This design comes from an exercise in tuning for small area on the open sky130 flow, not from production work. The RTL was checked by simulation tests, not by an equivalence proof against the original design. The series may have gaps, and a smaller design here may also do less where the tests do not look.

## flow/config.mk

```make
export PLATFORM = sky130hd
export DESIGN_NAME = jumpy_hawk
export DESIGN_NICKNAME = jumpy_hawk
export VERILOG_FILES = /design/flow/design.v
export SDC_FILE = /design/flow/constraint.sdc
export NUM_CORES = 4
export LEC_CHECK = 0
export CAP_MARGIN = 20
export CORE_MARGIN = 2
export CORE_UTILIZATION = 40
export SLEW_MARGIN = 20
```

## flow/constraint.sdc

```tcl
create_clock -name core_clock -period 10.0 [get_ports {CLOCK_50}]
set_input_delay 2.0000 -clock core_clock [delete_from_list [all_inputs] [get_ports {CLOCK_50}]]
set_output_delay 2.0000 -clock core_clock [all_outputs]
set_load 0.01 [all_outputs]
```

## flow/design.v

```verilog
module RateDivider(d, r, clock, Clear_b, ParLoad, Enable, pulse, rise, fall);
	input [27:0] d, r;
	input clock;
	input Clear_b;
	input ParLoad;
	input Enable;
	output pulse;
	output rise;
	output fall;
	reg [27:0] q;  
	reg [27:0] q_next;
	always @(*)
	begin
		q_next = q;
		if (Clear_b == 1'b0)  
			q_next = 28'b0000000000000000000000000000;  
		else if (Enable == 1'b1)
		begin
			if (ParLoad == 1'b0 || q == 28'b0000000000000000000000000000)  
				q_next = d;  
			else
				q_next = q - 1'b1;  
		end
	end
	always @(posedge clock)  
		q <= q_next;
	assign pulse = (q < r) ? 1'b1 : 1'b0;
	wire pulse_next = (q_next < r) ? 1'b1 : 1'b0;
	assign rise = !pulse && pulse_next;
	assign fall = pulse && !pulse_next;
endmodule
module SevenSegDecoder(e, m);
    input [3:0] e;
    output [6:0] m;
	 wire a, b, c, d;
	 assign a = e[0];
	 assign b = e[1];
	 assign c = e[2];
	 assign d = e[3];
    assign m[0] = ~((~a | b | c | d) & (a | b | ~c | d) & (~a | ~b | c | ~d) & (~a | b | ~c | ~d));
    assign m[1] = ~((~a | ~b | ~d) & (a | ~b | ~c) & (a | ~c | ~d) & (~a | b | ~c | d));
    assign m[2] = ~(( ~b | ~c | ~d) & (a | ~c | ~d) & (a | ~b | c | d)) ;
    assign m[3] = ~((~a | ~b | ~c) & (~a | b |c) & (a | b| ~c | d)& (a | ~b |c|~d)) ;
    assign m[4] = ~((~a | d) & (~a | b | c) & (b | ~c | d)) ;
    assign m[5] = ~((~a | c | d) & (~b | c | d) & (~a | ~b | d) & (~a | b | ~c | ~d)) ;
    assign m[6] = ~((b | c | d) & (~a | ~b | ~c | d) & (a | b | ~c | ~d)) ;
endmodule
module check_touched(
	input [7:0] bird_xleft, bird_xright, bird_ytop, bird_ybottom, wall_xleft, wall_xright, wall_topy, wall_bottomy,
	output touched
);
	wire in_the_hole, touched_top_bottom;
	assign in_the_hole = (bird_xright >= wall_xleft) && (bird_xleft <= wall_xright);
	assign touched_top_bottom  = (bird_ytop <= wall_topy) || (bird_ybottom >= wall_bottomy);
	assign touched = in_the_hole && touched_top_bottom;
endmodule
module draw_rect(
	input [7:0] start_x,
	input [7:0] start_y,
	input [7:0] width,
	input [7:0] height,
	input clk,
	input resetn,
	input clk_en,
	input enable,
	output [7:0] x_out,
	output [7:0] y_out,
	output finished_draw
    );
	reg [7:0] draw_x, draw_y;
	reg finished_draw_reg;
	always @(posedge clk)
	begin
		if (resetn == 1'b0)
		begin
			draw_x <= 8'b00000000;
			draw_y <= 8'b00000000;
			finished_draw_reg <= 1'b0;
		end
		else if (clk_en == 1'b1)
		begin
			if (enable == 1'b1 && !finished_draw_reg)
			begin
				if (draw_x < width - 1)
					draw_x <= draw_x + 1;
				else if (draw_y < height - 1) 
				begin
					draw_x <= 8'b0;
					draw_y <= draw_y + 1;
				end
				else
					finished_draw_reg <= 1'b1;
			end
			else if (enable == 1'b0)
			begin
				draw_x <= 8'b00000000;
				draw_y <= 8'b00000000;
				finished_draw_reg <= 1'b0;
			end
		end
	end
	assign x_out = start_x + draw_x;
	assign y_out = start_y + draw_y;
	assign finished_draw = finished_draw_reg;
endmodule
module wall_height_generator(clk, resetn, clk_en, out);
    input clk;
    input resetn;
    input clk_en;
	 output wire [7:0] out;
	 reg [7:0] random_number;
	 reg [3:0] current;
    localparam a = 4'b0000, b = 4'b0001, c = 4'b0010, d = 4'b0011, e = 4'b0100, f = 4'b0101, g = 4'b0110, h = 4'b0111, i = 4'b1000, j = 4'b1001, k = 4'b1010;
    always@(posedge clk)
    begin: state_table
        if (resetn == 1'b0) begin
            random_number <= 8'b00100000;
            current <= a;
        end
        else if (clk_en == 1'b1)
        case(current)
            a: begin
                random_number <= 8'b00110010;
                current <= b;
            end
            b : begin 
                random_number <= 8'b00111100;
                current <= c;
            end
            c: begin
					random_number <= 8'b00101000;
                current <= d;
				end
				d: begin
				random_number <= 8'b00000110;
                current <= e;
				end
				e: begin
				random_number <= 8'b00011110;
                current <= f;
				end
				f: begin
				random_number <= 8'b00010000;
                current <= g;
				end
				g:begin
				random_number <= 8'b00001010;
                current <= h;
				end
				h:begin
				random_number <= 8'b00011010;
                current <= i;
				end
				i:begin
				random_number <= 8'b00100100;
                current <= j;
				end
				j:begin
				random_number <= 8'b00000000;
                current <= k;
				end
				k:begin
				random_number <= 8'b00110111;
                current <= a;
				end
				default: ;
        endcase
    end
	 assign out = random_number;
endmodule
module control_bird(clk, resetn, clk_en, flag, press_key, touched, current_out);
        input clk;
        input resetn;
        input clk_en;
        input press_key;
        input touched;
        input flag;  
        output [4:0] current_out;
        reg [3:0] afterDraw, current;
        localparam B_START = 5'b00000, B_RAISING = 5'b00001, B_FALLING = 5'b00010, B_STOP = 5'b00011, B_DRAW = 5'b00100, B_DEL = 5'b01111, B_UPDATE = 5'b01110, B_UPDATE_VY = 5'b01011; 
			reg [19:0]counter;
        always@(posedge clk)
        begin: state_table
                if (resetn == 1'b0) begin
                        afterDraw <= B_START;
                        current <= B_START;
                        counter <= 20'b00000000000000000000;
                end
                else if (clk_en == 1'b1)
                case(current)
                        B_START: begin
                                afterDraw <= press_key ? B_RAISING : B_START;
                                current <= B_DRAW;
                        end
                        B_RAISING: begin
                                if (touched) afterDraw <= B_STOP;
                                else afterDraw  <= flag ? B_FALLING : B_RAISING;
                                current <= B_DRAW;
                        end
                        B_FALLING: begin
                                if (touched) afterDraw <= B_STOP;
                                else begin 
										  afterDraw  <= press_key ? B_RAISING : B_FALLING;
										  end
                                current <= B_DRAW;
                        end
                        B_STOP: begin
									current <= B_START;
                        end
								B_DRAW: begin
									if(counter < 20'b00000000000000001000)
										counter <= counter + 1'b1;
									else
									begin
										counter <= 1'b0;
										current <= B_DEL;
									end
								end
                        B_DEL: current <= B_UPDATE;
								B_UPDATE: current <= B_UPDATE_VY;
								B_UPDATE_VY: current <= afterDraw;
                        default current <= B_START;
                endcase
        end
	assign current_out = current;
endmodule
module control_wall(go, touched, clk, resetn, clk_en, current_out);
    input go;
    input touched;
    input clk;
    input resetn;
    input clk_en;
    output [4:0] current_out;
    localparam W_READY = 5'b00101, W_MOVE = 5'b00110, W_STOP = 5'b00111, W_DRAW = 5'b01000, W_DEL = 5'b01001, W_UPDATE = 5'b01010, W_DRAW_B = 5'b01101, W_DEL_B = 5'b01100;
    reg [3:0] afterDraw, current;
    always@(posedge clk)
    begin: state_table
        if (resetn == 1'b0) begin
            afterDraw <= W_READY;
            current <= W_READY;
        end
        else if (clk_en == 1'b1)
        case(current)
            W_READY: begin
                afterDraw <= go ? W_MOVE : W_READY;  
                current <= W_DRAW;
            end
            W_MOVE : begin 
                afterDraw <= touched ? W_STOP : W_MOVE;  
                current <= W_DRAW;
            end
            W_STOP: begin
					current <= W_READY;
            end
				W_DRAW: current <= W_DEL;
            W_DEL: current <= W_DRAW_B;
				W_DRAW_B: current <= W_DEL_B;
				W_DEL_B: current <= W_UPDATE;
				W_UPDATE: current <=  afterDraw;
            default current <= W_READY;
        endcase
    end
	 assign current_out = current;
endmodule
module control(clk, resetn, clk_en, touched, flag, collision, go, cur_state_out, bird_curr, wall_curr);
	input clk;
	input resetn;
	input clk_en;
	input touched;
	input flag;
	input collision;
	input go;
	output [4:0] cur_state_out;
	output [4:0] bird_curr, wall_curr;
	reg [3:0] cur_par_state;
	reg gogo;
	wire [4:0] bird_state_out, wall_state_out;
	always@(posedge clk)
	begin
		if (resetn == 1'b0) gogo <= 1'b0;
		else if (clk_en == 1'b1 && go == 1'b0) gogo <= 1'b1;
	end
	control_bird bird_controller(
		.clk(clk),
		.resetn(resetn),
		.clk_en(clk_en && cur_par_state == 4'b0001),
		.flag(flag),
		.press_key(gogo),
		.touched(collision),
		.current_out(bird_state_out));
	control_wall wall_controller(
		.go(gogo),
		.touched(collision),
		.clk(clk),
		.resetn(resetn),
		.clk_en(clk_en && cur_par_state == 4'b0000),
		.current_out(wall_state_out));
	always@(posedge clk)
        begin: state_table
        if (resetn == 1'b0)
			cur_par_state <= 4'b0000;
        else if (clk_en == 1'b1)
        case(cur_par_state)
			4'b0000: begin
				cur_par_state <= 4'b0001;
			end
			4'b0001: begin 
				cur_par_state <= 4'b0000;
			end
			default: ;
        endcase
        end
	assign bird_curr = bird_state_out;
	assign wall_curr = wall_state_out;
	assign cur_state_out = cur_par_state == 4'b0000 ? bird_state_out : wall_state_out;
endmodule
module datapath_bird(input clk, input resetn, input clk_en, input jump, input [4:0] cur_state, input collision, output [7:0] y_out);
	localparam BIRD_VY_SPEED = 8'b00000100;  
	localparam BIRD_VY_JUMP = 8'b00001010;  
	localparam GRAVITY = 8'b0000001000;
	localparam BIRD_Y_START = 8'b01000000;
	localparam BIRD_VY_START = 8'b00001000;
	localparam UPDATE_BIRD_Y = 5'b01110;
	localparam UPDATE_BIRD_VY = 5'b01011;
	reg [7:0] bird_vy; 
	reg [7:0] bird_y;
	reg raising, stopped;
	wire pulse_y, pulse_vy, tick_y, tick_vy;
	RateDivider rd0(
		.d(28'b0000000000000000000001111111),
		.r(28'b000000000000000000000000010),
		.clock(clk),
		.Clear_b(resetn),
		.ParLoad(1'b1),
		.Enable(clk_en && cur_state == UPDATE_BIRD_Y),
		.pulse(pulse_y),
		.rise(tick_y),
		.fall()
	);
	RateDivider rd1(
		.d(28'b0000000000000000000000111111),
		.r(28'b000000000000000000000000010),
		.clock(clk),
		.Clear_b(resetn),
		.ParLoad(1'b1),
		.Enable(clk_en && cur_state == UPDATE_BIRD_VY),
		.pulse(pulse_vy),
		.rise(tick_vy),
		.fall()
	);
	reg [20:0] counter;
	always @(posedge clk)
	begin
		if (resetn == 1'b0)
		begin
			bird_y <= BIRD_Y_START;
			counter <= 1'b0;
		end
		else if (tick_y == 1'b1)
		begin
		if(collision && counter == 1'b0)
			counter <= 1'b1;
		else if (counter > 1'b0 && counter < 10'b0001000000)
			counter <= counter + 1'b1;
		else if (counter >= 10'b0001000000)
		begin
			bird_y <= BIRD_Y_START;
			counter <= 1'b0;
		end
		else if(raising && !stopped && bird_y >= bird_vy)
			bird_y <= bird_y - bird_vy; 
		else if(!raising && !stopped)
			bird_y <= bird_y + bird_vy;
		end
	end
	always @(posedge clk)
	begin
		if (resetn == 1'b0)
		begin
			bird_vy <= BIRD_VY_START;
			raising <= 1'b1;
			stopped <= 1'b0;
		end
		else if (tick_vy == 1'b1)
		begin
		if(collision)
			bird_vy <= BIRD_VY_START;
		else if(!raising && jump)
		begin
			raising <= 1'b1;
			bird_vy <= 8'b00001000;
			stopped <= 1'b0;
		end
		else if(raising && bird_y < bird_vy) begin  
			bird_vy <= 1'b0;
			raising <= 1'b0;
		end
		else if(!raising && bird_y + bird_vy > 8'b01101100) begin  
			bird_vy <= 1'b0;
			stopped <= 1'b1;
		end
		else if (raising && bird_vy - 1'b1 > 1'b0) 
			bird_vy <= bird_vy - 3'b001;
		else if (raising && bird_vy - 1'b1 == 1'b0)
			raising <= 1'b0;
		else if (!raising)  
			bird_vy <= bird_vy + 1'b1;
		end
	end
	assign y_out = bird_y;
endmodule
module datapath_wall(input clk, input resetn, input clk_en, input [4:0] cur_state, output [7:0] x_out, input collision, output [7:0] y_out, output [7:0] score_out);
	localparam WALL_X_SPEED = 8'b00000001; 
	localparam WALL_HEIGHT = 8'b01111000; 
	localparam WALL_START = 1'b0; 
	localparam WALL_RESET = 8'b10100000; 
	localparam HOLE_Y = 8'b00100000;
	wire [7:0] wall_top_hole_y;
	reg [7:0] wall_x;
	reg [7:0] hole_y;
	reg [7:0] score;
	localparam UPDATE_WALL = 5'b01010;
	wire pulse_x, tick_x;
	RateDivider rd2(
		.d(28'b0000000000000000000000001111),
		.r(28'b000000000000000000000000010),
		.clock(clk),
		.Clear_b(resetn),
		.ParLoad(1'b1),
		.Enable(clk_en && cur_state == UPDATE_WALL),
		.pulse(pulse_x),
		.rise(tick_x),
		.fall()
	);
	reg [20:0] counter;
	always @(posedge clk)
	begin
		if (resetn == 1'b0)
		begin
			wall_x <= WALL_RESET;
			hole_y <= HOLE_Y;
			score <= 1'b0;
			counter <= 1'b0;
		end
		else if (tick_x == 1'b1)
		begin
		if(collision && counter == 1'b0)
			counter <= 1'b1;
		else if (counter > 1'b0 && counter < 10'b0001000000)
			counter <= counter + 1'b1;
		else if (counter >= 10'b0001000000)
		begin
			wall_x <= WALL_RESET;
			score <= 1'b0;
			counter <= 1'b0;
		end
		else if(WALL_X_SPEED < wall_x)
			wall_x <= wall_x - WALL_X_SPEED;
		else
		begin
			wall_x <= WALL_RESET;
			hole_y <= wall_top_hole_y;
			score <= score + 1'b1;
		end
		end
  	end
	assign x_out = wall_x;
	assign y_out = hole_y;
	assign score_out = score;
	wall_height_generator whg(
		.clk(clk),
		.resetn(resetn),
		.clk_en(tick_x),
		.out(wall_top_hole_y)
	);
endmodule
module datapath(
		input clk,
		input resetn,
		input clk_en,
		input [4:0] cur_state,
		input jump,
		output [7:0] x_out,
		output [7:0] y_out,
		output [2:0] colour_out,
		output [7:0] score_out,
		output collision,
		output finished_draw,
		output plot
	);
	localparam DRAW_BIRD = 5'b00100;
	localparam DEL_BIRD = 5'b01111;
	localparam UPDATE_BIRD_Y = 5'b10101;
	localparam DRAW_WALL_TOP = 5'b01101;
	localparam DEL_WALL_TOP = 5'b01100;
	localparam UPDATE_WALL = 5'b01010;
	localparam DRAW_WALL_BOT = 5'b01000;
	localparam DEL_WALL_BOT = 5'b01001; 
	localparam UPDATE_BIRD_VY = 5'b01011;
	localparam BIRD_W = 8'b00000100;
	localparam BIRD_LEFT_X = 8'b00001000;
	localparam BIRD_RIGHT_X = 8'b00001100;  
	localparam BIRD_COLOUR = 3'b010;
	localparam WALL_HEIGHT = 8'b01111000;
	localparam WALL_TOP_Y = 8'b00000000;
	localparam WALL_BOT_Y = 8'b01111000;  
	localparam HOLE_HEIGHT = 8'b00110010;  
	localparam WALL_W = 8'b00001010;  
	localparam WALL_COLOUR = 3'b100;
	localparam BLACK = 3'b000;
	wire [7:0] bird_top_y, bird_bot_y, wall_left_x, wall_right_x, wall_top_hole_y, wall_bot_hole_y, wall_top_h, wall_bot_h;
	wire [7:0] draw_x, draw_y, draw_w, draw_h, draw_x_out, draw_y_out;
	wire draw_enable;
	reg [4:0] prev_state, draw_reset;
	assign bird_bot_y = bird_top_y + BIRD_W;
	assign wall_right_x = wall_left_x + WALL_W > 8'b10100000 ? 8'b10100000 - wall_left_x : wall_left_x + WALL_W;
	assign wall_bot_hole_y = wall_top_hole_y + HOLE_HEIGHT;
	assign wall_top_h = wall_top_hole_y - WALL_TOP_Y;
	assign wall_bot_h = WALL_BOT_Y - wall_bot_hole_y;
	assign draw_x = cur_state == DRAW_WALL_TOP || cur_state == DRAW_WALL_BOT ? wall_left_x : 
						 cur_state == DEL_WALL_TOP || cur_state == DEL_WALL_BOT ? wall_right_x :
						 cur_state == DRAW_BIRD || cur_state == DEL_BIRD ? BIRD_LEFT_X : 
						 8'b00000000;  
	assign draw_y = cur_state == DRAW_WALL_BOT || cur_state == DEL_WALL_BOT ? wall_bot_hole_y : 
						 cur_state == DRAW_WALL_TOP || cur_state == DEL_WALL_TOP ? WALL_TOP_Y : 
						 cur_state == DRAW_BIRD || cur_state == DEL_BIRD ? bird_top_y : 
						 8'b00000000;  
	assign draw_w = cur_state == DRAW_WALL_TOP || cur_state == DRAW_WALL_BOT ? 8'b00000001 : 
						 cur_state == DEL_WALL_TOP || cur_state == DEL_WALL_BOT ? 8'b00000011 :
						 cur_state == DRAW_BIRD || cur_state == DEL_BIRD ? BIRD_W : 
						 8'b00000000;  
	assign draw_h = cur_state == DRAW_WALL_BOT || cur_state == DEL_WALL_BOT ? wall_bot_h : 
						 cur_state == DRAW_WALL_TOP || cur_state == DEL_WALL_TOP ? wall_top_h : 
						 cur_state == DRAW_BIRD || cur_state == DEL_BIRD ? BIRD_W : 
						 8'b00000000;  
	assign draw_enable = (cur_state == DRAW_WALL_TOP || cur_state == DRAW_WALL_BOT || cur_state == DEL_WALL_TOP || cur_state == DEL_WALL_BOT || cur_state == DRAW_BIRD || cur_state == DEL_BIRD) && draw_reset == 3'b100;
	assign x_out = prev_state == cur_state ? draw_x_out : 8'b00000000;
	assign y_out = prev_state == cur_state ? draw_y_out : 8'b00000000;
	assign plot = draw_enable && !finished_draw;
	assign colour_out = cur_state == DEL_WALL_TOP || cur_state == DEL_WALL_BOT || cur_state == DEL_BIRD ? BLACK : 
						 cur_state == DRAW_WALL_TOP || cur_state == DRAW_WALL_BOT ? 3'b010 : 
						 cur_state == DRAW_BIRD ? 3'b100 : 
						 3'b000;  
	always @(posedge clk)
	begin
		if (resetn == 1'b0)
		begin
			draw_reset <= 5'b00000;
			prev_state <= 5'b00000;
		end
		else if (clk_en == 1'b1)
		begin
		if(prev_state != cur_state)
		begin
			draw_reset <= 3'b000;
			prev_state <= cur_state;
		end
		else if(draw_reset == 3'b011)
			draw_reset <= 3'b100;
		else if(draw_reset == 3'b010)
			draw_reset <= 3'b011;
		else if(draw_reset == 3'b001)
			draw_reset <= 3'b010;
		else if(draw_reset == 3'b000)
			draw_reset <= 3'b001;
		end
	end
	datapath_bird db (
		.clk(clk),
		.resetn(resetn),
		.clk_en(clk_en),
		.jump(jump),
		.cur_state(cur_state),
		.collision(collision),
		.y_out(bird_top_y)
	);
	datapath_wall dw (
		.clk(clk), 
		.resetn(resetn),
		.clk_en(clk_en),
		.cur_state(cur_state),
		.x_out(wall_left_x),
		.collision(collision),
		.y_out(wall_top_hole_y),
		.score_out(score_out)
	);
	check_touched ct(
		.bird_xleft(BIRD_LEFT_X),  
		.bird_xright(BIRD_RIGHT_X),  
		.bird_ytop(bird_top_y),  
		.bird_ybottom(bird_bot_y),  
		.wall_xleft(wall_left_x),  
		.wall_xright(wall_right_x),  
		.wall_topy(wall_top_hole_y),  
		.wall_bottomy(wall_bot_hole_y),  
		.touched(collision)
	);
	draw_rect dr(
		.start_x(draw_x),
		.start_y(draw_y),
		.width(draw_w),
		.height(draw_h),
		.clk(clk),
		.resetn(resetn),
		.clk_en(clk_en),
		.enable(draw_enable),
		.x_out(draw_x_out),
		.y_out(draw_y_out),
		.finished_draw(finished_draw)
    	);
endmodule
module jumpy_hawk(
		CLOCK_50,						 
        	SW,
		LEDR,
		KEY,
		HEX0,
		VGA_X,
		VGA_Y,
		VGA_COLOUR,
		VGA_PLOT
);
	input [17:0] SW;
	input CLOCK_50;
	input [3:0] KEY;
	output [6:0] HEX0;
	output [9:0] LEDR;
	output [7:0] VGA_X;
	output [7:0] VGA_Y;
	output [2:0] VGA_COLOUR;
	output VGA_PLOT;
	wire [7:0] x, y, score;
	wire [2:0] colour;
	wire collision, finished_draw, plot;
	wire [4:0] cur_state;
	wire pulse1, pulse2, fall1, rise2;
	wire reset, start;
	assign reset = KEY[0];
	assign start = KEY[1];
	reg temp1;
	always @(posedge CLOCK_50)
	begin
		if (reset == 1'b0)
			temp1 <= 1'b0;
		else if(SW[17])
			temp1 <= 1'b1;
	end
	RateDivider rd0(
		.d(28'b0000000000000000000111111111),
		.r(28'b000000000000000000000001000),
		.clock(CLOCK_50),
		.Clear_b(reset),
		.ParLoad(start),
		.Enable(1'b1),
		.pulse(pulse1),
		.rise(),
		.fall(fall1)
	);
	RateDivider rd1(
		.d(28'b000000000000000000000000011),
		.r(28'b000000000000000000000000010),
		.clock(CLOCK_50),
		.Clear_b(reset),
		.ParLoad(start),
		.Enable(1'b1),
		.pulse(pulse2),
		.rise(rise2),
		.fall()
	);
	control C(
		.clk(CLOCK_50),
		.resetn(reset),
		.clk_en(fall1 & temp1),
		.go(SW[1]),
		.touched(SW[4]),
		.flag(SW[2]),
		.collision(collision),
		.bird_curr(),
		.wall_curr(),
		.cur_state_out(cur_state)
	);
	datapath D0(
		.clk(CLOCK_50),
		.resetn(reset),
		.clk_en(rise2),
		.cur_state(cur_state),
		.jump(!KEY[2]),
		.x_out(x),
		.y_out(y),
		.colour_out(colour),
		.score_out(score),
		.collision(collision),
		.finished_draw(finished_draw),
		.plot(plot)
	);
	assign VGA_X = x;
	assign VGA_Y = y;
	assign VGA_COLOUR = colour;
	assign VGA_PLOT = plot;
	assign LEDR[7:0] = score;
	assign LEDR[8] = collision;
	assign LEDR[9] = finished_draw;
	SevenSegDecoder decode0(
	.e(score[3:0]),
	.m(HEX0)
    );
endmodule
```

## flow/run.sh

```bash
#!/bin/bash
# synth_recipe.tcl (not shown) runs the flow's synth.tcl, then flattens the netlist and writes it again
# the make line also repeats each setting of config.mk as NAME=value (left out here)
make -C /OpenROAD-flow-scripts/flow DESIGN_CONFIG=/design/flow/config.mk WORK_HOME=/design/flow/orfs CLKGATE_MAP_FILE= SYNTH_SCRIPT=/design/flow/synth_recipe.tcl finish
```

==> run_1/registers.png <==
(2 px per µm) Other sequential cells in the stronger gray, the rest of the logic in the fainter gray.
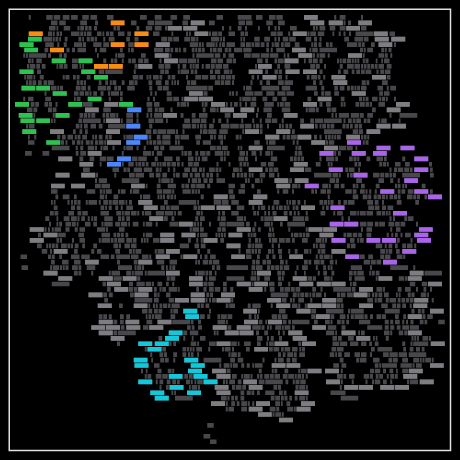
Key: blue = D0.dw.hole_y [flops 6]; orange = D0.dw.score [flops 8, where north-west]; purple = D0.db.rd1.q [flops 28, where east]; green = D0.dw.counter [flops 21, where north-west]; cyan = C.bird_controller.counter [flops 20]
Another 208 sequential cells are not colored.

==> run_1/final_congestion.png <==
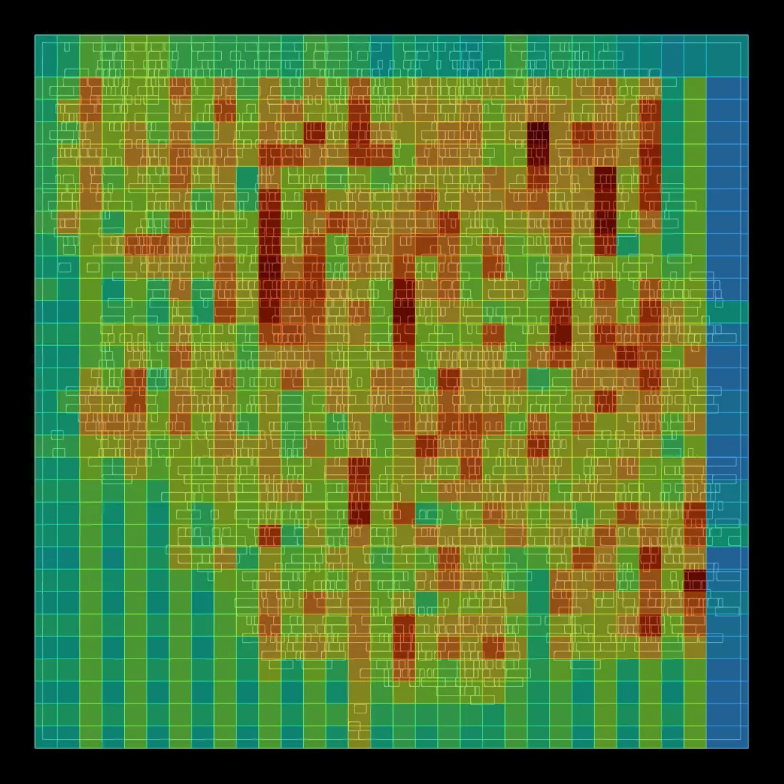
total global routing track utilization: 19.3%
M1 GR Usage: 25.4%
routed len/inst: 15.9 µm
met3 Use GR: 3.59%
fin util: 44.4%

==> run_1/density.png <==
(1.5 px per µm) The die is cut into 22 by 22 equal tiles; dark purple is low, yellow is high, 0 to 100% covered.
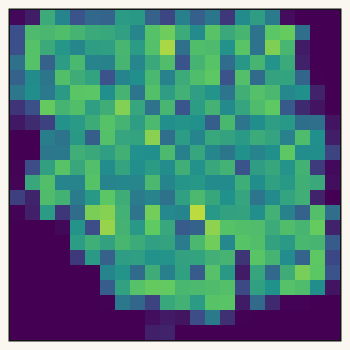
The fullest tile reaches 90%. 3.9% of the tiles are over 75% full. The mean over all tiles is 41%. 19% of the tiles are nearly empty. The emptiest ninth of the die: south-west.
core box area: 46300 µm²
initial core utilization: 40.3%

==> run 1: cells in the mapped netlist (34+ instances only) <==
library cell  number
nor2_1           325
dfxtp_1          291
nand2_1          185
a21oi_1          142
xnor2_1          115
nor3_1           106
o21ai_0          103
clkbuf_1          96
ha_1              90
inv_1             89
nand3_1           74
nor4_1            73
xor2_1            55
mux2i_1           40
and2_1            36
a31oi_1           34
nand4_1           34
or3_1             34
==> run 1: logic make-up after synthesis <==
| group | share of synthesized area [%] |
|---|---|
| AO/OA/AOI/OAI | 17.9 |
| other | 0.0201 |
| adder cells (fa/ha/maj) | 6.47 |
| multiplexers | 2.57 |
| AND/OR/NAND/NOR | 29.1 |
| buffers and inverters | 4.76 |
| flip-flops | 31.2 |
| XOR/XNOR | 7.98 |
==> run 1: worst register-to-register path, delay by kind of cell, from the launching register on <==
kind	cells	cell delay, ns
DFF	1	0.38
buffers and inverters	2	0.40
muxes	1	0.15
AOI/OAI and AO/OA	4	1.44
and+or+nand+nor	7	3.83
==> results by group, run 1 <==
Finish
  • Multi-In Gates: ~1900
  • Commonest non-fill, non-tap cells in the layout: nor2_1 (325), dfxtp_1 (291), nand2_1 (185)
  • Share of post-route cells with drive strength above 1: roughly 5.3%
  • Final non-clock buffer share: 2.46%
  • Seq area share: 28.3%
  • Filler Cell Count: about 4600
  • Multi-input logic area: 12000 µm²
  • Most common cell after layout, fill and taps aside: nor2_1
  • ANT cells: 0
  • # clk buffers: 54
  • Final std cells w/o fill: 2979
  • Leading cell kind: multi-input combinational cells

Timing
  • Period utilisation layout: between 70 and 80%
  • Final setup fails: 0
  • Unrepaired setup endpoints after global routing: no
  • Worst slew margin relative to its limit: between 20 and 30%
  • Setup TNS: 0 ns
  • Slew Limit Fails: 0
  • Peak Freq: 130 MHz
  • Final Hold Slack: around 0.44 ns
  • Post-layout minimum cycle time: between 7 and 8 ns
  • Setup ws final: 2.34 ns
  • Fin. Hold Viols: 0

Drt
  • Via count: 17000
  • First-pass iteration count of the detailed router: 7
  • Via density: between 5 and 6
  • Routed length on met3: 2.38 mm
  • Antenna-violating nets left: 0
  • Wl on met1: 22.2 mm
  • DR top layer: met4
  • DR WL met2: roughly 22 mm
  • Total routed wirelength: 47.4 mm

Min path
  • Hold Path Sink: D0.dw.counter[16]
  • Hold Startpoint: D0.dw.counter[16]
  • Worst Hold Path Cells: 2

CTS
  • CTS clk-pin slew, worst paths: 0.06 ns
  • Clk buf depth: 3
  • CTS buffer count: 36
  • H-tree Lvls: 2
  • Cts hold-fix bufs: 0
  • Root Buffer: clkbuf_16
  • Setup bufs post-CTS: 0
  • CTS sink cnt: 291

Setup path
  • Cell chain of the critical path: ha_1 -> o21ai_0 -> xor2_1 -> a31oi_1 -> o21ai_1 -> mux2i_1 -> xor2_1 -> nand3_1 -> o21ai_0 -> a32oi_1 -> o32ai_1 -> ha_1 -> a21o_1 -> a21oi_1 -> o21bai_1 -> a21oi_1 -> xor2_1 -> xnor2_1 -> nor2_1 -> clkdlybuf4s50_1
  • Max stage delay cell, worst path: clkdlybuf4s50_1
  • Reg2Reg Depth: 14
  • Peak fanout along the critical path: 10
  • Data arrival time of the critical path: 5.66 ns
  • Critical path origin: D0.dw.wall_x[2]
  • Worst Setup End Kind: primary output
  • Required time of the worst setup path: 8.00 ns
  • Reg2reg start: rd1.q[7]
  • R2r setup slk: 3.69 ns
  • Cell with the most instances on the worst path: xor2_1
  • CP Capture Point: VGA_X[7]
  • Max incr delay on CP: just under 0.6 ns

Job
  • Max Cap Viol: 0

Place
  • Routability cong.: 0.865
  • Placed Cells: 2915
  • Pre-CTS WS: 2.22 ns
  • Port bufs: 42

Synth
  • Area contributors post-synth: dfxtp_1 (31%), nor2_1 (6.5%), ha_1 (6.0%)
  • Area leader, netlist: dfxtp_1
  • Seq/Total Area, Yosys: around 31%
  • Synth async-reset ratio: 0%
  • Cell area after synthesis: 18700 µm²
  • Post-synth EDFFs: 0
  • Synth Flop Type: dfxtp_1
  • Yosys warning total: 10
  • Synthesized flop and latch total: 291

Outcome
  • Status: complete, no violations

Floorplanning
  • Tap Count: between 600 and 700
  • Die area: 48400 µm²
  • Row cnt: 79
  • Die X: 220 µm
  • I/O Pins: 60

GRT
  • Largest net degree at the start of global routing: 59
  • Global routing's busiest layer: met2
  • Vias in the first global route: 16000
  • Global routing usage on met2: 31.9%
  • Initial antenna violation count: 0
==> run_1/gate_families.png <==
(2 px per µm)
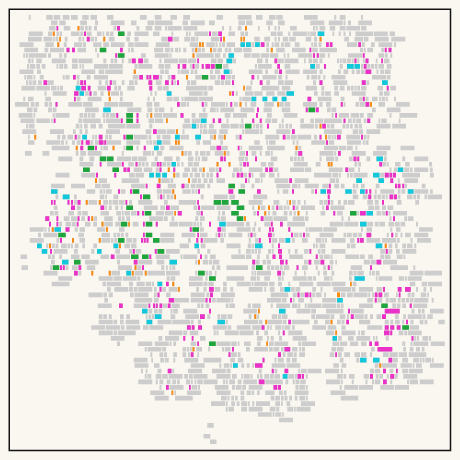

==> run 2: a larger rewrite; changed files in full <==
==> flow/design.v <==
module jumpy_hawk(
		CLOCK_50,
		SW,
		LEDR,
		KEY,
		HEX0,
		VGA_X,
		VGA_Y,
		VGA_COLOUR,
		VGA_PLOT
);
	input [17:0] SW;
	input CLOCK_50;
	input [3:0] KEY;
	output [6:0] HEX0;
	output [9:0] LEDR;
	output [7:0] VGA_X;
	output [7:0] VGA_Y;
	output [2:0] VGA_COLOUR;
	output VGA_PLOT;
	wire rst = !KEY[0];
	wire run = KEY[1];
	function [7:0] hole_of;
		input [3:0] i;
		case (i)
			4'd0: hole_of = 8'd32;
			4'd1: hole_of = 8'd50;
			4'd2: hole_of = 8'd60;
			4'd3: hole_of = 8'd40;
			4'd4: hole_of = 8'd6;
			4'd5: hole_of = 8'd30;
			4'd6: hole_of = 8'd16;
			4'd7: hole_of = 8'd10;
			4'd8: hole_of = 8'd26;
			4'd9: hole_of = 8'd36;
			4'd10: hole_of = 8'd0;
			default: hole_of = 8'd55;
		endcase
	endfunction
	reg en;
	reg [8:0] q;
	always @(posedge CLOCK_50)
		if (rst) begin
			en <= 1'b0;
			q <= 9'd0;
		end else begin
			if (SW[17]) en <= 1'b1;
			q <= run ? q - 1'b1 : 9'd511;
		end
	wire ctl = en && q[8:3] == 6'd0 && (q[2:0] == 3'd0 || !run);
	wire dtick = run && q[1:0] == 2'd2;
	localparam B_DEC = 4'd0, B_D8 = 4'd9, B_DEL = 4'd10, B_UPD = 4'd11, B_UPDVY = 4'd12;
	localparam A_START = 2'd0, A_RAISING = 2'd1, A_FALLING = 2'd2, A_STOP = 2'd3;
	localparam W_DEC = 3'd0, W_DRAW = 3'd1, W_DEL = 3'd2, W_DRAW_B = 3'd3, W_DEL_B = 3'd4, W_UPD = 3'd5;
	localparam WA_READY = 2'd0, WA_MOVE = 2'd1, WA_STOP = 2'd2;
	reg gogo, par;
	reg [3:0] bpos;
	reg [1:0] bad;
	reg [2:0] wpos;
	reg [1:0] wad;
	wire coll;
	always @(posedge CLOCK_50)
		if (rst) begin
			gogo <= 1'b0;
			par <= 1'b0;
			bpos <= B_DEC;
			bad <= A_START;
			wpos <= W_DEC;
			wad <= WA_READY;
		end else if (ctl) begin
			if (!SW[1]) gogo <= 1'b1;
			par <= !par;
			if (par) begin
				if (bpos == B_DEC) begin
					case (bad)
						A_START: bad <= gogo ? A_RAISING : A_START;
						A_RAISING: bad <= coll ? A_STOP : (SW[2] ? A_FALLING : A_RAISING);
						A_FALLING: bad <= coll ? A_STOP : (gogo ? A_RAISING : A_FALLING);
						default: bad <= A_START;
					endcase
					if (bad != A_STOP) bpos <= 4'd1;
				end else
					bpos <= (bpos == B_UPDVY) ? B_DEC : bpos + 1'b1;
			end else begin
				if (wpos == W_DEC) begin
					case (wad)
						WA_READY: wad <= gogo ? WA_MOVE : WA_READY;
						WA_MOVE: wad <= coll ? WA_STOP : WA_MOVE;
						default: wad <= WA_READY;
					endcase
					if (wad == WA_READY || wad == WA_MOVE) wpos <= W_DRAW;
				end else
					wpos <= (wpos == W_UPD) ? W_DEC : wpos + 1'b1;
			end
		end
	wire b_draw = !par && bpos != B_DEC && bpos <= B_D8;
	wire b_del = !par && bpos == B_DEL;
	wire b_upd = !par && bpos == B_UPD;
	wire b_updvy = !par && bpos == B_UPDVY;
	wire w_draw_bot = par && wpos == W_DRAW;
	wire w_del_bot = par && wpos == W_DEL;
	wire w_draw_top = par && wpos == W_DRAW_B;
	wire w_del_top = par && wpos == W_DEL_B;
	wire w_upd = par && wpos == W_UPD;
	wire is_bird = b_draw || b_del;
	wire is_wall = w_draw_bot || w_del_bot || w_draw_top || w_del_top;
	wire is_draw = is_bird || is_wall;
	reg [2:0] n;
	always @(posedge CLOCK_50)
		if (rst) n <= 3'd1;
		else if (ctl) n <= 3'd0;
		else if (dtick && n != 3'd5) n <= n + 1'b1;
	wire changed = n == 3'd0;
	wire denable = is_draw && (n == 3'd0 || n == 3'd5);
	reg [7:0] bird_y, vy;
	reg raising, stopped;
	reg [6:0] ry, cb;
	reg [5:0] rv;
	wire tick_y = dtick && b_upd && ry == 7'd2;
	wire tick_vy = dtick && b_updvy && rv == 6'd2;
	wire jump = !KEY[2];
	wire [7:0] bird_y_plus = bird_y + vy;
	always @(posedge CLOCK_50)
		if (rst) begin
			ry <= 7'd0;
			rv <= 6'd0;
		end else begin
			if (dtick && b_upd) ry <= ry - 1'b1;
			if (dtick && b_updvy) rv <= rv - 1'b1;
		end
	always @(posedge CLOCK_50)
		if (rst) begin
			bird_y <= 8'd64;
			cb <= 7'd0;
		end else if (tick_y) begin
			if (coll && cb == 7'd0)
				cb <= 7'd1;
			else if (cb != 7'd0 && !cb[6])
				cb <= cb + 1'b1;
			else if (cb[6]) begin
				bird_y <= 8'd64;
				cb <= 7'd0;
			end else if (raising && !stopped && bird_y >= vy)
				bird_y <= bird_y - vy;
			else if (!raising && !stopped)
				bird_y <= bird_y_plus;
		end
	always @(posedge CLOCK_50)
		if (rst) begin
			vy <= 8'd8;
			raising <= 1'b1;
			stopped <= 1'b0;
		end else if (tick_vy) begin
			if (coll)
				vy <= 8'd8;
			else if (!raising && jump) begin
				raising <= 1'b1;
				vy <= 8'd8;
				stopped <= 1'b0;
			end else if (raising && bird_y < vy) begin
				vy <= 8'd0;
				raising <= 1'b0;
			end else if (!raising && bird_y_plus > 8'd108) begin
				vy <= 8'd0;
				stopped <= 1'b1;
			end else if (raising && vy != 8'd1)
				vy <= vy - 1'b1;
			else if (raising)
				raising <= 1'b0;
			else
				vy <= vy + 1'b1;
		end
	reg [7:0] wall_x, score;
	reg [3:0] hole_i, gen;
	reg [6:0] cw;
	reg [3:0] rx;
	wire tick_x = dtick && w_upd && rx == 4'd2;
	always @(posedge CLOCK_50)
		if (rst) rx <= 4'd0;
		else if (dtick && w_upd) rx <= rx - 1'b1;
	always @(posedge CLOCK_50)
		if (rst) begin
			wall_x <= 8'd160;
			hole_i <= 4'd0;
			score <= 8'd0;
			cw <= 7'd0;
			gen <= 4'd0;
		end else if (tick_x) begin
			gen <= (gen == 4'd11) ? 4'd1 : gen + 1'b1;
			if (coll && cw == 7'd0)
				cw <= 7'd1;
			else if (cw != 7'd0 && !cw[6])
				cw <= cw + 1'b1;
			else if (cw[6]) begin
				wall_x <= 8'd160;
				score <= 8'd0;
				cw <= 7'd0;
			end else if (wall_x > 8'd1)
				wall_x <= wall_x - 1'b1;
			else begin
				wall_x <= 8'd160;
				hole_i <= gen;
				score <= score + 1'b1;
			end
		end
	wire [7:0] hole = hole_of(hole_i);
	wire [7:0] hole_bot = hole + 8'd50;
	wire [7:0] wall_right = (wall_x > 8'd150) ? 8'd160 - wall_x : wall_x + 8'd10;
	wire [7:0] bird_bot = bird_y + 8'd4;
	assign coll = wall_x <= 8'd12 && (bird_y <= hole || bird_bot >= hole_bot);
	reg [1:0] dx;
	reg [7:0] dy;
	reg fin;
	wire w_del = w_del_bot || w_del_top;
	wire dx_more = is_bird ? dx != 2'd3 : (w_del && dx == 2'd0) || (w_del && dx == 2'd1);
	wire [7:0] hb = 8'd69 - hole;
	wire [7:0] ht = hole - 1'b1;
	wire dy_more = is_bird ? dy < 8'd3 :
		(w_draw_bot || w_del_bot) ? dy < hb :
		(hole == 8'd0 || dy < ht);
	always @(posedge CLOCK_50)
		if (rst) begin
			dx <= 2'd0;
			dy <= 8'd0;
			fin <= 1'b0;
		end else if (dtick) begin
			if (denable && !fin) begin
				if (dx_more)
					dx <= dx + 1'b1;
				else if (dy_more) begin
					dx <= 2'd0;
					dy <= dy + 1'b1;
				end else
					fin <= 1'b1;
			end else if (!denable) begin
				dx <= 2'd0;
				dy <= 8'd0;
				fin <= 1'b0;
			end
		end
	wire [7:0] sx = is_bird ? 8'd8 : w_del ? wall_right : wall_x;
	wire [7:0] sy = is_bird ? bird_y : (w_draw_bot || w_del_bot) ? hole_bot : 8'd0;
	wire vis = !changed && is_draw;
	assign VGA_X = vis ? sx + dx : 8'd0;
	assign VGA_Y = vis ? sy + dy : 8'd0;
	assign VGA_COLOUR = b_draw ? 3'b100 : (w_draw_bot || w_draw_top) ? 3'b010 : 3'b000;
	assign VGA_PLOT = denable && !fin;
	assign LEDR[7:0] = score;
	assign LEDR[8] = coll;
	assign LEDR[9] = fin;
	wire a = score[0], b = score[1], c = score[2], d = score[3];
	assign HEX0[0] = ~((~a | b | c | d) & (a | b | ~c | d) & (~a | ~b | c | ~d) & (~a | b | ~c | ~d));
	assign HEX0[1] = ~((~a | ~b | ~d) & (a | ~b | ~c) & (a | ~c | ~d) & (~a | b | ~c | d));
	assign HEX0[2] = ~((~b | ~c | ~d) & (a | ~c | ~d) & (a | ~b | c | d));
	assign HEX0[3] = ~((~a | ~b | ~c) & (~a | b | c) & (a | b | ~c | d) & (a | ~b | c | ~d));
	assign HEX0[4] = ~((~a | d) & (~a | b | c) & (b | ~c | d));
	assign HEX0[5] = ~((~a | c | d) & (~b | c | d) & (~a | ~b | d) & (~a | b | ~c | ~d));
	assign HEX0[6] = ~((b | c | d) & (~a | ~b | ~c | d) & (a | b | ~c | ~d));
endmodule
==> run_2/gate_families.png <==
(3 px per µm)
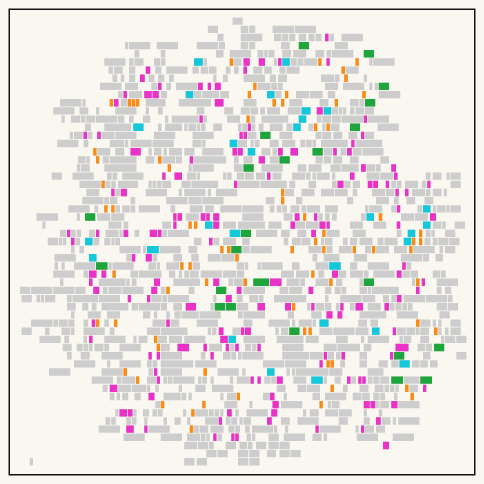
Key: cyan = AND-OR and OR-AND gates [cells 28, most used a21o_1]; green = multiplexers [cells 23, most used mux2i_1]; orange = inverters [cells 77, most used inv_1, where spread over the die]; magenta = NAND gates [cells 158, most used nand2_1]

==> run_2/cell_classes.png <==
(2 px per µm)
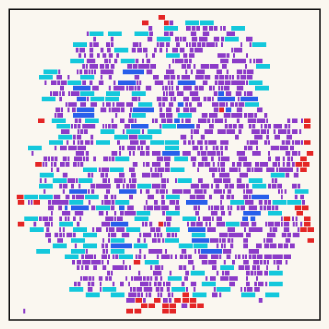
Key: purple = all other logic [cells 957, share of their area 65%]; red = other buffers and delay cells [cells 45, share of their area 4.5%]; blue = clock drivers and dummy loads [cells 32, share of their area 6.9%]; cyan = flip-flops [cells 116, share of their area 23%]
fin util: 45.7%
fin area: 10300 µm²
row cnt: 55

==> run 2 against run 1 <==
Net effect: critical path depth shrank 4; clock skew decreased by 0.0060 ns; global-route usage decreased by 1.8 points; sequential share of layout area is 5.7 points lower; highest routed layer unchanged; synthesized cell count is 52% lower; via count decreased by 54%; largest cell class unchanged; die area decreased by 51%; critical path type unchanged; first-iteration DRC count down 62%; worst setup slack improved by 1.1 ns; still clean on timing, DRC and antenna; wire length decreased by 57%; count of clock-buffer cells in the layout is 36 lower.
==> results by group, run 2 <==
Outcome
  • Status: complete, no violations (unchanged)

Drt
  • Routed length on met3: 752 µm (was 2.38 mm)
  • DR WL met2: 9.06 mm (was 21.7 mm)
  • First-pass iteration count of the detailed router: 5 (was 7)
  • Via count: 7760 (was 17000)
  • DR top layer: met4 (unchanged)
  • Wl on met1: 10.6 mm (was 22.2 mm)
  • Total routed wirelength: 20.5 mm (was 47.4 mm)
  • Drt initial violations: 472 (was 1235)
  • Post-route DRC: 0 (unchanged)
  • Antenna-violating nets left: 0 (unchanged)
  • Via density: 5.41 (was 5.71)
  • Routed len/inst: 14.3 µm (was 15.9 µm)

Timing
  • Period utilisation layout: 65.5% (was 76.6%)
  • Setup TNS: 0 ns (unchanged)
  • Fin. Hold Viols: 0 (unchanged)
  • Peak Freq: 153 MHz (was 130 MHz)
  • Slew Limit Fails: 0 (unchanged)
  • Post-layout minimum cycle time: 6.55 ns (was 7.66 ns)
  • Final setup fails: 0 (unchanged)
  • Final Hold Slack: 0.467 ns (was 0.443 ns)
  • Unrepaired setup endpoints after global routing: no (unchanged)
  • Setup ws final: 3.45 ns (was 2.34 ns)
  • Worst Clk Skew: 0.0112 ns (was 0.0172 ns)
  • Tightest Pin Transition: 0.863 ns (was 1.08 ns)
  • Worst slew margin relative to its limit: 42.5% (was 27.5%)

GRT
  • Global-route wire length before repair: 34.7 mm (was 78.4 mm)
  • M1 GR Usage: 24.5% (was 25.4%)
  • Global routing's busiest layer: met2 (unchanged)
  • Largest net degree at the start of global routing: 40 (was 59)
  • Global routing usage on met2: 27.7% (was 31.9%)
  • Grt total ovfl: 0 (unchanged)
  • Met3 Use GR: 3.39% (was 3.59%)
  • Initial antenna violation count: 0 (unchanged)
  • Vias in the first global route: 7187 (was 16000)
  • Total global routing track utilization: 17.5% (was 19.3%)

Setup path
  • Max incr delay on CP: 0.65 ns (was 0.58 ns)
  • Reg2reg start: hole[1] (was rd1.q[7])
  • Worst reg2reg endpoint: dy[5] (was D0.dw.hole_y[1])
  • Peak fanout along the critical path: 16 (was 10)
  • Cell with the most instances on the worst path: a21o_1 (was xor2_1)
  • Critical path origin: bpos[0] (was D0.dw.wall_x[2])
  • Buf/Inv on CP: 2 (was 1)
  • Reg2Reg Depth: 14 (unchanged)
  • Crit start category: register (unchanged)
  • Worst Setup End Kind: primary output (unchanged)
  • CP Capture Point: VGA_Y[7] (was VGA_X[7])
  • Cell chain of the critical path: inv_1 -> ha_1 -> nor3b_2 -> nor2_1 -> and2_1 -> nand2_1 -> o21ai_0 -> ha_1 -> a21o_1 -> a21o_1 -> a21o_1 -> a21oi_1 -> o21ai_0 -> xnor2_1 -> nor2_1 -> clkdlybuf4s50_1 (was ha_1 -> o21ai_0 -> xor2_1 -> a31oi_1 -> o21ai_1 -> mux2i_1 -> xor2_1 -> nand3_1 -> o21ai_0 -> a32oi_1 -> o32ai_1 -> ha_1 -> a21o_1 -> a21oi_1 -> o21bai_1 -> a21oi_1 -> xor2_1 -> xnor2_1 -> nor2_1 -> clkdlybuf4s50_1)
  • Max stage delay cell, worst path: and2_1 (was clkdlybuf4s50_1)
  • R2r setup slk: 5.88 ns (was 3.69 ns)
  • Data arrival time of the critical path: 4.55 ns (was 5.66 ns)
  • CP Class: reg -> out (unchanged)
  • Required time of the worst setup path: 8.00 ns (about the same)

Place
  • Placed Cells: 1403 (was 2915)
  • Pre-CTS WS: 3.87 ns (was 2.22 ns)
  • DP Area: 9570 µm² (was 19400 µm²)
  • Dpl hpwl: 15.0 mm (was 33.2 mm)
  • Port bufs: 42 (unchanged)
  • Routability cong.: 0.810 (was 0.865)

CTS
  • Root Buffer: clkbuf_16 (unchanged)
  • CTS buffer count: 17 (was 36)
  • CTS sink cnt: 116 (was 291)
  • H-tree Lvls: 4 (was 2)
  • CTS clk-pin slew, worst paths: 0.06 ns (about the same)
  • Clock latency on the worst-skew pair: 0.42 ns (was 0.55 ns)
  • Clk buf depth: 2 (was 3)
  • Cts repair resizes: 0 (unchanged)
  • Cts hold-fix bufs: 0 (unchanged)
  • CTS tree: yes (unchanged)
  • Setup bufs post-CTS: 0 (unchanged)

Floorplanning
  • I/O Pins: 60 (unchanged)
  • Die area: 23900 µm² (was 48400 µm²)
  • Die X: 155 µm (was 220 µm)

Synth
  • Synth cell count leaders: nor2_1 (139), dfxtp_1 (116), ha_1 (101) (was nor2_1 (325), dfxtp_1 (291), nand2_1 (185))
  • Post-synth EDFFs: 0 (unchanged)
  • Synth Flop Type: dfxtp_1 (unchanged)
  • Cell area after synthesis: 9080 µm² (was 18700 µm²)
  • Most common cell in the netlist: nor2_1 (unchanged)
  • Avg Inst Size Synth: 8.04 µm² (was 7.85 µm²)
  • Seq/Total Area, Yosys: 25.6% (was 31.2%)
  • Area leader, netlist: dfxtp_1 (unchanged)
  • Area contributors post-synth: dfxtp_1 (26%), ha_1 (14%), nor2_1 (5.7%) (was dfxtp_1 (31%), nor2_1 (6.5%), ha_1 (6.0%))
  • Synthesized flop and latch total: 116 (was 291)
  • Synth async-reset ratio: 0% (unchanged)
  • Yosys warning total: 1 (was 10)
  • Synth top area share: 25.6% (was 31.2%)
  • Yosys cell types: 96 (was 100)

Finish
  • Layout area overhead: 12.9% (was 10.2%)
  • Max reg flops: 9
  • Commonest non-fill, non-tap cells in the layout: nor2_1 (139), dfxtp_1 (116), ha_1 (101) (was nor2_1 (325), dfxtp_1 (291), nand2_1 (185))
  • Largest register by flop count: q
  • Nets@finish: 1265 (was 2463)
  • ANT cells: 0 (unchanged)
  • Filler Cell Count: 2215 (was 4645)
  • Share of post-route cells with drive strength above 1: 6.61% (was 5.31%)
  • Final std cells w/o fill: 1435 (was 2979)
  • Most common cell after layout, fill and taps aside: nor2_1 (unchanged)

Min path
  • Worst min-delay path class: reg -> reg (unchanged)
  • Hold Startpoint: q[0] (was D0.dw.counter[16])
  • Hold Path Sink: q[0] (was D0.dw.counter[16])
  • Worst Hold Path Cells: 1 (was 2)

Job
  • Max Cap Viol: 0 (unchanged)
==> run_2/density.png <==
(2 px per µm) The die is cut into 15 by 15 equal tiles; dark purple is low, yellow is high, 0 to 100% covered.
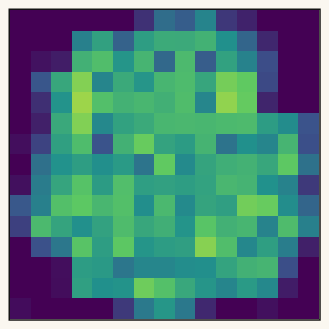
The mean over all tiles is 41%. 18% of the tiles are nearly empty. The fullest tile reaches 85%.
core box area: 22400 µm²
initial core utilization: 40.5%

==> run 2: cell count changes after synthesis, moves of 69 or more <==
cell	before	now
nor2_1	325	139
clkbuf_1	96	26
xnor2_1	115	46
nor3_1	106	19
dfxtp_1	291	116
nand2_1	185	79
==> run 2: cell families after synthesis <==
kind of cell | synth area share, %
buffers and inverters | 6.60
XOR/XNOR | 6.83
flip-flops | 25.6
AO/OA/AOI/OAI | 19.3
other | 0.0413
adder cells (fa/ha/maj) | 14.8
multiplexers | 2.63
AND/OR/NAND/NOR | 24.2
==> run 2: cell type report <==
type	count	area [µm²]	area share, %
Timing Repair Buffer	45	443	4.32
Tap cell	285	357	3.48
Clock buffer	18	439	4.28
Clock inverter	14	245	2.39
Inverter	77	289	2.82
Multi-Input combinational cell	880	6160	60.1
Sequential cell	116	2320	22.6
==> run_2/final_congestion.png <==
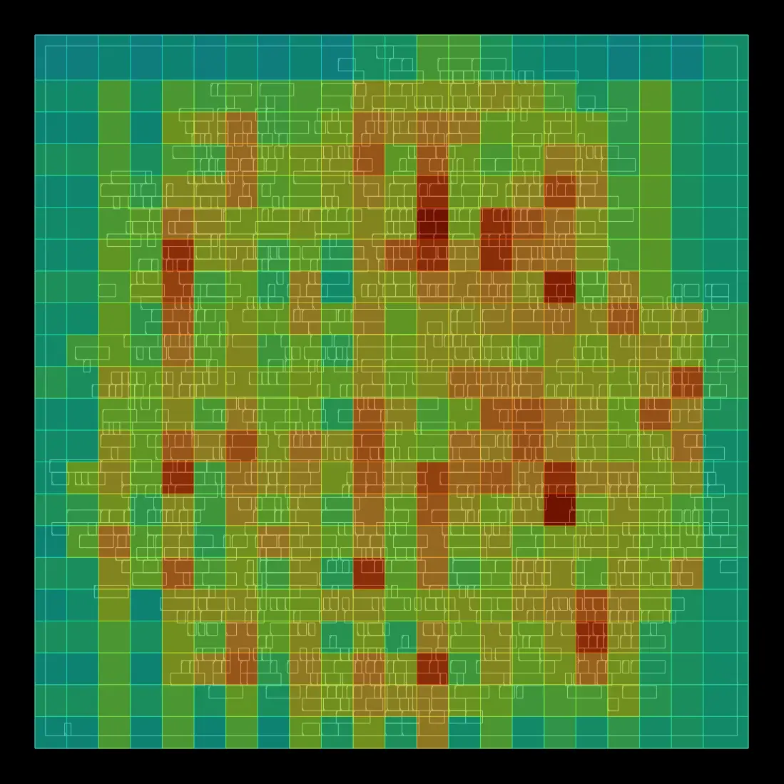

--- run 3 (changed files replaced; the others as in run 2) ---
removed: flow/run.sh
==> flow/design.v <==
module jumpy_hawk(
		CLOCK_50,
		SW,
		LEDR,
		KEY,
		HEX0,
		VGA_X,
		VGA_Y,
		VGA_COLOUR,
		VGA_PLOT
);
	input [17:0] SW;
	input CLOCK_50;
	input [3:0] KEY;
	output [6:0] HEX0;
	output [9:0] LEDR;
	output [7:0] VGA_X;
	output [7:0] VGA_Y;
	output [2:0] VGA_COLOUR;
	output VGA_PLOT;
	wire rst = !KEY[0];
	wire run = KEY[1];
	reg en;
	reg [1:0] L;
	reg [6:0] H;
	always @(posedge CLOCK_50)
		if (rst) begin
			en <= 1'b0;
			L <= 2'd0;
			H <= 7'd64;
		end else begin
			if (SW[17]) en <= 1'b1;
			L <= run ? L - 1'b1 : 2'd3;
			if (!run) H <= 7'd0;
			else if (L == 2'd0) H <= {H[5:0], H[6] ^ H[5] ^ (H[5:0] == 6'd0)};
		end
	wire h0 = H == 7'd64;
	wire ctl = en && (h0 || H == 7'd96) && ((h0 && L == 2'd0) || !run);
	wire dtick = run && L == 2'd2;
	localparam K_START = 2'd0, K_GO = 2'd1, K_STOP = 2'd2;
	reg gogo, par;
	reg [3:0] bpos;
	reg [1:0] bk;
	reg [2:0] wpos;
	reg [1:0] wk;
	wire coll;
	always @(posedge CLOCK_50)
		if (rst) begin
			gogo <= 1'b0;
			par <= 1'b0;
			bpos <= 4'd0;
			bk <= K_START;
			wpos <= 3'd0;
			wk <= K_START;
		end else if (ctl) begin
			if (!SW[1]) gogo <= 1'b1;
			par <= !par;
			if (par) begin
				if (bpos == 4'd0) begin
					bk <= (bk == K_START) ? (gogo ? K_GO : K_START) :
						(bk == K_GO && !coll) ? K_GO :
						(bk == K_GO) ? K_STOP : K_START;
					if (bk != K_STOP) bpos <= 4'd1;
				end else
					bpos <= (bpos == 4'd12) ? 4'd0 : bpos + 1'b1;
			end else begin
				if (wpos == 3'd0) begin
					wk <= (wk == K_START) ? (gogo ? K_GO : K_START) :
						(wk == K_GO && !coll) ? K_GO :
						(wk == K_GO) ? K_STOP : K_START;
					if (wk != K_STOP) wpos <= 3'd1;
				end else
					wpos <= (wpos == 3'd5) ? 3'd0 : wpos + 1'b1;
			end
		end
	wire b_draw = !par && bpos != 4'd0 && bpos <= 4'd9;
	wire b_del = !par && bpos == 4'd10;
	wire b_upd = !par && bpos == 4'd11;
	wire b_updvy = !par && bpos == 4'd12;
	wire w_draw_bot = par && wpos == 3'd1;
	wire w_del_bot = par && wpos == 3'd2;
	wire w_draw_top = par && wpos == 3'd3;
	wire w_del_top = par && wpos == 3'd4;
	wire w_upd = par && wpos == 3'd5;
	wire is_bird = b_draw || b_del;
	wire w_bot = w_draw_bot || w_del_bot;
	wire w_del = w_del_bot || w_del_top;
	wire is_wall = w_bot || w_draw_top || w_del_top;
	wire is_draw = is_bird || is_wall;
	reg [2:0] n;
	always @(posedge CLOCK_50)
		if (rst) n <= 3'd1;
		else if (ctl) n <= 3'd0;
		else if (dtick && n != 3'd5) n <= n + 1'b1;
	wire changed = n == 3'd0;
	wire denable = is_draw && (n == 3'd0 || n == 3'd5);
	reg [7:0] bird_y, vy;
	reg raising, stopped;
	reg [6:0] ry, cb;
	reg [5:0] rv;
	wire tick_y = dtick && b_upd && ry == 7'd96;
	wire tick_vy = dtick && b_updvy && rv == 6'd48;
	wire jump = !KEY[2];
	wire [8:0] ysum;
	wire [7:0] bsum = ysum[7:0];
	wire ge = ysum[8];
	wire [7:0] xsum;
	always @(posedge CLOCK_50)
		if (rst) begin
			ry <= 7'd0;
			rv <= 6'd0;
		end else begin
			if (dtick && b_upd) ry <= {ry[5:0], ry[6] ^ ry[5] ^ (ry[5:0] == 6'd0)};
			if (dtick && b_updvy) rv <= {rv[4:0], rv[5] ^ rv[4] ^ (rv[4:0] == 5'd0)};
		end
	wire cb_idle = cb == 7'd0;
	wire cb_last = cb == 7'd9;
	always @(posedge CLOCK_50)
		if (rst) begin
			bird_y <= 8'd64;
			cb <= 7'd0;
		end else if (tick_y) begin
			if (coll && cb_idle)
				cb <= 7'd1;
			else if (!cb_idle && !cb_last)
				cb <= {cb[5:0], cb[6] ^ cb[5]};
			else if (cb_last) begin
				bird_y <= 8'd64;
				cb <= 7'd0;
			end else if (!stopped && (!raising || ge))
				bird_y <= bsum;
		end
	always @(posedge CLOCK_50)
		if (rst) begin
			vy <= 8'd8;
			raising <= 1'b1;
			stopped <= 1'b0;
		end else if (tick_vy) begin
			if (coll)
				vy <= 8'd8;
			else if (!raising && jump) begin
				raising <= 1'b1;
				vy <= 8'd8;
				stopped <= 1'b0;
			end else if (raising && !ge) begin
				vy <= 8'd0;
				raising <= 1'b0;
			end else if (!raising && bsum > 8'd108) begin
				vy <= 8'd0;
				stopped <= 1'b1;
			end else if (raising && vy == 8'd1)
				raising <= 1'b0;
			else
				vy <= xsum;    
		end
	reg [7:0] wall_x, score;
	reg [3:0] hole_i, gen;
	reg [6:0] cw;
	reg [3:0] rx;
	wire tick_x = dtick && w_upd && rx == 4'd12;
	wire cw_idle = cw == 7'd0;
	wire cw_last = cw == 7'd9;
	always @(posedge CLOCK_50)
		if (rst) rx <= 4'd0;
		else if (dtick && w_upd) rx <= {rx[2:0], rx[3] ^ rx[2] ^ (rx[2:0] == 3'd0)};
	always @(posedge CLOCK_50)
		if (rst) begin
			wall_x <= 8'd160;
			hole_i <= 4'd0;
			score <= 8'd0;
			cw <= 7'd0;
			gen <= 4'd0;
		end else if (tick_x) begin
			gen <= (gen == 4'd11) ? 4'd1 : gen + 1'b1;
			if (coll && cw_idle)
				cw <= 7'd1;
			else if (!cw_idle && !cw_last)
				cw <= {cw[5:0], cw[6] ^ cw[5]};
			else if (cw_last) begin
				wall_x <= 8'd160;
				score <= 8'd0;
				cw <= 7'd0;
			end else if (wall_x > 8'd1)
				wall_x <= xsum;    
			else begin
				wall_x <= 8'd160;
				hole_i <= gen;
				score <= score + 1'b1;
			end
		end
	wire [5:0] hole =
		hole_i == 4'd0 ? 6'd32 :
		hole_i == 4'd1 ? 6'd50 :
		hole_i == 4'd2 ? 6'd60 :
		hole_i == 4'd3 ? 6'd40 :
		hole_i == 4'd4 ? 6'd6 :
		hole_i == 4'd5 ? 6'd30 :
		hole_i == 4'd6 ? 6'd16 :
		hole_i == 4'd7 ? 6'd10 :
		hole_i == 4'd8 ? 6'd26 :
		hole_i == 4'd9 ? 6'd36 :
		hole_i == 4'd10 ? 6'd0 : 6'd55;
	wire [7:0] hole_bot = {2'b00, hole} + 8'd50;
	assign coll = wall_x <= 8'd12 &&
		(bird_y <= {2'b00, hole} || (bird_y >= {2'b00, hole} + 8'd46 && bird_y <= 8'd251));
	reg [1:0] dx;
	reg [7:0] dy;
	reg fin;
	wire b_upds = b_upd || b_updvy;
	wire [7:0] ya = !par ? bird_y : w_bot ? hole_bot : 8'd0;
	wire [7:0] yb = b_upds ? vy ^ {8{raising}} : dy;
	assign ysum = {1'b0, ya} + {1'b0, yb} + (b_upds && raising);
	wire dx_more = is_bird ? dx != 2'd3 : w_del && !dx[1];
	wire dy_more = is_bird ? dy < 8'd3 :
		w_bot ? ysum < 9'd119 :
		(hole == 6'd0 || dy < {2'b00, hole} - 8'd1);
	always @(posedge CLOCK_50)
		if (rst)
			fin <= 1'b0;
		else if (dtick) begin
			if (denable && !fin) begin
				if (!dx_more && !dy_more)
					fin <= 1'b1;
			end else if (!denable)
				fin <= 1'b0;
		end
	always @(posedge CLOCK_50)
		if (dtick) begin
			if (denable && !fin) begin
				if (dx_more)
					dx <= dx + 1'b1;
				else if (dy_more) begin
					dx <= 2'd0;
					dy <= dy + 1'b1;
				end
			end else if (!denable) begin
				dx <= 2'd0;
				dy <= 8'd0;
			end
		end
	wire inv = w_del && wall_x > 8'd150;
	wire [7:0] xa = !par ? vy : wall_x ^ {8{inv}};
	wire [7:0] xb =
		!par ? {8{raising}} :
		w_upd ? 8'hff :
		inv ? {6'b101000, dx} :
		w_del ? {4'b0000, 1'b1, dx[1], !dx[1], dx[0]} :
		{6'b000000, dx};
	wire xc = !par ? !raising : inv;
	assign xsum = xa + xb + xc;
	wire vis = !changed && is_draw;
	assign VGA_X = !vis ? 8'd0 : is_bird ? {6'b000010, dx} : xsum;
	assign VGA_Y = vis ? ysum[7:0] : 8'd0;
	assign VGA_COLOUR = b_draw ? 3'b100 : (w_draw_bot || w_draw_top) ? 3'b010 : 3'b000;
	assign VGA_PLOT = denable && !fin;
	assign LEDR[7:0] = score;
	assign LEDR[8] = coll;
	assign LEDR[9] = fin;
	wire a = score[0], b = score[1], c = score[2], d = score[3];
	assign HEX0[0] = ~((~a | b | c | d) & (a | b | ~c | d) & (~a | ~b | c | ~d) & (~a | b | ~c | ~d));
	assign HEX0[1] = ~((~a | ~b | ~d) & (a | ~b | ~c) & (a | ~c | ~d) & (~a | b | ~c | d));
	assign HEX0[2] = ~((~b | ~c | ~d) & (a | ~c | ~d) & (a | ~b | c | d));
	assign HEX0[3] = ~((~a | ~b | ~c) & (~a | b | c) & (a | b | ~c | d) & (a | ~b | c | ~d));
	assign HEX0[4] = ~((~a | d) & (~a | b | c) & (b | ~c | d));
	assign HEX0[5] = ~((~a | c | d) & (~b | c | d) & (~a | ~b | d) & (~a | b | ~c | ~d));
	assign HEX0[6] = ~((b | c | d) & (~a | ~b | ~c | d) & (a | b | ~c | ~d));
endmodule
==> flow/flow/run.sh <==
#!/bin/bash
# Layout flow: the standard synthesis, its combinational logic re-mapped
# by ABC for area (flip-flops untouched, equivalence checked), then the
# standard ORFS layout with small port buffers and a small clock tree.
set -euo pipefail
HERE=$(pwd)
F=$HERE/flow
R=$HERE/orfs/results/$FLOW_PLATFORM/jumpy_hawk/base
LIB=$FLOW_HOME/platforms/$FLOW_PLATFORM/lib/sky130_fd_sc_hd__tt_025C_1v80.lib

bash standard.sh synth > $HERE/synth_std.log 2>&1

cp $R/1_2_yosys.v $HERE/std.v
LIB=$LIB NETLIST_IN=$HERE/std.v NETLIST_OUT=$HERE/new.v ABC_SCRIPT=$F/abc_area.scr \
  yosys -c $F/remap.tcl > $HERE/remap.log 2>&1
ln -sf $LIB $HERE/lib.lib
yosys $F/equiv.ys > $HERE/equiv.log 2>&1
rm -f $HERE/lib.lib
cp $HERE/new.v $R/1_2_yosys.v
rm -f $R/1_synth.odb $R/1_synth.sdc

source $F/settings.sh
bash standard.sh finish > $HERE/finish.log 2>&1
==> flow/flow/abc_area.scr <==
strash
&get -n
&fraig -x
&put
scorr
dc2
dretime
strash
&get -n
&dch -f
&nf -a -R 1000
&put
==> flow/flow/equiv.ys <==
read_liberty -ignore_miss_func lib.lib
read_verilog std.v
rename jumpy_hawk gold
read_verilog new.v
rename jumpy_hawk gate
flatten -noscopeinfo gold gate
rename -hide w:_*
opt_clean
equiv_make gold gate eq
hierarchy -top eq
equiv_simple
equiv_induct
equiv_status -assert
==> flow/flow/remap.tcl <==
yosys -import
# Re-map the standard synthesis's combinational logic for area. The
# flip-flops stay as they are (same instances, names and cells); only the
# logic between them is rebuilt by ABC with an area-oriented script.
read_liberty -ignore_miss_func $::env(LIB)
read_verilog $::env(NETLIST_IN)
hierarchy -top jumpy_hawk
blackbox sky130_fd_sc_hd__*df*
flatten -noscopeinfo
yosys rename -hide w:*.*
opt_clean -purge
abc -script $::env(ABC_SCRIPT) -liberty $::env(LIB) -dont_use sky130_fd_sc_hd__lpflow_bleeder_1 -dont_use sky130_fd_sc_hd__lpflow_clkbufkapwr_1 -dont_use sky130_fd_sc_hd__lpflow_clkbufkapwr_16 -dont_use sky130_fd_sc_hd__lpflow_clkbufkapwr_2 -dont_use sky130_fd_sc_hd__lpflow_clkbufkapwr_4 -dont_use sky130_fd_sc_hd__lpflow_clkbufkapwr_8 -dont_use sky130_fd_sc_hd__lpflow_clkinvkapwr_1 -dont_use sky130_fd_sc_hd__lpflow_clkinvkapwr_16 -dont_use sky130_fd_sc_hd__lpflow_clkinvkapwr_2 -dont_use sky130_fd_sc_hd__lpflow_clkinvkapwr_4 -dont_use sky130_fd_sc_hd__lpflow_clkinvkapwr_8 -dont_use sky130_fd_sc_hd__lpflow_decapkapwr_12 -dont_use sky130_fd_sc_hd__lpflow_decapkapwr_3 -dont_use sky130_fd_sc_hd__lpflow_decapkapwr_4 -dont_use sky130_fd_sc_hd__lpflow_decapkapwr_6 -dont_use sky130_fd_sc_hd__lpflow_decapkapwr_8 -dont_use sky130_fd_sc_hd__lpflow_inputiso0n_1 -dont_use sky130_fd_sc_hd__lpflow_inputiso0p_1 -dont_use sky130_fd_sc_hd__lpflow_inputiso1n_1 -dont_use sky130_fd_sc_hd__lpflow_inputiso1p_1 -dont_use sky130_fd_sc_hd__lpflow_inputisolatch_1 -dont_use sky130_fd_sc_hd__lpflow_isobufsrc_1 -dont_use sky130_fd_sc_hd__lpflow_isobufsrc_16 -dont_use sky130_fd_sc_hd__lpflow_isobufsrc_2 -dont_use sky130_fd_sc_hd__lpflow_isobufsrc_4 -dont_use sky130_fd_sc_hd__lpflow_isobufsrc_8 -dont_use sky130_fd_sc_hd__lpflow_isobufsrckapwr_16 -dont_use sky130_fd_sc_hd__lpflow_lsbuf_lh_hl_isowell_tap_1 -dont_use sky130_fd_sc_hd__lpflow_lsbuf_lh_hl_isowell_tap_2 -dont_use sky130_fd_sc_hd__lpflow_lsbuf_lh_hl_isowell_tap_4 -dont_use sky130_fd_sc_hd__lpflow_lsbuf_lh_isowell_4 -dont_use sky130_fd_sc_hd__lpflow_lsbuf_lh_isowell_tap_1 -dont_use sky130_fd_sc_hd__lpflow_lsbuf_lh_isowell_tap_2 -dont_use sky130_fd_sc_hd__lpflow_lsbuf_lh_isowell_tap_4 -dont_use sky130_fd_sc_hd__probe_p_8 -dont_use sky130_fd_sc_hd__probec_p_8  -D 10000
setundef -zero
splitnets
opt_clean -purge
hilomap -singleton -hicell sky130_fd_sc_hd__conb_1 HI -locell sky130_fd_sc_hd__conb_1 LO
insbuf -buf sky130_fd_sc_hd__buf_4 A X
opt_clean -purge
stat -liberty $::env(LIB)
write_verilog -noattr -noexpr -nohex -nodec -selected $::env(NETLIST_OUT)
==> flow/flow/settings.sh <==
export BUFFER_PORTS_ARGS="-buffer_cell sky130_fd_sc_hd__buf_1"
export CTS_ARGS="-sink_clustering_enable -repair_clock_nets -buf_list sky130_fd_sc_hd__clkbuf_8 -sink_clustering_size 16 -dont_use_dummy_load"
==> flow/standard.sh <==
#!/bin/bash
# synth_recipe.tcl (not shown) runs the flow's synth.tcl, then flattens the netlist and writes it again
# the make line also repeats each setting of config.mk as NAME=value (left out here)
make -C /OpenROAD-flow-scripts/flow DESIGN_CONFIG=/design/flow/config.mk WORK_HOME=/design/flow/orfs CLKGATE_MAP_FILE= SYNTH_SCRIPT=/design/flow/synth_recipe.tcl "${@:-finish}"
==> run_3/final_congestion.png <==
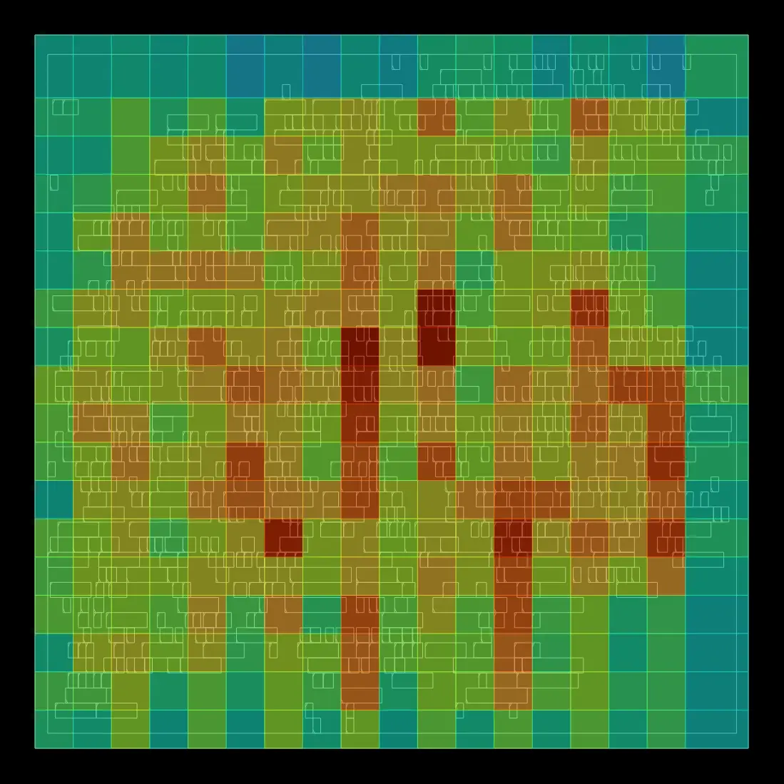
fin util: 44.1%
M1 GR Usage: 29.5%
total global routing track utilization: 20.1%

==> run_3/gate_families.png <==
(4 px per µm)
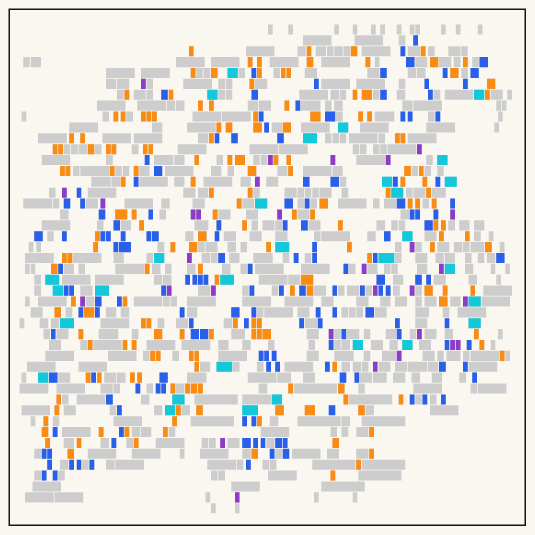
Key: blue = NAND gates [cells 154, most used nand2_1, where spread over the die]; cyan = AND-OR and OR-AND gates [cells 30, most used o21a_1]; purple = inverters [cells 30, most used clkinv_1]; orange = NOR gates [cells 176, most used nor2_1, where spread over the die]

==> run 3 against run 2 <==
Net effect: count of clock-buffer cells in the layout shrank 9; worst setup slack lost 1.2 ns; register-to-register slack lost 2.6 ns; critical endpoint unchanged.
==> results by group, run 3 <==
Floorplanning
  • Core box area: 15200 µm² (was 22400 µm²)
  • Initial core utilization: 40.9% (was 40.5%)
  • Row cnt: 45 (was 55)
  • Die Y: 129 µm (was 155 µm)
  • Die X: 129 µm (was 155 µm)

Job
  • Max Cap Viol: 0 (unchanged)

Setup path
  • Max stage delay cell, worst path: dfxtp_1 (was and2_1)
  • Peak fanout along the critical path: 17 (was 16)
  • Buf/Inv on CP: 5 (was 2)
  • CP Class: reg -> out (unchanged)
  • Cell with the most instances on the worst path: clkinv_1 (was a21o_1)
  • Worst Setup End Kind: primary output (unchanged)
  • Max incr delay on CP: 0.71 ns (was 0.65 ns)
  • Cell chain of the critical path: clkinv_1 -> nor2_1 -> o21ai_0 -> a21o_1 -> o2bb2ai_1 -> clkinv_1 -> maj3_1 -> maj3_1 -> o21a_1 -> a21oi_1 -> clkinv_1 -> maj3_1 -> clkinv_1 -> o21ai_0 -> a21boi_0 -> nand2b_1 -> o21ai_0 -> xor2_1 -> nor2_1 -> buf_1 (was inv_1 -> ha_1 -> nor3b_2 -> nor2_1 -> and2_1 -> nand2_1 -> o21ai_0 -> ha_1 -> a21o_1 -> a21o_1 -> a21o_1 -> a21oi_1 -> o21ai_0 -> xnor2_1 -> nor2_1 -> clkdlybuf4s50_1)
  • Crit start category: register (unchanged)
  • Data arrival time of the critical path: 5.71 ns (was 4.55 ns)

Drt
  • First-pass iteration count of the detailed router: 6 (was 5)
  • Drt initial violations: 400 (was 472)
  • Post-route DRC: 0 (unchanged)
  • Via density: 5.60 (was 5.41)
  • Via count: 5965 (was 7760)
  • Routed len/inst: 14.9 µm (was 14.3 µm)
  • Antenna-violating nets left: 0 (unchanged)
  • Total routed wirelength: 15.9 mm (was 20.5 mm)

Place
  • Pre-CTS WS: 2.79 ns (was 3.87 ns)
  • Routability cong.: 0.843 (was 0.810)
  • Port bufs: 41 (was 42)
  • Placed Cells: 1057 (was 1403)
  • DP Area: 6580 µm² (was 9570 µm²)
  • Dpl hpwl: 11.4 mm (was 15.0 mm)

Finish
  • Share of post-route cells with drive strength above 1: 1.48% (was 6.61%)
  • Fin area: 6710 µm² (was 10300 µm²)
  • Most common cell after layout, fill and taps aside: nor2_1 (unchanged)
  • Commonest non-fill, non-tap cells in the layout: nor2_1 (137), nand2_1 (111), dfxtp_1 (100) (was nor2_1 (139), dfxtp_1 (116), ha_1 (101))
  • Layout area overhead: 7.93% (was 12.9%)
  • ANT cells: 0 (unchanged)
  • Final std cells w/o fill: 1066 (was 1435)
  • Filler Cell Count: 1607 (was 2215)
  • Multi-input logic area: 3750 µm² (was 6160 µm²)

CTS
  • CTS tree: yes (unchanged)
  • Clk buf depth: 2 (unchanged)
  • CTS sink cnt: 110 (was 116)
  • CTS buffer count: 9 (was 17)
  • Clock latency on the worst-skew pair: 0.40 ns (was 0.42 ns)
  • Setup bufs post-CTS: 0 (unchanged)
  • Cts repair resizes: 0 (unchanged)
  • H-tree Lvls: 3 (was 4)
  • CTS clk-pin slew, worst paths: 0.11 ns (was 0.06 ns)
  • Root Buffer: clkbuf_8 (was clkbuf_16)
  • Cts hold-fix bufs: 0 (unchanged)

Synth
  • Yosys warning total: 1 (unchanged)
  • Avg Inst Size Synth: 7.48 µm² (was 8.04 µm²)

Timing
  • Fin. Hold Viols: 0 (unchanged)
  • Final setup fails: 0 (unchanged)
  • Worst slew margin relative to its limit: 34.3% (was 42.5%)
  • Worst Clk Skew: 0.0364 ns (was 0.0112 ns)
  • Setup TNS: 0 ns (unchanged)
  • Final Hold Slack: 0.468 ns (was 0.467 ns)
  • Period utilisation layout: 77.1% (was 65.5%)
  • Peak Freq: 130 MHz (was 153 MHz)
  • Slew Limit Fails: 0 (unchanged)

GRT
  • Grt total ovfl: 0 (unchanged)
  • Largest net degree at the start of global routing: 76 (was 40)
  • Global-route wire length before repair: 26.7 mm (was 34.7 mm)
  • Initial antenna violation count: 0 (unchanged)
  • Vias in the first global route: 5172 (was 7187)

Outcome
  • Status: complete, no violations (unchanged)
==> run_3/density.png <==
(3 px per µm) The die is cut into 13 by 13 equal tiles; dark purple is low, yellow is high, 0 to 100% covered.
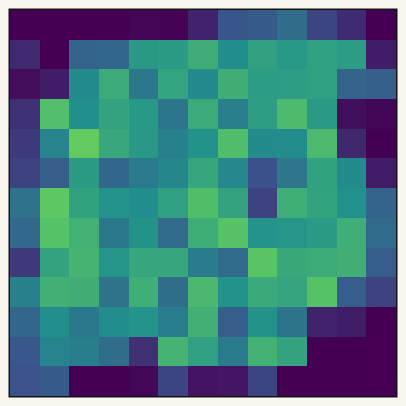
The fullest tile reaches 76%. The mean over all tiles is 39%. 0.60% of the tiles are over 75% full.

==> run 3: changes by cell type in the layout (fill, tap and decap cells not counted), sizes merged, moves of 12 or more <==
cell           before  now
a21o               18    5
a21oi              85   61
buf                 3   43
clkdlybuf4s50      42    0
clkinv              4   30
dfxtp             116  100
ha                101    0
inv                80    0
mux2i              19    0
nand2              80  111
nand3              35   23
o21ai              53   94
xnor2              46   30
==> run 3: layout make-up <==
class | count | area share, %
clock buffers | 9 | 1.85
inverters | 30 | 1.68
well taps | 188 | 3.51
flip-flops and latches | 110 | 34.3
repair buffers | 44 | 2.65
multi-input cells | 685 | 56.0
==> run 3: worst paths after layout <==
check / startpoint / to / slack (ns) / depth (start not counted)
worst max-delay path: par / VGA_Y[7] / 2.29 / 20
worst min-delay path: stopped / stopped / 0.47 / 2
worst max register to register: par / bird_y[4] / 3.33 / 22
worst min register to register: stopped / stopped / 0.47 / 2
==> run 3: per-layer routing <==
layer  global-route usage [%]  wire length [µm]
met5                        0                 0
met3                     4.16               753
met4                     5.75               299
met1                     29.5              7980
met2                     29.7              6840
==> run 3: tightest hold or removal path, cell delays in order (launching register included) <==
cell and delay (ns):
dfxtp_1 0.34, nand2_1 0.05, o21ai_0 0.05
==> run_3/registers.png <==
(4 px per µm) Other sequential cells in the stronger gray, the rest of the logic in the fainter gray.
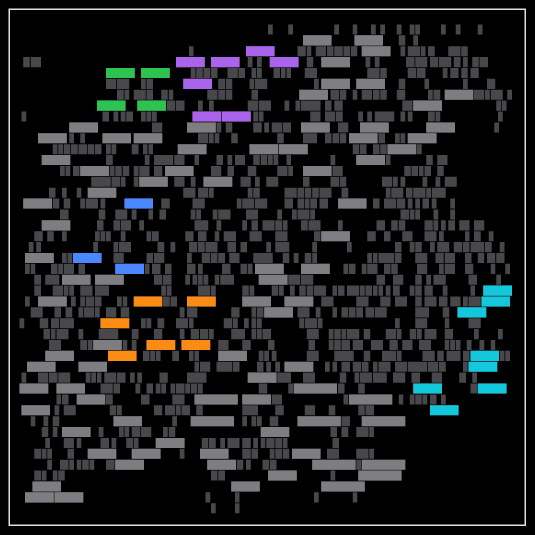

==> inputs of run 4 (changes only) <==
--- a/flow/design.v
+++ b/flow/design.v
@@ -132,26 +132,26 @@
 		end
 	always @(posedge CLOCK_50)
 		if (rst) begin
-			vy <= 8'd8;
+			vy <= 8'hf8;
 			raising <= 1'b1;
 			stopped <= 1'b0;
 		end else if (tick_vy) begin
 			if (coll)
-				vy <= 8'd8;
+				vy <= raising ? 8'hf8 : 8'h07;
 			else if (!raising && jump) begin
 				raising <= 1'b1;
-				vy <= 8'd8;
+				vy <= 8'hf8;
 				stopped <= 1'b0;
 			end else if (raising && !ge) begin
-				vy <= 8'd0;
+				vy <= 8'hff;
 				raising <= 1'b0;
 			end else if (!raising && bsum > 8'd108) begin
-				vy <= 8'd0;
+				vy <= 8'hff;
 				stopped <= 1'b1;
-			end else if (raising && vy == 8'd1)
-				raising <= 1'b0;
-			else
+			end else begin
+				if (raising && vy == 8'hff) raising <= 1'b0;
 				vy <= xsum;    
+			end
 		end
 	reg [7:0] wall_x, score;
 	reg [3:0] hole_i, gen;
@@ -208,8 +208,8 @@
 	reg fin;
 	wire b_upds = b_upd || b_updvy;
 	wire [7:0] ya = !par ? bird_y : w_bot ? hole_bot : 8'd0;
-	wire [7:0] yb = b_upds ? vy ^ {8{raising}} : dy;
-	assign ysum = {1'b0, ya} + {1'b0, yb} + (b_upds && raising);
+	wire [7:0] yb = b_upds ? vy : dy;
+	assign ysum = {1'b0, ya} + {1'b0, yb} + (b_upds && !raising);
 	wire dx_more = is_bird ? dx != 2'd3 : w_del && !dx[1];
 	wire dy_more = is_bird ? dy < 8'd3 :
 		w_bot ? ysum < 9'd119 :
@@ -241,12 +241,12 @@
 	wire inv = w_del && wall_x > 8'd150;
 	wire [7:0] xa = !par ? vy : wall_x ^ {8{inv}};
 	wire [7:0] xb =
-		!par ? {8{raising}} :
+		!par ? 8'h00 :
 		w_upd ? 8'hff :
 		inv ? {6'b101000, dx} :
 		w_del ? {4'b0000, 1'b1, dx[1], !dx[1], dx[0]} :
 		{6'b000000, dx};
-	wire xc = !par ? !raising : inv;
+	wire xc = !par || inv;
 	assign xsum = xa + xb + xc;
 	wire vis = !changed && is_draw;
 	assign VGA_X = !vis ? 8'd0 : is_bird ? {6'b000010, dx} : xsum;
==> flow/flow/abc_area.scr (replaced) <==
strash
&get -n
&deepsyn -T 60
&put
dc2
&get -n
&deepsyn -T 60 -S 3
&dch -f
&nf -a -R 1000
&put
--- a/flow/flow/remap.tcl
+++ b/flow/flow/remap.tcl
@@ -14,7 +14,7 @@
 splitnets
 opt_clean -purge
 hilomap -singleton -hicell sky130_fd_sc_hd__conb_1 HI -locell sky130_fd_sc_hd__conb_1 LO
-insbuf -buf sky130_fd_sc_hd__buf_4 A X
+insbuf -buf sky130_fd_sc_hd__buf_1 A X
 opt_clean -purge
 stat -liberty $::env(LIB)
 write_verilog -noattr -noexpr -nohex -nodec -selected $::env(NETLIST_OUT)
==> run_4/registers.png <==
(4 px per µm) Other sequential cells in the stronger gray, the rest of the logic in the fainter gray.
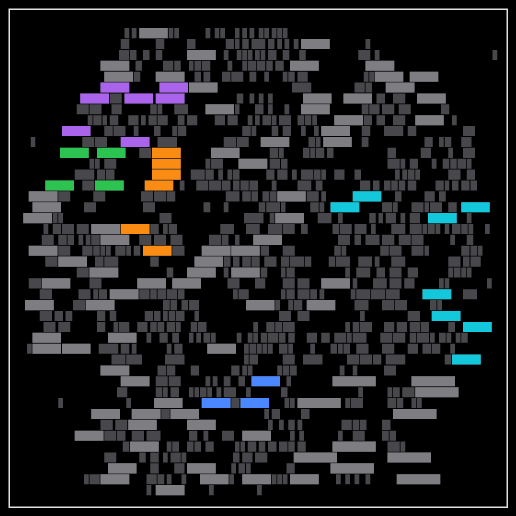
fin util: 44.8%
Seq area share: 36.7%
FF+latch area: 2300 µm²

==> run_4/density.png <==
(3 px per µm) The die is cut into 12 by 12 equal tiles; dark purple is low, yellow is high, 0 to 100% covered.
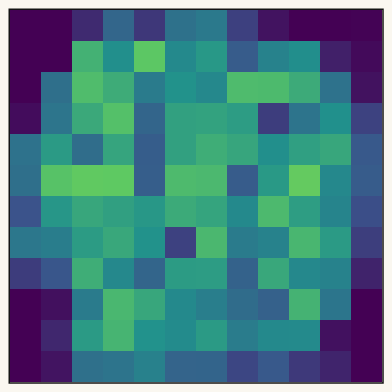
The fullest tile reaches 76%. The mean over all tiles is 39%. 2.1% of the tiles are over 75% full. 9.7% of the tiles are nearly empty.

==> run 4 against run 3 <==
Net effect: still clean; cell count is 14% lower; global-route usage is 0.25 points higher; synthesized cell count is 17% lower; first-iteration DRC count is 6.8% lower; cell area is 6.5% lower.
==> results by group, run 4 <==
GRT
  • Initial antenna violation count: 0 (unchanged)
  • Global routing's busiest layer: met2 (unchanged)
  • Largest net degree at the start of global routing: 44 (was 76)
  • Total global routing track utilization: 20.3% (was 20.1%)
  • Met3 Use GR: 4.76% (was 4.16%)
  • M1 GR Usage: 26.3% (was 29.5%)
  • Vias in the first global route: 4975 (was 5172)
  • Grt total ovfl: 0 (unchanged)
  • Global routing usage on met2: 32.8% (was 29.7%)
  • Global-route wire length before repair: 24.6 mm (was 26.7 mm)

Setup path
  • Required time of the worst setup path: 8.00 ns (about the same)
  • Data arrival time of the critical path: 6.58 ns (was 5.71 ns)
  • Critical path depth: 18 (was 20)
  • Worst reg2reg endpoint: dy[1] (was bird_y[4])
  • Max incr delay on CP: 0.78 ns (was 0.71 ns)
  • R2r setup slk: 3.05 ns (was 3.33 ns)
  • Crit start category: register (unchanged)
  • Buf/Inv on CP: 3 (was 5)
  • Worst Setup End Kind: primary output (unchanged)
  • Reg2reg start: par (unchanged)
  • Top cell family by delay on the critical path: adder cells (was compound AO/OA/AOI/OAI gates)
  • Reg2Reg Depth: 20 (was 22)
  • CP Class: reg -> out (unchanged)
  • Max stage delay cell, worst path: dfxtp_1 (unchanged)
  • Cell chain of the critical path: clkinv_1 -> nor2_1 -> nand2_1 -> o21ai_0 -> a22oi_1 -> o21ai_0 -> nor2_1 -> o21ai_0 -> clkinv_1 -> maj3_1 -> maj3_1 -> maj3_1 -> maj3_1 -> maj3_1 -> xor2_1 -> a21oi_1 -> a311oi_1 -> buf_1 (was clkinv_1 -> nor2_1 -> o21ai_0 -> a21o_1 -> o2bb2ai_1 -> clkinv_1 -> maj3_1 -> maj3_1 -> o21a_1 -> a21oi_1 -> clkinv_1 -> maj3_1 -> clkinv_1 -> o21ai_0 -> a21boi_0 -> nand2b_1 -> o21ai_0 -> xor2_1 -> nor2_1 -> buf_1)
  • Peak fanout along the critical path: 20 (was 17)
  • Cell with the most instances on the worst path: maj3_1 (was clkinv_1)

Timing
  • Worst slew margin relative to its limit: 40.2% (was 34.3%)
  • Tightest Pin Transition: 0.887 ns (was 0.977 ns)
  • Setup TNS: 0 ns (unchanged)
  • Post-layout minimum cycle time: 8.58 ns (was 7.71 ns)
  • Unrepaired setup endpoints after global routing: no (unchanged)
  • Peak Freq: 117 MHz (was 130 MHz)
  • Setup ws final: 1.42 ns (was 2.29 ns)
  • Fin. Hold Viols: 0 (unchanged)
  • Final setup fails: 0 (unchanged)
  • Slew Limit Fails: 0 (unchanged)
  • Worst Clk Skew: 0.0406 ns (was 0.0364 ns)
  • Period utilisation layout: 85.8% (was 77.1%)

Drt
  • DR top layer: met4 (unchanged)
  • DR WL met2: 6.86 mm (was 6.84 mm)
  • Via density: 5.78 (was 5.60)
  • Total routed wirelength: 14.9 mm (was 15.9 mm)
  • Wl on met1: 6.89 mm (was 7.98 mm)
  • Via count: 5315 (was 5965)
  • Routed len/inst: 16.2 µm (was 14.9 µm)
  • Post-route DRC: 0 (unchanged)
  • Drt initial violations: 373 (was 400)
  • Antenna-violating nets left: 0 (unchanged)
  • Routed length on met3: 726 µm (was 753 µm)
  • First-pass iteration count of the detailed router: 5 (was 6)

CTS
  • Setup bufs post-CTS: 0 (unchanged)
  • CTS sink cnt: 110 (unchanged)
  • Clk buf depth: 2 (unchanged)
  • CTS buffer count: 9 (unchanged)
  • CTS clk-pin slew, worst paths: 0.11 ns (about the same)
  • Root Buffer: clkbuf_8 (unchanged)
  • Cts hold-fix bufs: 0 (unchanged)
  • H-tree Lvls: 3 (unchanged)
  • Cts repair resizes: 0 (unchanged)
  • CTS tree: yes (unchanged)
  • Clock latency on the worst-skew pair: 0.40 ns (about the same)

Synth
  • Yosys warning total: 1 (unchanged)
  • Cell area after synthesis: 5770 µm² (was 6210 µm²)
  • Avg Inst Size Synth: 8.34 µm² (was 7.48 µm²)
  • Mapped Nets: 715 (was 854)
  • Post-synthesis cell count: 692 (was 831)

Outcome
  • Status: complete, no violations (unchanged)

Finish
  • Share of post-route cells with drive strength above 1: 1.62% (was 1.48%)
  • Commonest non-fill, non-tap cells in the layout: dfxtp_1 (100), nor2_1 (85), nand2_1 (60) (was nor2_1 (137), nand2_1 (111), dfxtp_1 (100))
  • Most common cell after layout, fill and taps aside: dfxtp_1 (was nor2_1)
  • Final std cells w/o fill: 919 (was 1066)
  • Nets@finish: 764 (was 903)
  • ANT cells: 0 (unchanged)
  • Layout area overhead: 8.72% (was 7.93%)

Floorplanning
  • Initial core utilization: 41.3% (was 40.9%)
  • Die Y: 124 µm (was 129 µm)
  • I/O Pins: 60 (unchanged)
  • Core box area: 14000 µm² (was 15200 µm²)
  • Die area: 15400 µm² (was 16500 µm²)
  • Die X: 124 µm (was 129 µm)

Place
  • DP Area: 6150 µm² (was 6580 µm²)
  • Routability cong.: 0.869 (was 0.843)
  • Pre-CTS WS: 1.91 ns (was 2.79 ns)
  • Placed Cells: 910 (was 1057)
  • Port bufs: 41 (unchanged)
  • Dpl hpwl: 11.0 mm (was 11.4 mm)

Min path
  • Worst Hold Path Cells: 2 (unchanged)
  • Hold Startpoint: cb[4] (was stopped)
  • Worst min-delay path class: reg -> reg (unchanged)
  • Hold Path Sink: cb[4] (was stopped)

Job
  • Max Cap Viol: 0 (unchanged)
==> run_4/cell_classes.png <==
(3 px per µm)
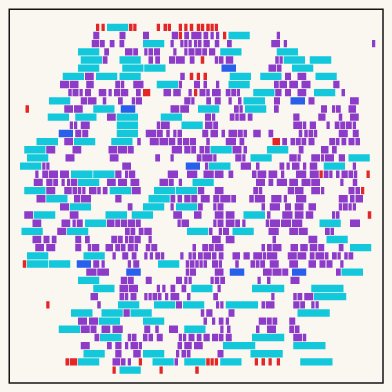
Key: cyan = flip-flops [cells 110, share of their area 38%]; red = other buffers and delay cells [cells 44, share of their area 2.9%]; purple = all other logic [cells 576, share of their area 57%]; blue = cells driving clock nets [cells 9, share of their area 2.0%]
fin area: 6270 µm²
row cnt: 43

[run 4: cell type report]
type	count	area, µm²
Fill cell	1439	7710
Clock buffer	9	124
Tap cell	180	225
Inverter	23	86.3
Timing Repair Buffer	44	176
Multi-Input combinational cell	553	3360
Sequential cell	110	2300
[run 4: worst max path at each step]
stage / startpoint / end / slack, ns
final: par / VGA_Y[7] / 1.42
after global routing: par / VGA_Y[7] / 0.87
after detailed placement: par / VGA_Y[7] / 1.91
after floorplan: bpos[0] / VGA_Y[7] / 2.67
after global placement: par / VGA_Y[7] / 1.93
after CTS: par / VGA_Y[7] / 1.45
[run 4: metrics by stage]
stage                     hold slack (ns)
final                               0.471
after global routing                0.494
after CTS                           0.477
after detailed placement            0.458
after global placement              0.437
after floorplan                     0.428
==> run_4/final_congestion.png <==
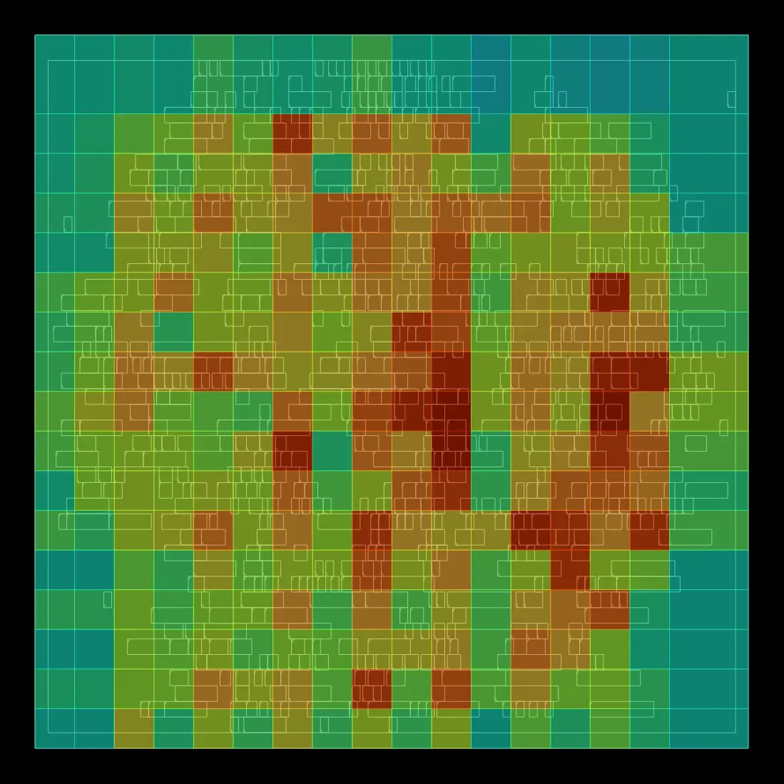

==> inputs of run 5 (changes only) <==
==> flow/flow/abc_area.scr (replaced) <==
strash
&get -n
&fraig -x
&put
scorr
dc2
dretime
strash
&get -n
&dch -f
&nf -a -R 1000
&put
==> flow/flow/settings.sh (replaced) <==
export BUFFER_PORTS_ARGS="-buffer_cell sky130_fd_sc_hd__buf_1"
export CTS_ARGS="-sink_clustering_enable -repair_clock_nets -buf_list sky130_fd_sc_hd__clkbuf_16 -sink_clustering_size 40 -sink_clustering_max_diameter 200 -dont_use_dummy_load"
==> run_5/final_congestion.png <==
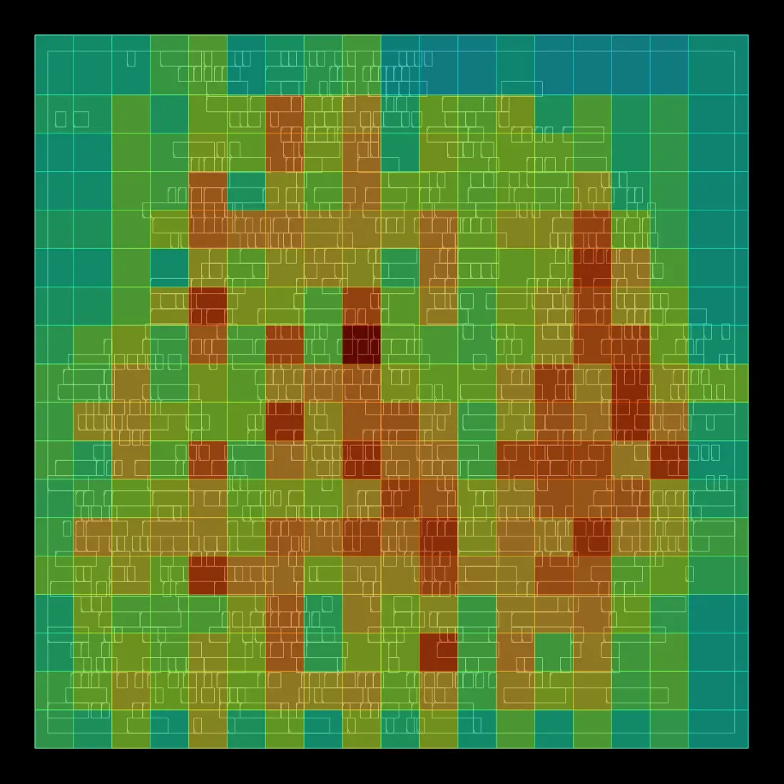
met3 Use GR: 3.96%
total global routing track utilization: 19.6%
global routing usage on met2: 31.7%
routed len/inst: 14.7 µm

==> run_5/density.png <==
(3 px per µm) The die is cut into 13 by 13 equal tiles; dark purple is low, yellow is high, 0 to 100% covered.
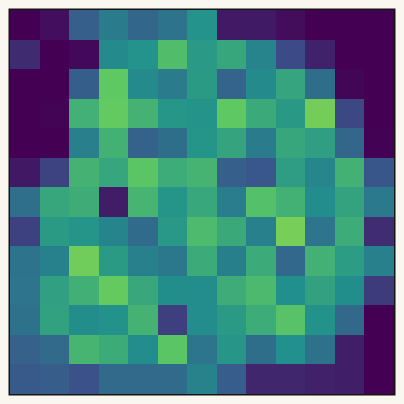
The fullest tile reaches 79%. The mean over all tiles is 40%. 4.1% of the tiles are over 75% full.
fin util: 45.1%
initial core utilization: 40.8%
core box area: 15100 µm²

==> run_5/gate_families.png <==
(4 px per µm)
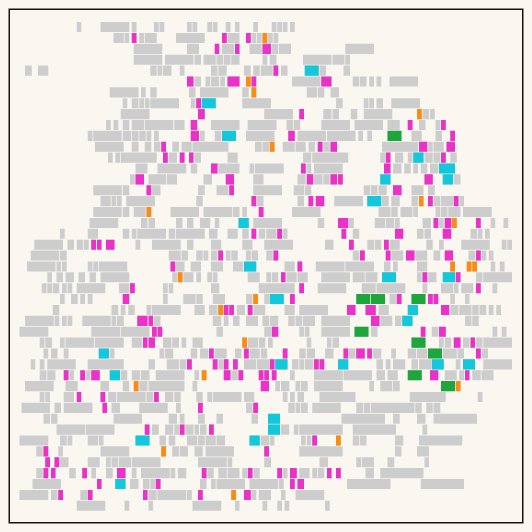
Key: cyan = AND-OR and OR-AND gates [cells 26, most used o21a_1]; orange = inverters [cells 21, most used clkinv_1]; magenta = NAND gates [cells 158, most used nand2_1, where spread over the die]; green = multiplexers [cells 9, most used mux2i_1]

==> run 5 against run 4 <==
Net effect: sequential share of layout area down 2.8 points; cell area grew 8.4%; first-iteration DRC count is 30% higher; core utilization increased by 0.23 points; via count increased by 13%; sequential cell count is the same; clock skew shrank 0.013 ns; critical path depth down 4; still clean.
==> results by group, run 5 <==
Job
  • Max Cap Viol: 0 (unchanged)

Finish
  • Nets@finish: 913 (was 764)
  • Final std cells w/o fill: 1076 (was 919)
  • Fin area: 6800 µm² (was 6270 µm²)
  • Filler Cell Count: 1598 (was 1439)
  • Share of post-route cells with drive strength above 1: 2.03% (was 1.62%)
  • Layout area overhead: 10.5% (was 8.72%)
  • Commonest non-fill, non-tap cells in the layout: nor2_1 (153), nand2_1 (112), dfxtp_1 (100) (was dfxtp_1 (100), nor2_1 (85), nand2_1 (60))
  • FF+latch area: 2300 µm² (unchanged)

Timing
  • Worst slew margin relative to its limit: 32.4% (was 40.2%)
  • Worst Clk Skew: 0.0275 ns (was 0.0406 ns)
  • Peak Freq: 143 MHz (was 117 MHz)
  • Slew Limit Fails: 0 (unchanged)
  • Setup ws final: 3.02 ns (was 1.42 ns)
  • Period utilisation layout: 69.8% (was 85.8%)
  • Final Hold Slack: 0.466 ns (was 0.471 ns)
  • Fin. Hold Viols: 0 (unchanged)
  • Setup TNS: 0 ns (unchanged)
  • Tightest Pin Transition: 1.01 ns (was 0.887 ns)

CTS
  • Clock latency on the worst-skew pair: 0.36 ns (was 0.40 ns)
  • Clk buf depth: 2 (unchanged)
  • CTS sink cnt: 110 (unchanged)
  • H-tree Lvls: 3 (unchanged)
  • Setup bufs post-CTS: 0 (unchanged)
  • CTS clk-pin slew, worst paths: 0.07 ns (was 0.11 ns)
  • Root Buffer: clkbuf_16 (was clkbuf_8)
  • CTS buffer count: 9 (unchanged)
  • CTS tree: yes (unchanged)
  • Cts hold-fix bufs: 0 (unchanged)

Synth
  • Yosys warning total: 1 (unchanged)
  • Avg Inst Size Synth: 7.34 µm² (was 8.34 µm²)
  • Mapped Nets: 861 (was 715)
  • Cell area after synthesis: 6150 µm² (was 5770 µm²)
  • Post-synthesis cell count: 838 (was 692)

GRT
  • Initial antenna violation count: 0 (unchanged)
  • Grt total ovfl: 0 (unchanged)
  • Vias in the first global route: 5269 (was 4975)
  • Global-route wire length before repair: 25.8 mm (was 24.6 mm)
  • Largest net degree at the start of global routing: 75 (was 44)

Place
  • Pre-CTS WS: 3.49 ns (was 1.91 ns)
  • DP Area: 6570 µm² (was 6150 µm²)
  • Port bufs: 41 (unchanged)
  • Routability cong.: 0.860 (was 0.869)
  • Dpl hpwl: 11.6 mm (was 11.0 mm)
  • Placed Cells: 1066 (was 910)

Drt
  • Antenna-violating nets left: 0 (unchanged)
  • Total routed wirelength: 15.8 mm (was 14.9 mm)
  • Post-route DRC: 0 (unchanged)
  • First-pass iteration count of the detailed router: 5 (unchanged)
  • Via density: 5.59 (was 5.78)
  • Via count: 6015 (was 5315)

Floorplanning
  • Die area: 16400 µm² (was 15400 µm²)
  • I/O Pins: 60 (unchanged)
  • Row cnt: 45 (was 43)
  • Die Y: 128 µm (was 124 µm)

Setup path
  • Reg2Reg Depth: 17 (was 20)
  • CP Class: reg -> out (unchanged)
  • Required time of the worst setup path: 8.00 ns (about the same)
  • Crit start category: register (unchanged)
  • Worst Setup End Kind: primary output (unchanged)
  • Peak fanout along the critical path: 20 (unchanged)
  • Data arrival time of the critical path: 4.98 ns (was 6.58 ns)

Min path
  • Worst min-delay path class: reg -> reg (unchanged)
  • Worst Hold Path Cells: 2 (unchanged)

Outcome
  • Status: complete, no violations (unchanged)
[run 5: final cells by class]
class,count,area share (%)
Clock buffer,9,3.31
Sequential cell,110,33.8
Timing Repair Buffer,47,2.91
Tap cell,188,3.46
Multi-Input combinational cell,701,55.3
Inverter,21,1.16
[run 5: final timing paths]
path              start         to  slack [ns]
setup / recovery    par   VGA_Y[7]        3.02
hold / removal    cb[6]      cb[6]        0.47
setup reg to reg    par  bird_y[6]        4.40
hold reg to reg   cb[6]      cb[6]        0.47
[run 5: worst max-delay path: stages (launching register included)]
cell	delay, ns
dfxtp_1	0.63
clkinv_1	0.65
nor2_1	0.44
nand2_1	0.28
o2bb2ai_1	0.24
nor2_1	0.08
o31a_1	0.27
maj3_1	0.40
nor2b_1	0.17
o311ai_0	0.21
a32o_1	0.29
maj3_1	0.41
xnor2_1	0.31
nor2_1	0.10
buf_1	0.14
[run 5: layer usage]
layer	up-vias	part of all wire (%)
met5	-	0
met4	0	1.6
met3	16	4.3
met2	136	46
met1	2750	48
li1	3113	-
==> run_5/cell_classes.png <==
(3 px per µm)
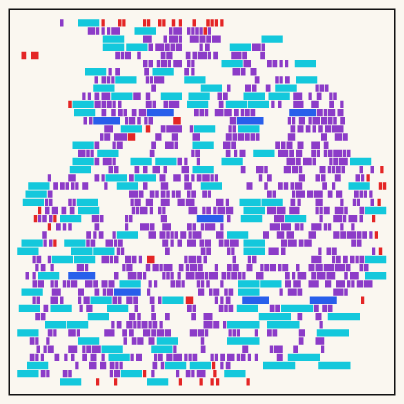

==> inputs of run 6 (changes only) <==
--- a/flow/design.v
+++ b/flow/design.v
@@ -44,11 +44,13 @@
 	reg [2:0] wpos;
 	reg [1:0] wk;
 	wire coll;
+	wire b_dec = bpos == 4'd3;
+	wire w_dec = wpos == 3'd0;
 	always @(posedge CLOCK_50)
 		if (rst) begin
 			gogo <= 1'b0;
 			par <= 1'b0;
-			bpos <= 4'd0;
+			bpos <= 4'd3;
 			bk <= K_START;
 			wpos <= 3'd0;
 			wk <= K_START;
@@ -56,36 +58,36 @@
 			if (!SW[1]) gogo <= 1'b1;
 			par <= !par;
 			if (par) begin
-				if (bpos == 4'd0) begin
+				if (b_dec) begin
 					bk <= (bk == K_START) ? (gogo ? K_GO : K_START) :
 						(bk == K_GO && !coll) ? K_GO :
 						(bk == K_GO) ? K_STOP : K_START;
-					if (bk != K_STOP) bpos <= 4'd1;
+					if (bk != K_STOP) bpos <= 4'd7;
 				end else
-					bpos <= (bpos == 4'd12) ? 4'd0 : bpos + 1'b1;
+					bpos <= bpos + 1'b1;
 			end else begin
-				if (wpos == 3'd0) begin
+				if (w_dec) begin
 					wk <= (wk == K_START) ? (gogo ? K_GO : K_START) :
 						(wk == K_GO && !coll) ? K_GO :
 						(wk == K_GO) ? K_STOP : K_START;
-					if (wk != K_STOP) wpos <= 3'd1;
+					if (wk != K_STOP) wpos <= 3'd4;
 				end else
-					wpos <= (wpos == 3'd5) ? 3'd0 : wpos + 1'b1;
-			end
-		end
-	wire b_draw = !par && bpos != 4'd0 && bpos <= 4'd9;
-	wire b_del = !par && bpos == 4'd10;
-	wire b_upd = !par && bpos == 4'd11;
-	wire b_updvy = !par && bpos == 4'd12;
-	wire w_draw_bot = par && wpos == 3'd1;
-	wire w_del_bot = par && wpos == 3'd2;
-	wire w_draw_top = par && wpos == 3'd3;
-	wire w_del_top = par && wpos == 3'd4;
-	wire w_upd = par && wpos == 3'd5;
+					wpos <= (wpos == 3'd7) ? 3'd2 : (wpos == 3'd2) ? 3'd0 : wpos + 1'b1;
+			end
+		end
+	wire b_draw = !par && bpos >= 4'd7;
+	wire b_del = !par && bpos == 4'd0;
+	wire b_upd = !par && bpos == 4'd1;
+	wire b_updvy = !par && bpos == 4'd2;
+	wire is_wall = par && wpos[2];
+	wire w_draw_bot = is_wall && wpos[1:0] == 2'd0;
+	wire w_del_bot = is_wall && wpos[1:0] == 2'd1;
+	wire w_draw_top = is_wall && wpos[1:0] == 2'd2;
+	wire w_del_top = is_wall && wpos[1:0] == 2'd3;
+	wire w_upd = par && wpos == 3'd2;
 	wire is_bird = b_draw || b_del;
-	wire w_bot = w_draw_bot || w_del_bot;
-	wire w_del = w_del_bot || w_del_top;
-	wire is_wall = w_bot || w_draw_top || w_del_top;
+	wire w_bot = is_wall && !wpos[1];
+	wire w_del = is_wall && wpos[0];
 	wire is_draw = is_bird || is_wall;
 	reg [2:0] n;
 	always @(posedge CLOCK_50)
==> flow/flow/run.sh (replaced) <==
#!/bin/bash
# Layout flow: the standard synthesis, its combinational logic re-mapped
# by ABC for area (flip-flops untouched), four ABC runs with different seeds
# in parallel and the smallest kept (its equivalence with the standard
# netlist checked), then the standard ORFS layout with small port buffers
# and a small clock tree.
set -euo pipefail
HERE=$(pwd)
F=$HERE/flow
R=$HERE/orfs/results/$FLOW_PLATFORM/jumpy_hawk/base
LIB=$FLOW_HOME/platforms/$FLOW_PLATFORM/lib/sky130_fd_sc_hd__tt_025C_1v80.lib

bash standard.sh synth > $HERE/synth_std.log 2>&1
cp $R/1_2_yosys.v $HERE/std.v

pids=()
for k in 0 1 2 3; do
  sed -e "s/SEED1/$k/" -e "s/SEED2/$((k + 4))/" $F/abc_template.scr > $HERE/abc_$k.scr
  LIB=$LIB NETLIST_IN=$HERE/std.v NETLIST_OUT=$HERE/new_$k.v ABC_SCRIPT=$HERE/abc_$k.scr \
    yosys -c $F/remap.tcl > $HERE/remap_$k.log 2>&1 &
  pids+=($!)
done
for p in "${pids[@]}"; do wait $p || true; done
best=$(for k in 0 1 2 3; do
  a=$(grep "Chip area" $HERE/remap_$k.log | awk '{print $NF}' || true)
  if [ -n "$a" ] && [ -s $HERE/new_$k.v ]; then echo "$a $k"; fi
done | sort -g | head -1 | awk '{print $2}')
echo "chosen remap: $best" > $HERE/choice.log
grep "Chip area" $HERE/remap_*.log >> $HERE/choice.log
cp $HERE/new_$best.v $HERE/new.v

ln -sf $LIB $HERE/lib.lib
yosys $F/equiv.ys > $HERE/equiv.log 2>&1
rm -f $HERE/lib.lib
cp $HERE/new.v $R/1_2_yosys.v
rm -f $R/1_synth.odb $R/1_synth.sdc

source $F/settings.sh
bash standard.sh finish > $HERE/finish.log 2>&1
==> flow/flow/abc_template.scr (new file) <==
strash
&get -n
&deepsyn -T 60 -S SEED1
&put
dc2
&get -n
&deepsyn -T 60 -S SEED2
&dch -f
&nf -a -R 1000
&put
==> flow/flow/settings.sh (replaced) <==
export BUFFER_PORTS_ARGS="-buffer_cell sky130_fd_sc_hd__buf_1"
export CTS_ARGS="-sink_clustering_enable -repair_clock_nets -buf_list sky130_fd_sc_hd__clkbuf_8 -sink_clustering_size 16 -dont_use_dummy_load"
==> flow/config.mk (replaced) <==
export PLATFORM = sky130hd
export DESIGN_NAME = jumpy_hawk
export DESIGN_NICKNAME = jumpy_hawk
export VERILOG_FILES = /design/flow/design.v
export SDC_FILE = /design/flow/constraint.sdc
export NUM_CORES = 4
export LEC_CHECK = 0
export CAP_MARGIN = 10
export CORE_MARGIN = 2
export CORE_UTILIZATION = 65
export GPL_TIMING_DRIVEN = 0
export SLEW_MARGIN = 10
removed: flow/flow/abc_area.scr
==> run_6/cell_classes.png <==
(4 px per µm)
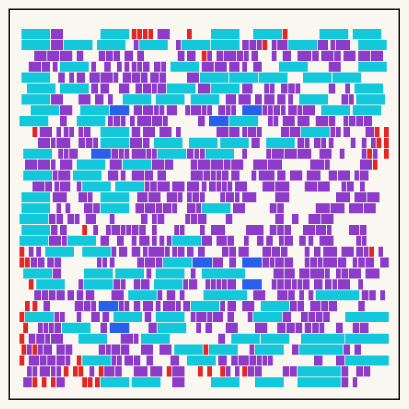
Key: cyan = flip-flops [cells 110, share of their area 39%]; red = other buffers and delay cells [cells 47, share of their area 3.0%]; purple = all other logic [cells 583, share of their area 56%]; blue = cells driving clock nets [cells 9, share of their area 2.1%]

==> run_6/density.png <==
(4 px per µm) The die is cut into 10 by 10 equal tiles; dark purple is low, yellow is high, 0 to 100% covered.
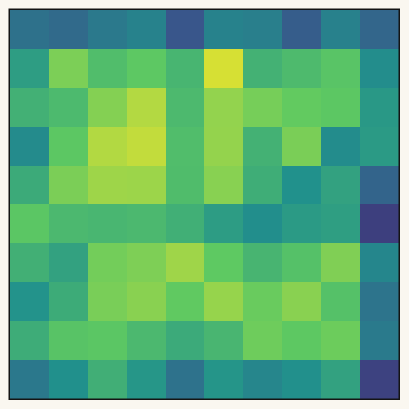
27% of the tiles are over 75% full. The mean over all tiles is 63%. The fullest tile reaches 94%.
core box area: 8300 µm²
fin util: 73.0%

==> run_6/registers.png <==
(4 px per µm) Other sequential cells in the stronger gray, the rest of the logic in the fainter gray.
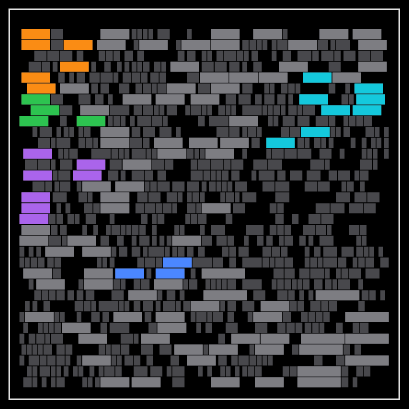
Key: purple = cw [flops 7, where west]; cyan = bird_y [flops 8, where north-east]; orange = rv [flops 6, where north-west]; blue = wpos [flops 3]; green = rx [flops 4, where north-west]
Another 82 sequential cells are not colored.

==> run 6 against run 5 <==
Net effect: fmax is 12% lower; count of clock-buffer cells in the layout did not move; worst setup slack lost 0.91 ns; wire length is 12% lower; critical path type unchanged; critical endpoint unchanged; highest routed layer unchanged.
==> results by group, run 6 <==
Place
  • Placed Cells: 845 (was 1066)
  • Dpl hpwl: 10.3 mm (was 11.6 mm)
  • Pre-CTS WS: 2.60 ns (was 3.49 ns)
  • Routability cong.: 0.886 (was 0.860)

Timing
  • Period utilisation layout: 78.8% (was 69.8%)
  • Peak Freq: 127 MHz (was 143 MHz)
  • Setup ws final: 2.12 ns (was 3.02 ns)
  • Slew Limit Fails: 0 (unchanged)
  • Setup TNS: 0 ns (unchanged)
  • Tightest Pin Transition: 1.17 ns (was 1.01 ns)
  • Final Hold Slack: 0.479 ns (was 0.466 ns)
  • Final setup fails: 0 (unchanged)
  • Worst Clk Skew: 0.0277 ns (was 0.0275 ns)

Drt
  • Routed length on met3: 747 µm (was 675 µm)
  • Via density: 6.32 (was 5.59)
  • DR WL met2: 6.48 mm (was 7.23 mm)
  • Wl on met1: 6.23 mm (was 7.61 mm)
  • Post-route DRC: 0 (unchanged)
  • Drt initial violations: 393 (was 484)

Floorplanning
  • Die X: 97.1 µm (was 128 µm)
  • Die Y: 97.1 µm (was 128 µm)
  • Die area: 9440 µm² (was 16400 µm²)
  • I/O Pins: 60 (unchanged)
  • Row cnt: 33 (was 45)

CTS
  • Clk buf depth: 2 (unchanged)
  • CTS sink cnt: 110 (unchanged)
  • Cts hold-fix bufs: 0 (unchanged)
  • H-tree Lvls: 3 (unchanged)

Finish
  • Layout area overhead: 7.43% (was 10.5%)
  • Nets@finish: 774 (was 913)
  • Final std cells w/o fill: 854 (was 1076)
  • Most common cell after layout, fill and taps aside: nor2_1 (unchanged)
  • Share of post-route cells with drive strength above 1: 1.47% (was 2.03%)
  • Filler Cell Count: 687 (was 1598)
  • ANT cells: 0 (unchanged)
  • Commonest non-fill, non-tap cells in the layout: nor2_1 (101), dfxtp_1 (100), nand2_1 (75) (was nor2_1 (153), nand2_1 (112), dfxtp_1 (100))

Synth
  • Cell area after synthesis: 5640 µm² (was 6150 µm²)
  • Avg Inst Size Synth: 8.07 µm² (was 7.34 µm²)
  • Yosys warning total: 1 (unchanged)

Setup path
  • CP Class: reg -> out (unchanged)
  • Required time of the worst setup path: 8.00 ns (about the same)
  • Peak fanout along the critical path: 10 (was 20)
  • R2r setup slk: 3.75 ns (was 4.40 ns)

GRT
  • Largest net degree at the start of global routing: 28 (was 75)
  • Total global routing track utilization: 28.8% (was 19.6%)
  • Initial antenna violation count: 0 (unchanged)
  • Met3 Use GR: 4.60% (was 3.96%)
  • Global routing's busiest layer: met2 (unchanged)
  • Global routing usage on met2: 47.6% (was 31.7%)
  • Grt total ovfl: 0 (unchanged)

Outcome
  • Status: complete, no violations (unchanged)

Min path
  • Worst min-delay path class: reg -> reg (unchanged)

Job
  • Max Cap Viol: 0 (unchanged)
run 6: path summary, 6_finish.rpt:
kind | endpoint | startpoint | cells after the start
hold / removal | stopped | stopped | 2
setup / recovery | VGA_Y[7] | hole_i[2] | 19
setup reg to reg | dy[1] | hole_i[2] | 20
hold reg to reg | stopped | stopped | 2
run 6: layout make-up:
| type | count | area, µm² | share of cell area [%] |
|---|---|---|---|
| plain buffers | 6 | 22.5 | 0.372 |
| repair buffers | 41 | 154 | 2.54 |
| inverters | 21 | 78.8 | 1.30 |
| well taps | 105 | 131 | 2.17 |
| multi-input cells | 562 | 3250 | 53.6 |
| clock buffers | 9 | 124 | 2.04 |
| flip-flops and latches | 110 | 2300 | 38.0 |
run 6: critical path, stage by stage, from the launching register on:
cell       delay, ns
dfxtp_1         0.42
nor2b_1         0.24
a21oi_1         0.17
o21bai_1        0.56
nand2_1         0.10
o21ai_0         0.13
mux2i_1         0.21
or2_0           0.32
o2bb2ai_1       0.28
nand2b_1        0.17
a31oi_1         0.13
maj3_1          0.42
maj3_1          0.41
maj3_1          0.41
maj3_1          0.41
maj3_1          0.43
xnor2_1         0.16
xnor2_1         0.24
nor2b_1         0.16
buf_1           0.16
==> run_6/final_congestion.png <==
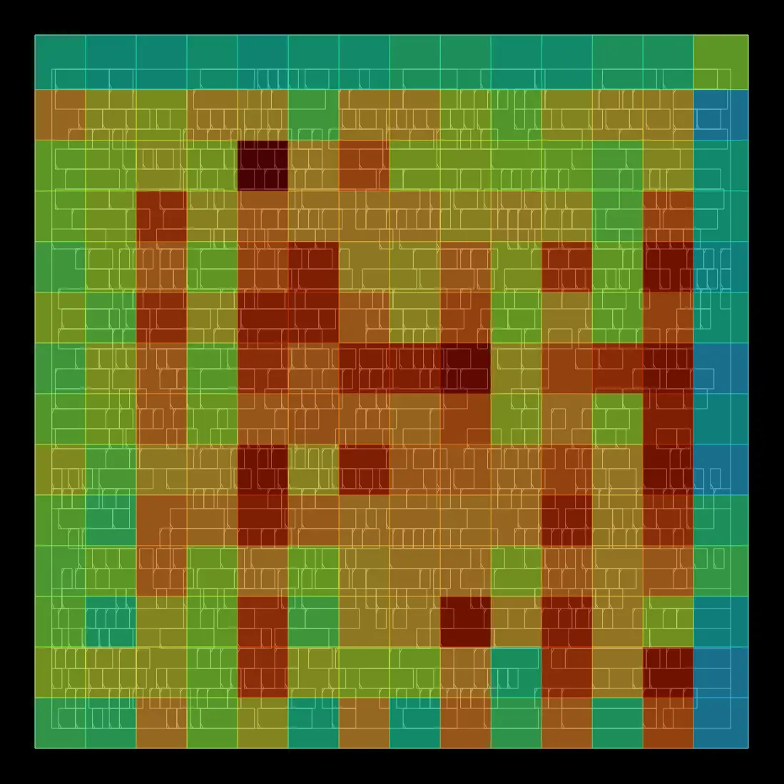

==> inputs of run 7 (changes only) <==
==> flow/config.mk (replaced) <==
export PLATFORM = sky130hd
export DESIGN_NAME = jumpy_hawk
export DESIGN_NICKNAME = jumpy_hawk
export VERILOG_FILES = /design/flow/design.v
export SDC_FILE = /design/flow/constraint.sdc
export NUM_CORES = 4
export LEC_CHECK = 0
export CAP_MARGIN = 20
export CORE_MARGIN = 2
export CORE_UTILIZATION = 40
export SLEW_MARGIN = 20
==> run_7/final_congestion.png <==
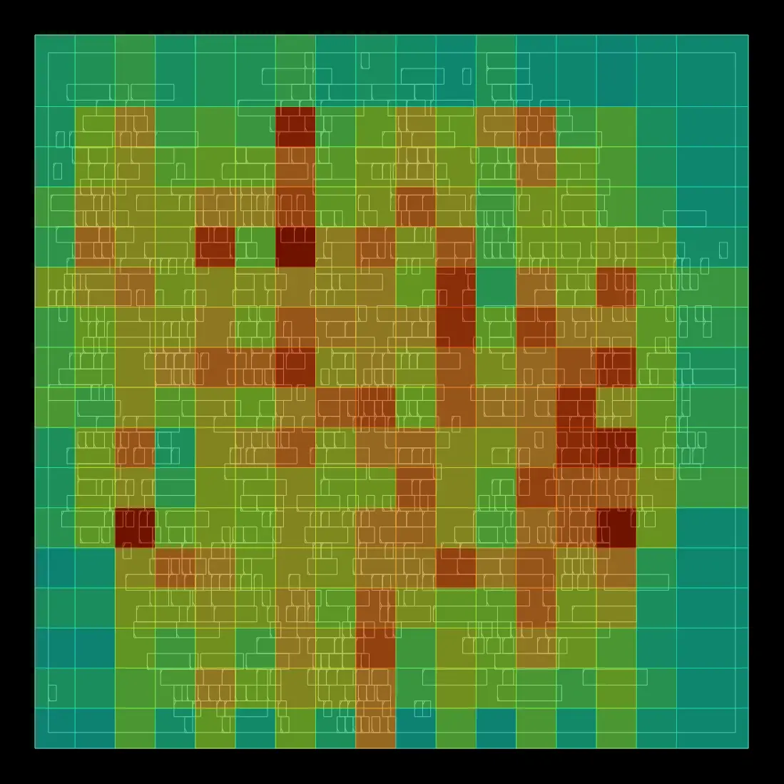
routed len/inst: 15.7 µm
fin util: 44.6%
global routing's busiest layer: met2

==> run_7/cell_classes.png <==
(3 px per µm)
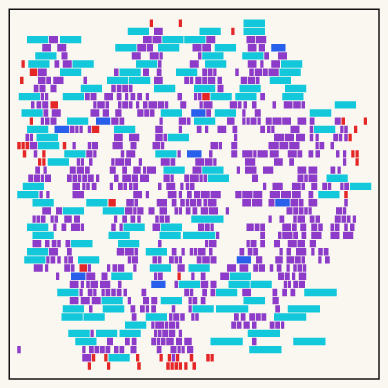
Key: cyan = flip-flops [cells 110, share of their area 39%]; purple = all other logic [cells 583, share of their area 56%]; blue = cells driving clock nets [cells 9, share of their area 2.1%]; red = other buffers and delay cells [cells 47, share of their area 3.3%]

==> run 7 against run 6 <==
Net effect: sequential share of layout area is 0.66 points lower; still clean on timing, DRC and antenna; core utilization is 28 points lower; cell area is 1.8% higher; count of clock-buffer cells in the layout stayed put; largest cell class unchanged; die area is 60% higher; hold slack worse by 0.0024 ns.
==> results by group, run 7 <==
Floorplanning
  • Die X: 123 µm (was 97.1 µm)
  • Die Y: 123 µm (was 97.1 µm)
  • Tap Count: 180 (was 105)

Setup path
  • Worst Setup End Kind: primary output (unchanged)
  • CP Class: reg -> out (unchanged)
  • Reg2Reg Depth: 23 (was 20)
  • CP Capture Point: VGA_Y[7] (unchanged)

CTS
  • Clk buf depth: 2 (unchanged)
  • Cts repair resizes: 0 (unchanged)
  • H-tree Lvls: 3 (unchanged)
  • Setup bufs post-CTS: 0 (unchanged)
  • Clock latency on the worst-skew pair: 0.39 ns (was 0.37 ns)

GRT
  • Largest net degree at the start of global routing: 27 (was 28)
  • Vias in the first global route: 4948 (was 4882)
  • Met3 Use GR: 4.37% (was 4.60%)
  • M1 GR Usage: 27.4% (was 37.2%)

Timing
  • Final setup fails: 0 (unchanged)
  • Fin. Hold Viols: 0 (unchanged)
  • Worst Clk Skew: 0.0357 ns (was 0.0277 ns)
  • Peak Freq: 126 MHz (was 127 MHz)

Finish
  • Final non-clock buffer share: 3.23% (was 2.91%)
  • Filler Cell Count: 1435 (was 687)
  • Nets@finish: 774 (unchanged)
  • Layout area overhead: 9.32% (was 7.43%)
  • Most common cell after layout, fill and taps aside: nor2_1 (unchanged)
  • ANT cells: 0 (unchanged)
  • Layout buffer count excluding clock buffers: 47 (unchanged)
  • Flip-flop and latch count: 110 (unchanged)

Place
  • Dpl hpwl: 10.9 mm (was 10.3 mm)

Min path
  • Worst min-delay path class: reg -> reg (unchanged)
  • Worst Hold Path Cells: 1 (was 2)

Drt
  • First-pass iteration count of the detailed router: 4 (was 5)
  • DR WL met2: 6.76 mm (was 6.48 mm)
  • Drt initial violations: 376 (was 393)
  • Antenna-violating nets left: 0 (unchanged)
  • DR top layer: met4 (unchanged)
  • Wl on met1: 6.93 mm (was 6.23 mm)
  • Routed length on met3: 682 µm (was 747 µm)

Outcome
  • Status: complete, no violations (unchanged)

Synth
  • Cell area after synthesis: 5640 µm² (unchanged)
  • Mapped Nets: 722 (unchanged)
==> run_7/density.png <==
(3 px per µm) The die is cut into 12 by 12 equal tiles; dark purple is low, yellow is high, 0 to 100% covered.
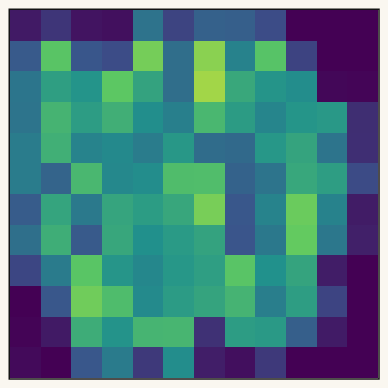
4.9% of the tiles are over 75% full. The mean over all tiles is 39%. The fullest tile reaches 86%.
core box area: 13800 µm²
initial core utilization: 40.8%

-- run 7: cell count changes in the layout (fill, tap and decap cells not counted) --
cell / previous run / this run
buf_1: 47 / 41
buf_4: 0 / 6
a211oi_1: 5 / 6
a211oi_2: 1 / 0
nor3_1: 28 / 29
nor3_2: 1 / 0
-- run 7: worst max-delay path: stages, from the launching register on --
cell,delay [ns]
dfxtp_1,0.43
nor2b_1,0.24
a21oi_1,0.17
o21bai_1,0.60
nand2_1,0.10
o21ai_0,0.16
mux2i_1,0.20
nand2_1,0.20
nor2_1,0.07
a21oi_1,0.20
xor2_1,0.25
a31oi_1,0.16
maj3_1,0.43
maj3_1,0.42
maj3_1,0.40
maj3_1,0.40
maj3_1,0.42
xnor2_1,0.16
xnor2_1,0.24
nor2b_1,0.17
buf_1,0.16
-- run 7: metrics by stage --
| stage | area (µm²) | worst slack (ns) | hold slack [ns] |
|---|---|---|---|
| finish | 6160 | 2.03 | 0.477 |
| floorplan | 5640 | 3.23 | 0.441 |
| detailed placement | 6040 | 2.54 | 0.461 |
| global placement | 6040 | 2.59 | 0.455 |
| global route | 6160 | 1.58 | 0.514 |
| CTS | 6160 | 2.08 | 0.481 |

## Gallery

Gate families picked out.
(4 px per µm)
shot_01.png
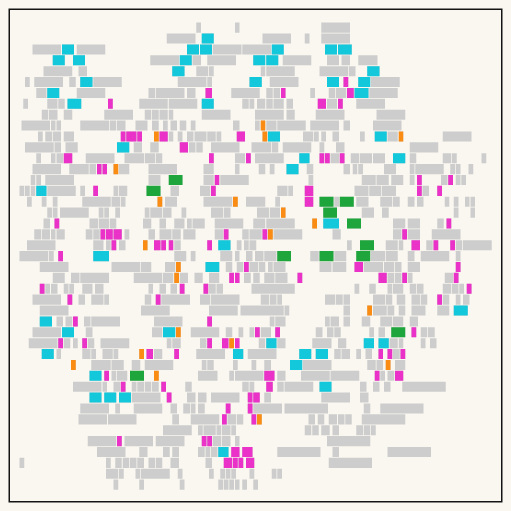
shot_02.png
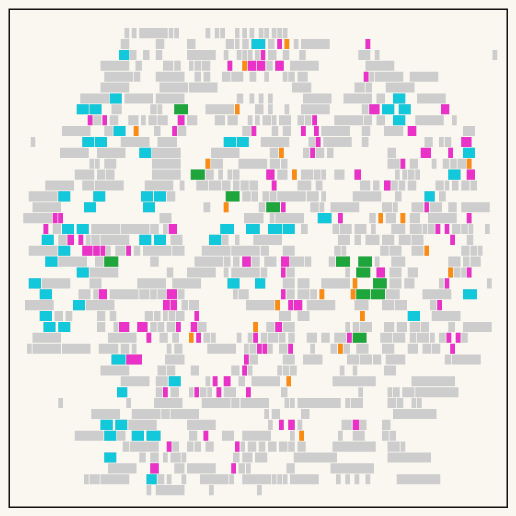
shot_03.png
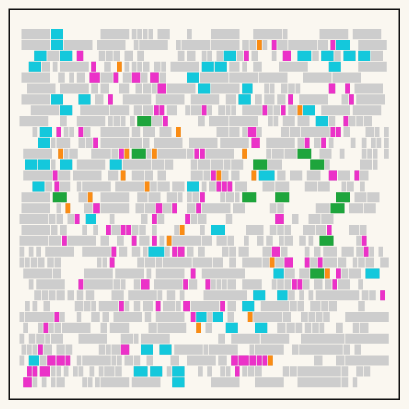
- shot_01.png = run 7
- shot_02.png = run 4
- shot_03.png = run 6
Of these, smallest die: shot_03.png

Key to shot_03.png:
Key: green = multiplexers [cells 12, most used mux2i_1]; magenta = NAND gates [cells 101, most used nand2_1, where spread over the die]; cyan = AND-OR and OR-AND gates [cells 51, most used a22o_1, where spread over the die]; orange = inverters [cells 21, most used clkinv_1]


==> screenshots <==
Sequential cells colored by netlist name.
image #1
(4 px per µm) Other sequential cells in the stronger gray, the rest of the logic in the fainter gray.
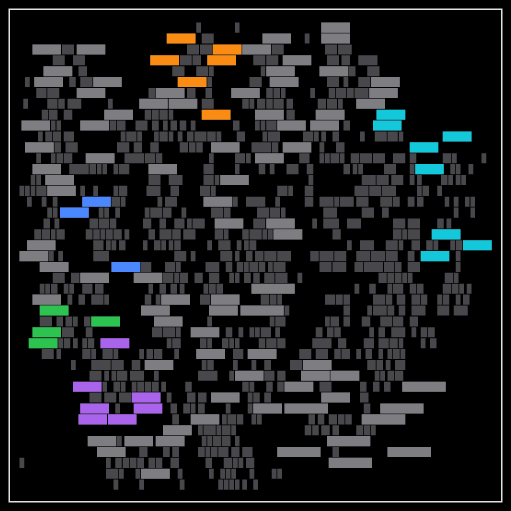
image #2
(3 px per µm) Other sequential cells in the stronger gray, the rest of the logic in the fainter gray.
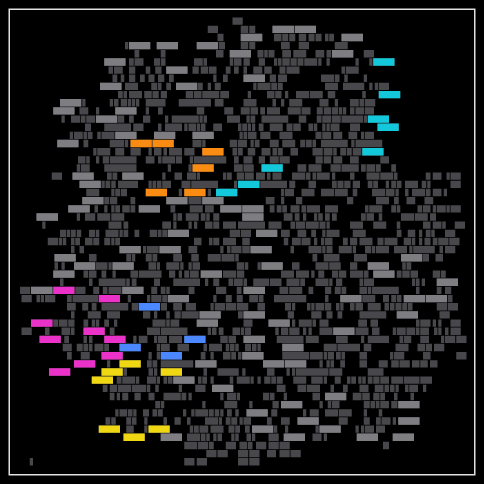
image #3
(4 px per µm) Other sequential cells in the stronger gray, the rest of the logic in the fainter gray.
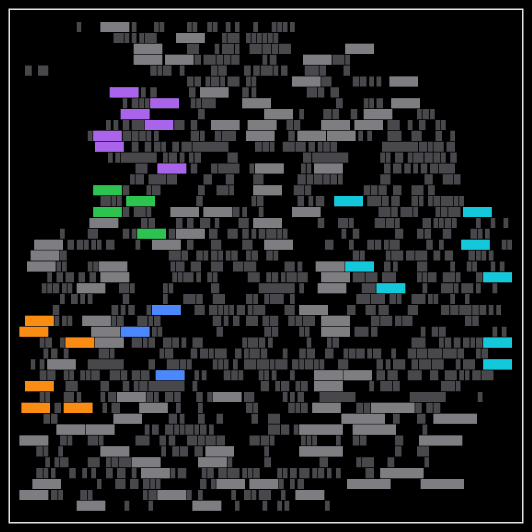
Image #1 comes from run 7.
Image #3 comes from run 5.
Image #2 comes from run 2.
Of these, fewest cells: image #1
Of these, largest die: image #2

Key to image #3:
Key: green = rx [flops 4, where west]; orange = rv [flops 6]; purple = cw [flops 7, where north-west]; cyan = bird_y [flops 8, where east]; blue = wpos [flops 3]

==> afterwards: timing with drivers on the ports <==
The flow's constraints put no driver on any port. The routed layouts listed below were extracted and timed again, unchanged, in two steps. Step 1: set_driving_cell puts a clkbuf_16 on CLOCK_50 and a buf_2 on each other input, an assumption about the parent block. Step 2 adds t to the input delays and takes it off the output delays; t is the mean of the earliest and latest rising clock arrival at the registers after step 1. Input paths then give back, and output paths get back, about the clock's delay inside the block. Slacks: ideal / step 1 / step 2; pairs: ideal / step 1.
| run | t (ns) | setup WS [ns] | hold slack, ns | worst setup path after step 2 | worst register clock-pin slew, ns |
|---|---|---|---|---|---|
| run 1 | 0.597 | 2.335 / 2.278 / 2.632 | 0.443 / 0.443 / 0.443 | input to register | 0.06 / 0.06 |
| run 2 | 0.459 | 3.450 / 3.408 / 3.866 | 0.467 / 0.467 / 0.467 | register to output | 0.06 / 0.06 |
| run 3 | 0.414 | 2.290 / 2.253 / 2.667 | 0.468 / 0.468 / 0.468 | register to output | 0.11 / 0.11 |
| run 4 | 0.413 | 1.418 / 1.385 / 1.798 | 0.471 / 0.471 / 0.471 | register to output | 0.12 / 0.12 |
| run 5 | 0.391 | 3.024 / 2.981 / 3.372 | 0.466 / 0.466 / 0.466 | register to output | 0.08 / 0.08 |
| run 6 | 0.395 | 2.117 / 2.078 / 2.474 | 0.479 / 0.479 / 0.479 | register to output | 0.11 / 0.11 |
| run 7 | 0.410 | 2.035 / 2.000 / 2.410 | 0.477 / 0.477 / 0.477 | register to output | 0.11 / 0.11 |
After both steps setup and hold are still met in every run listed.
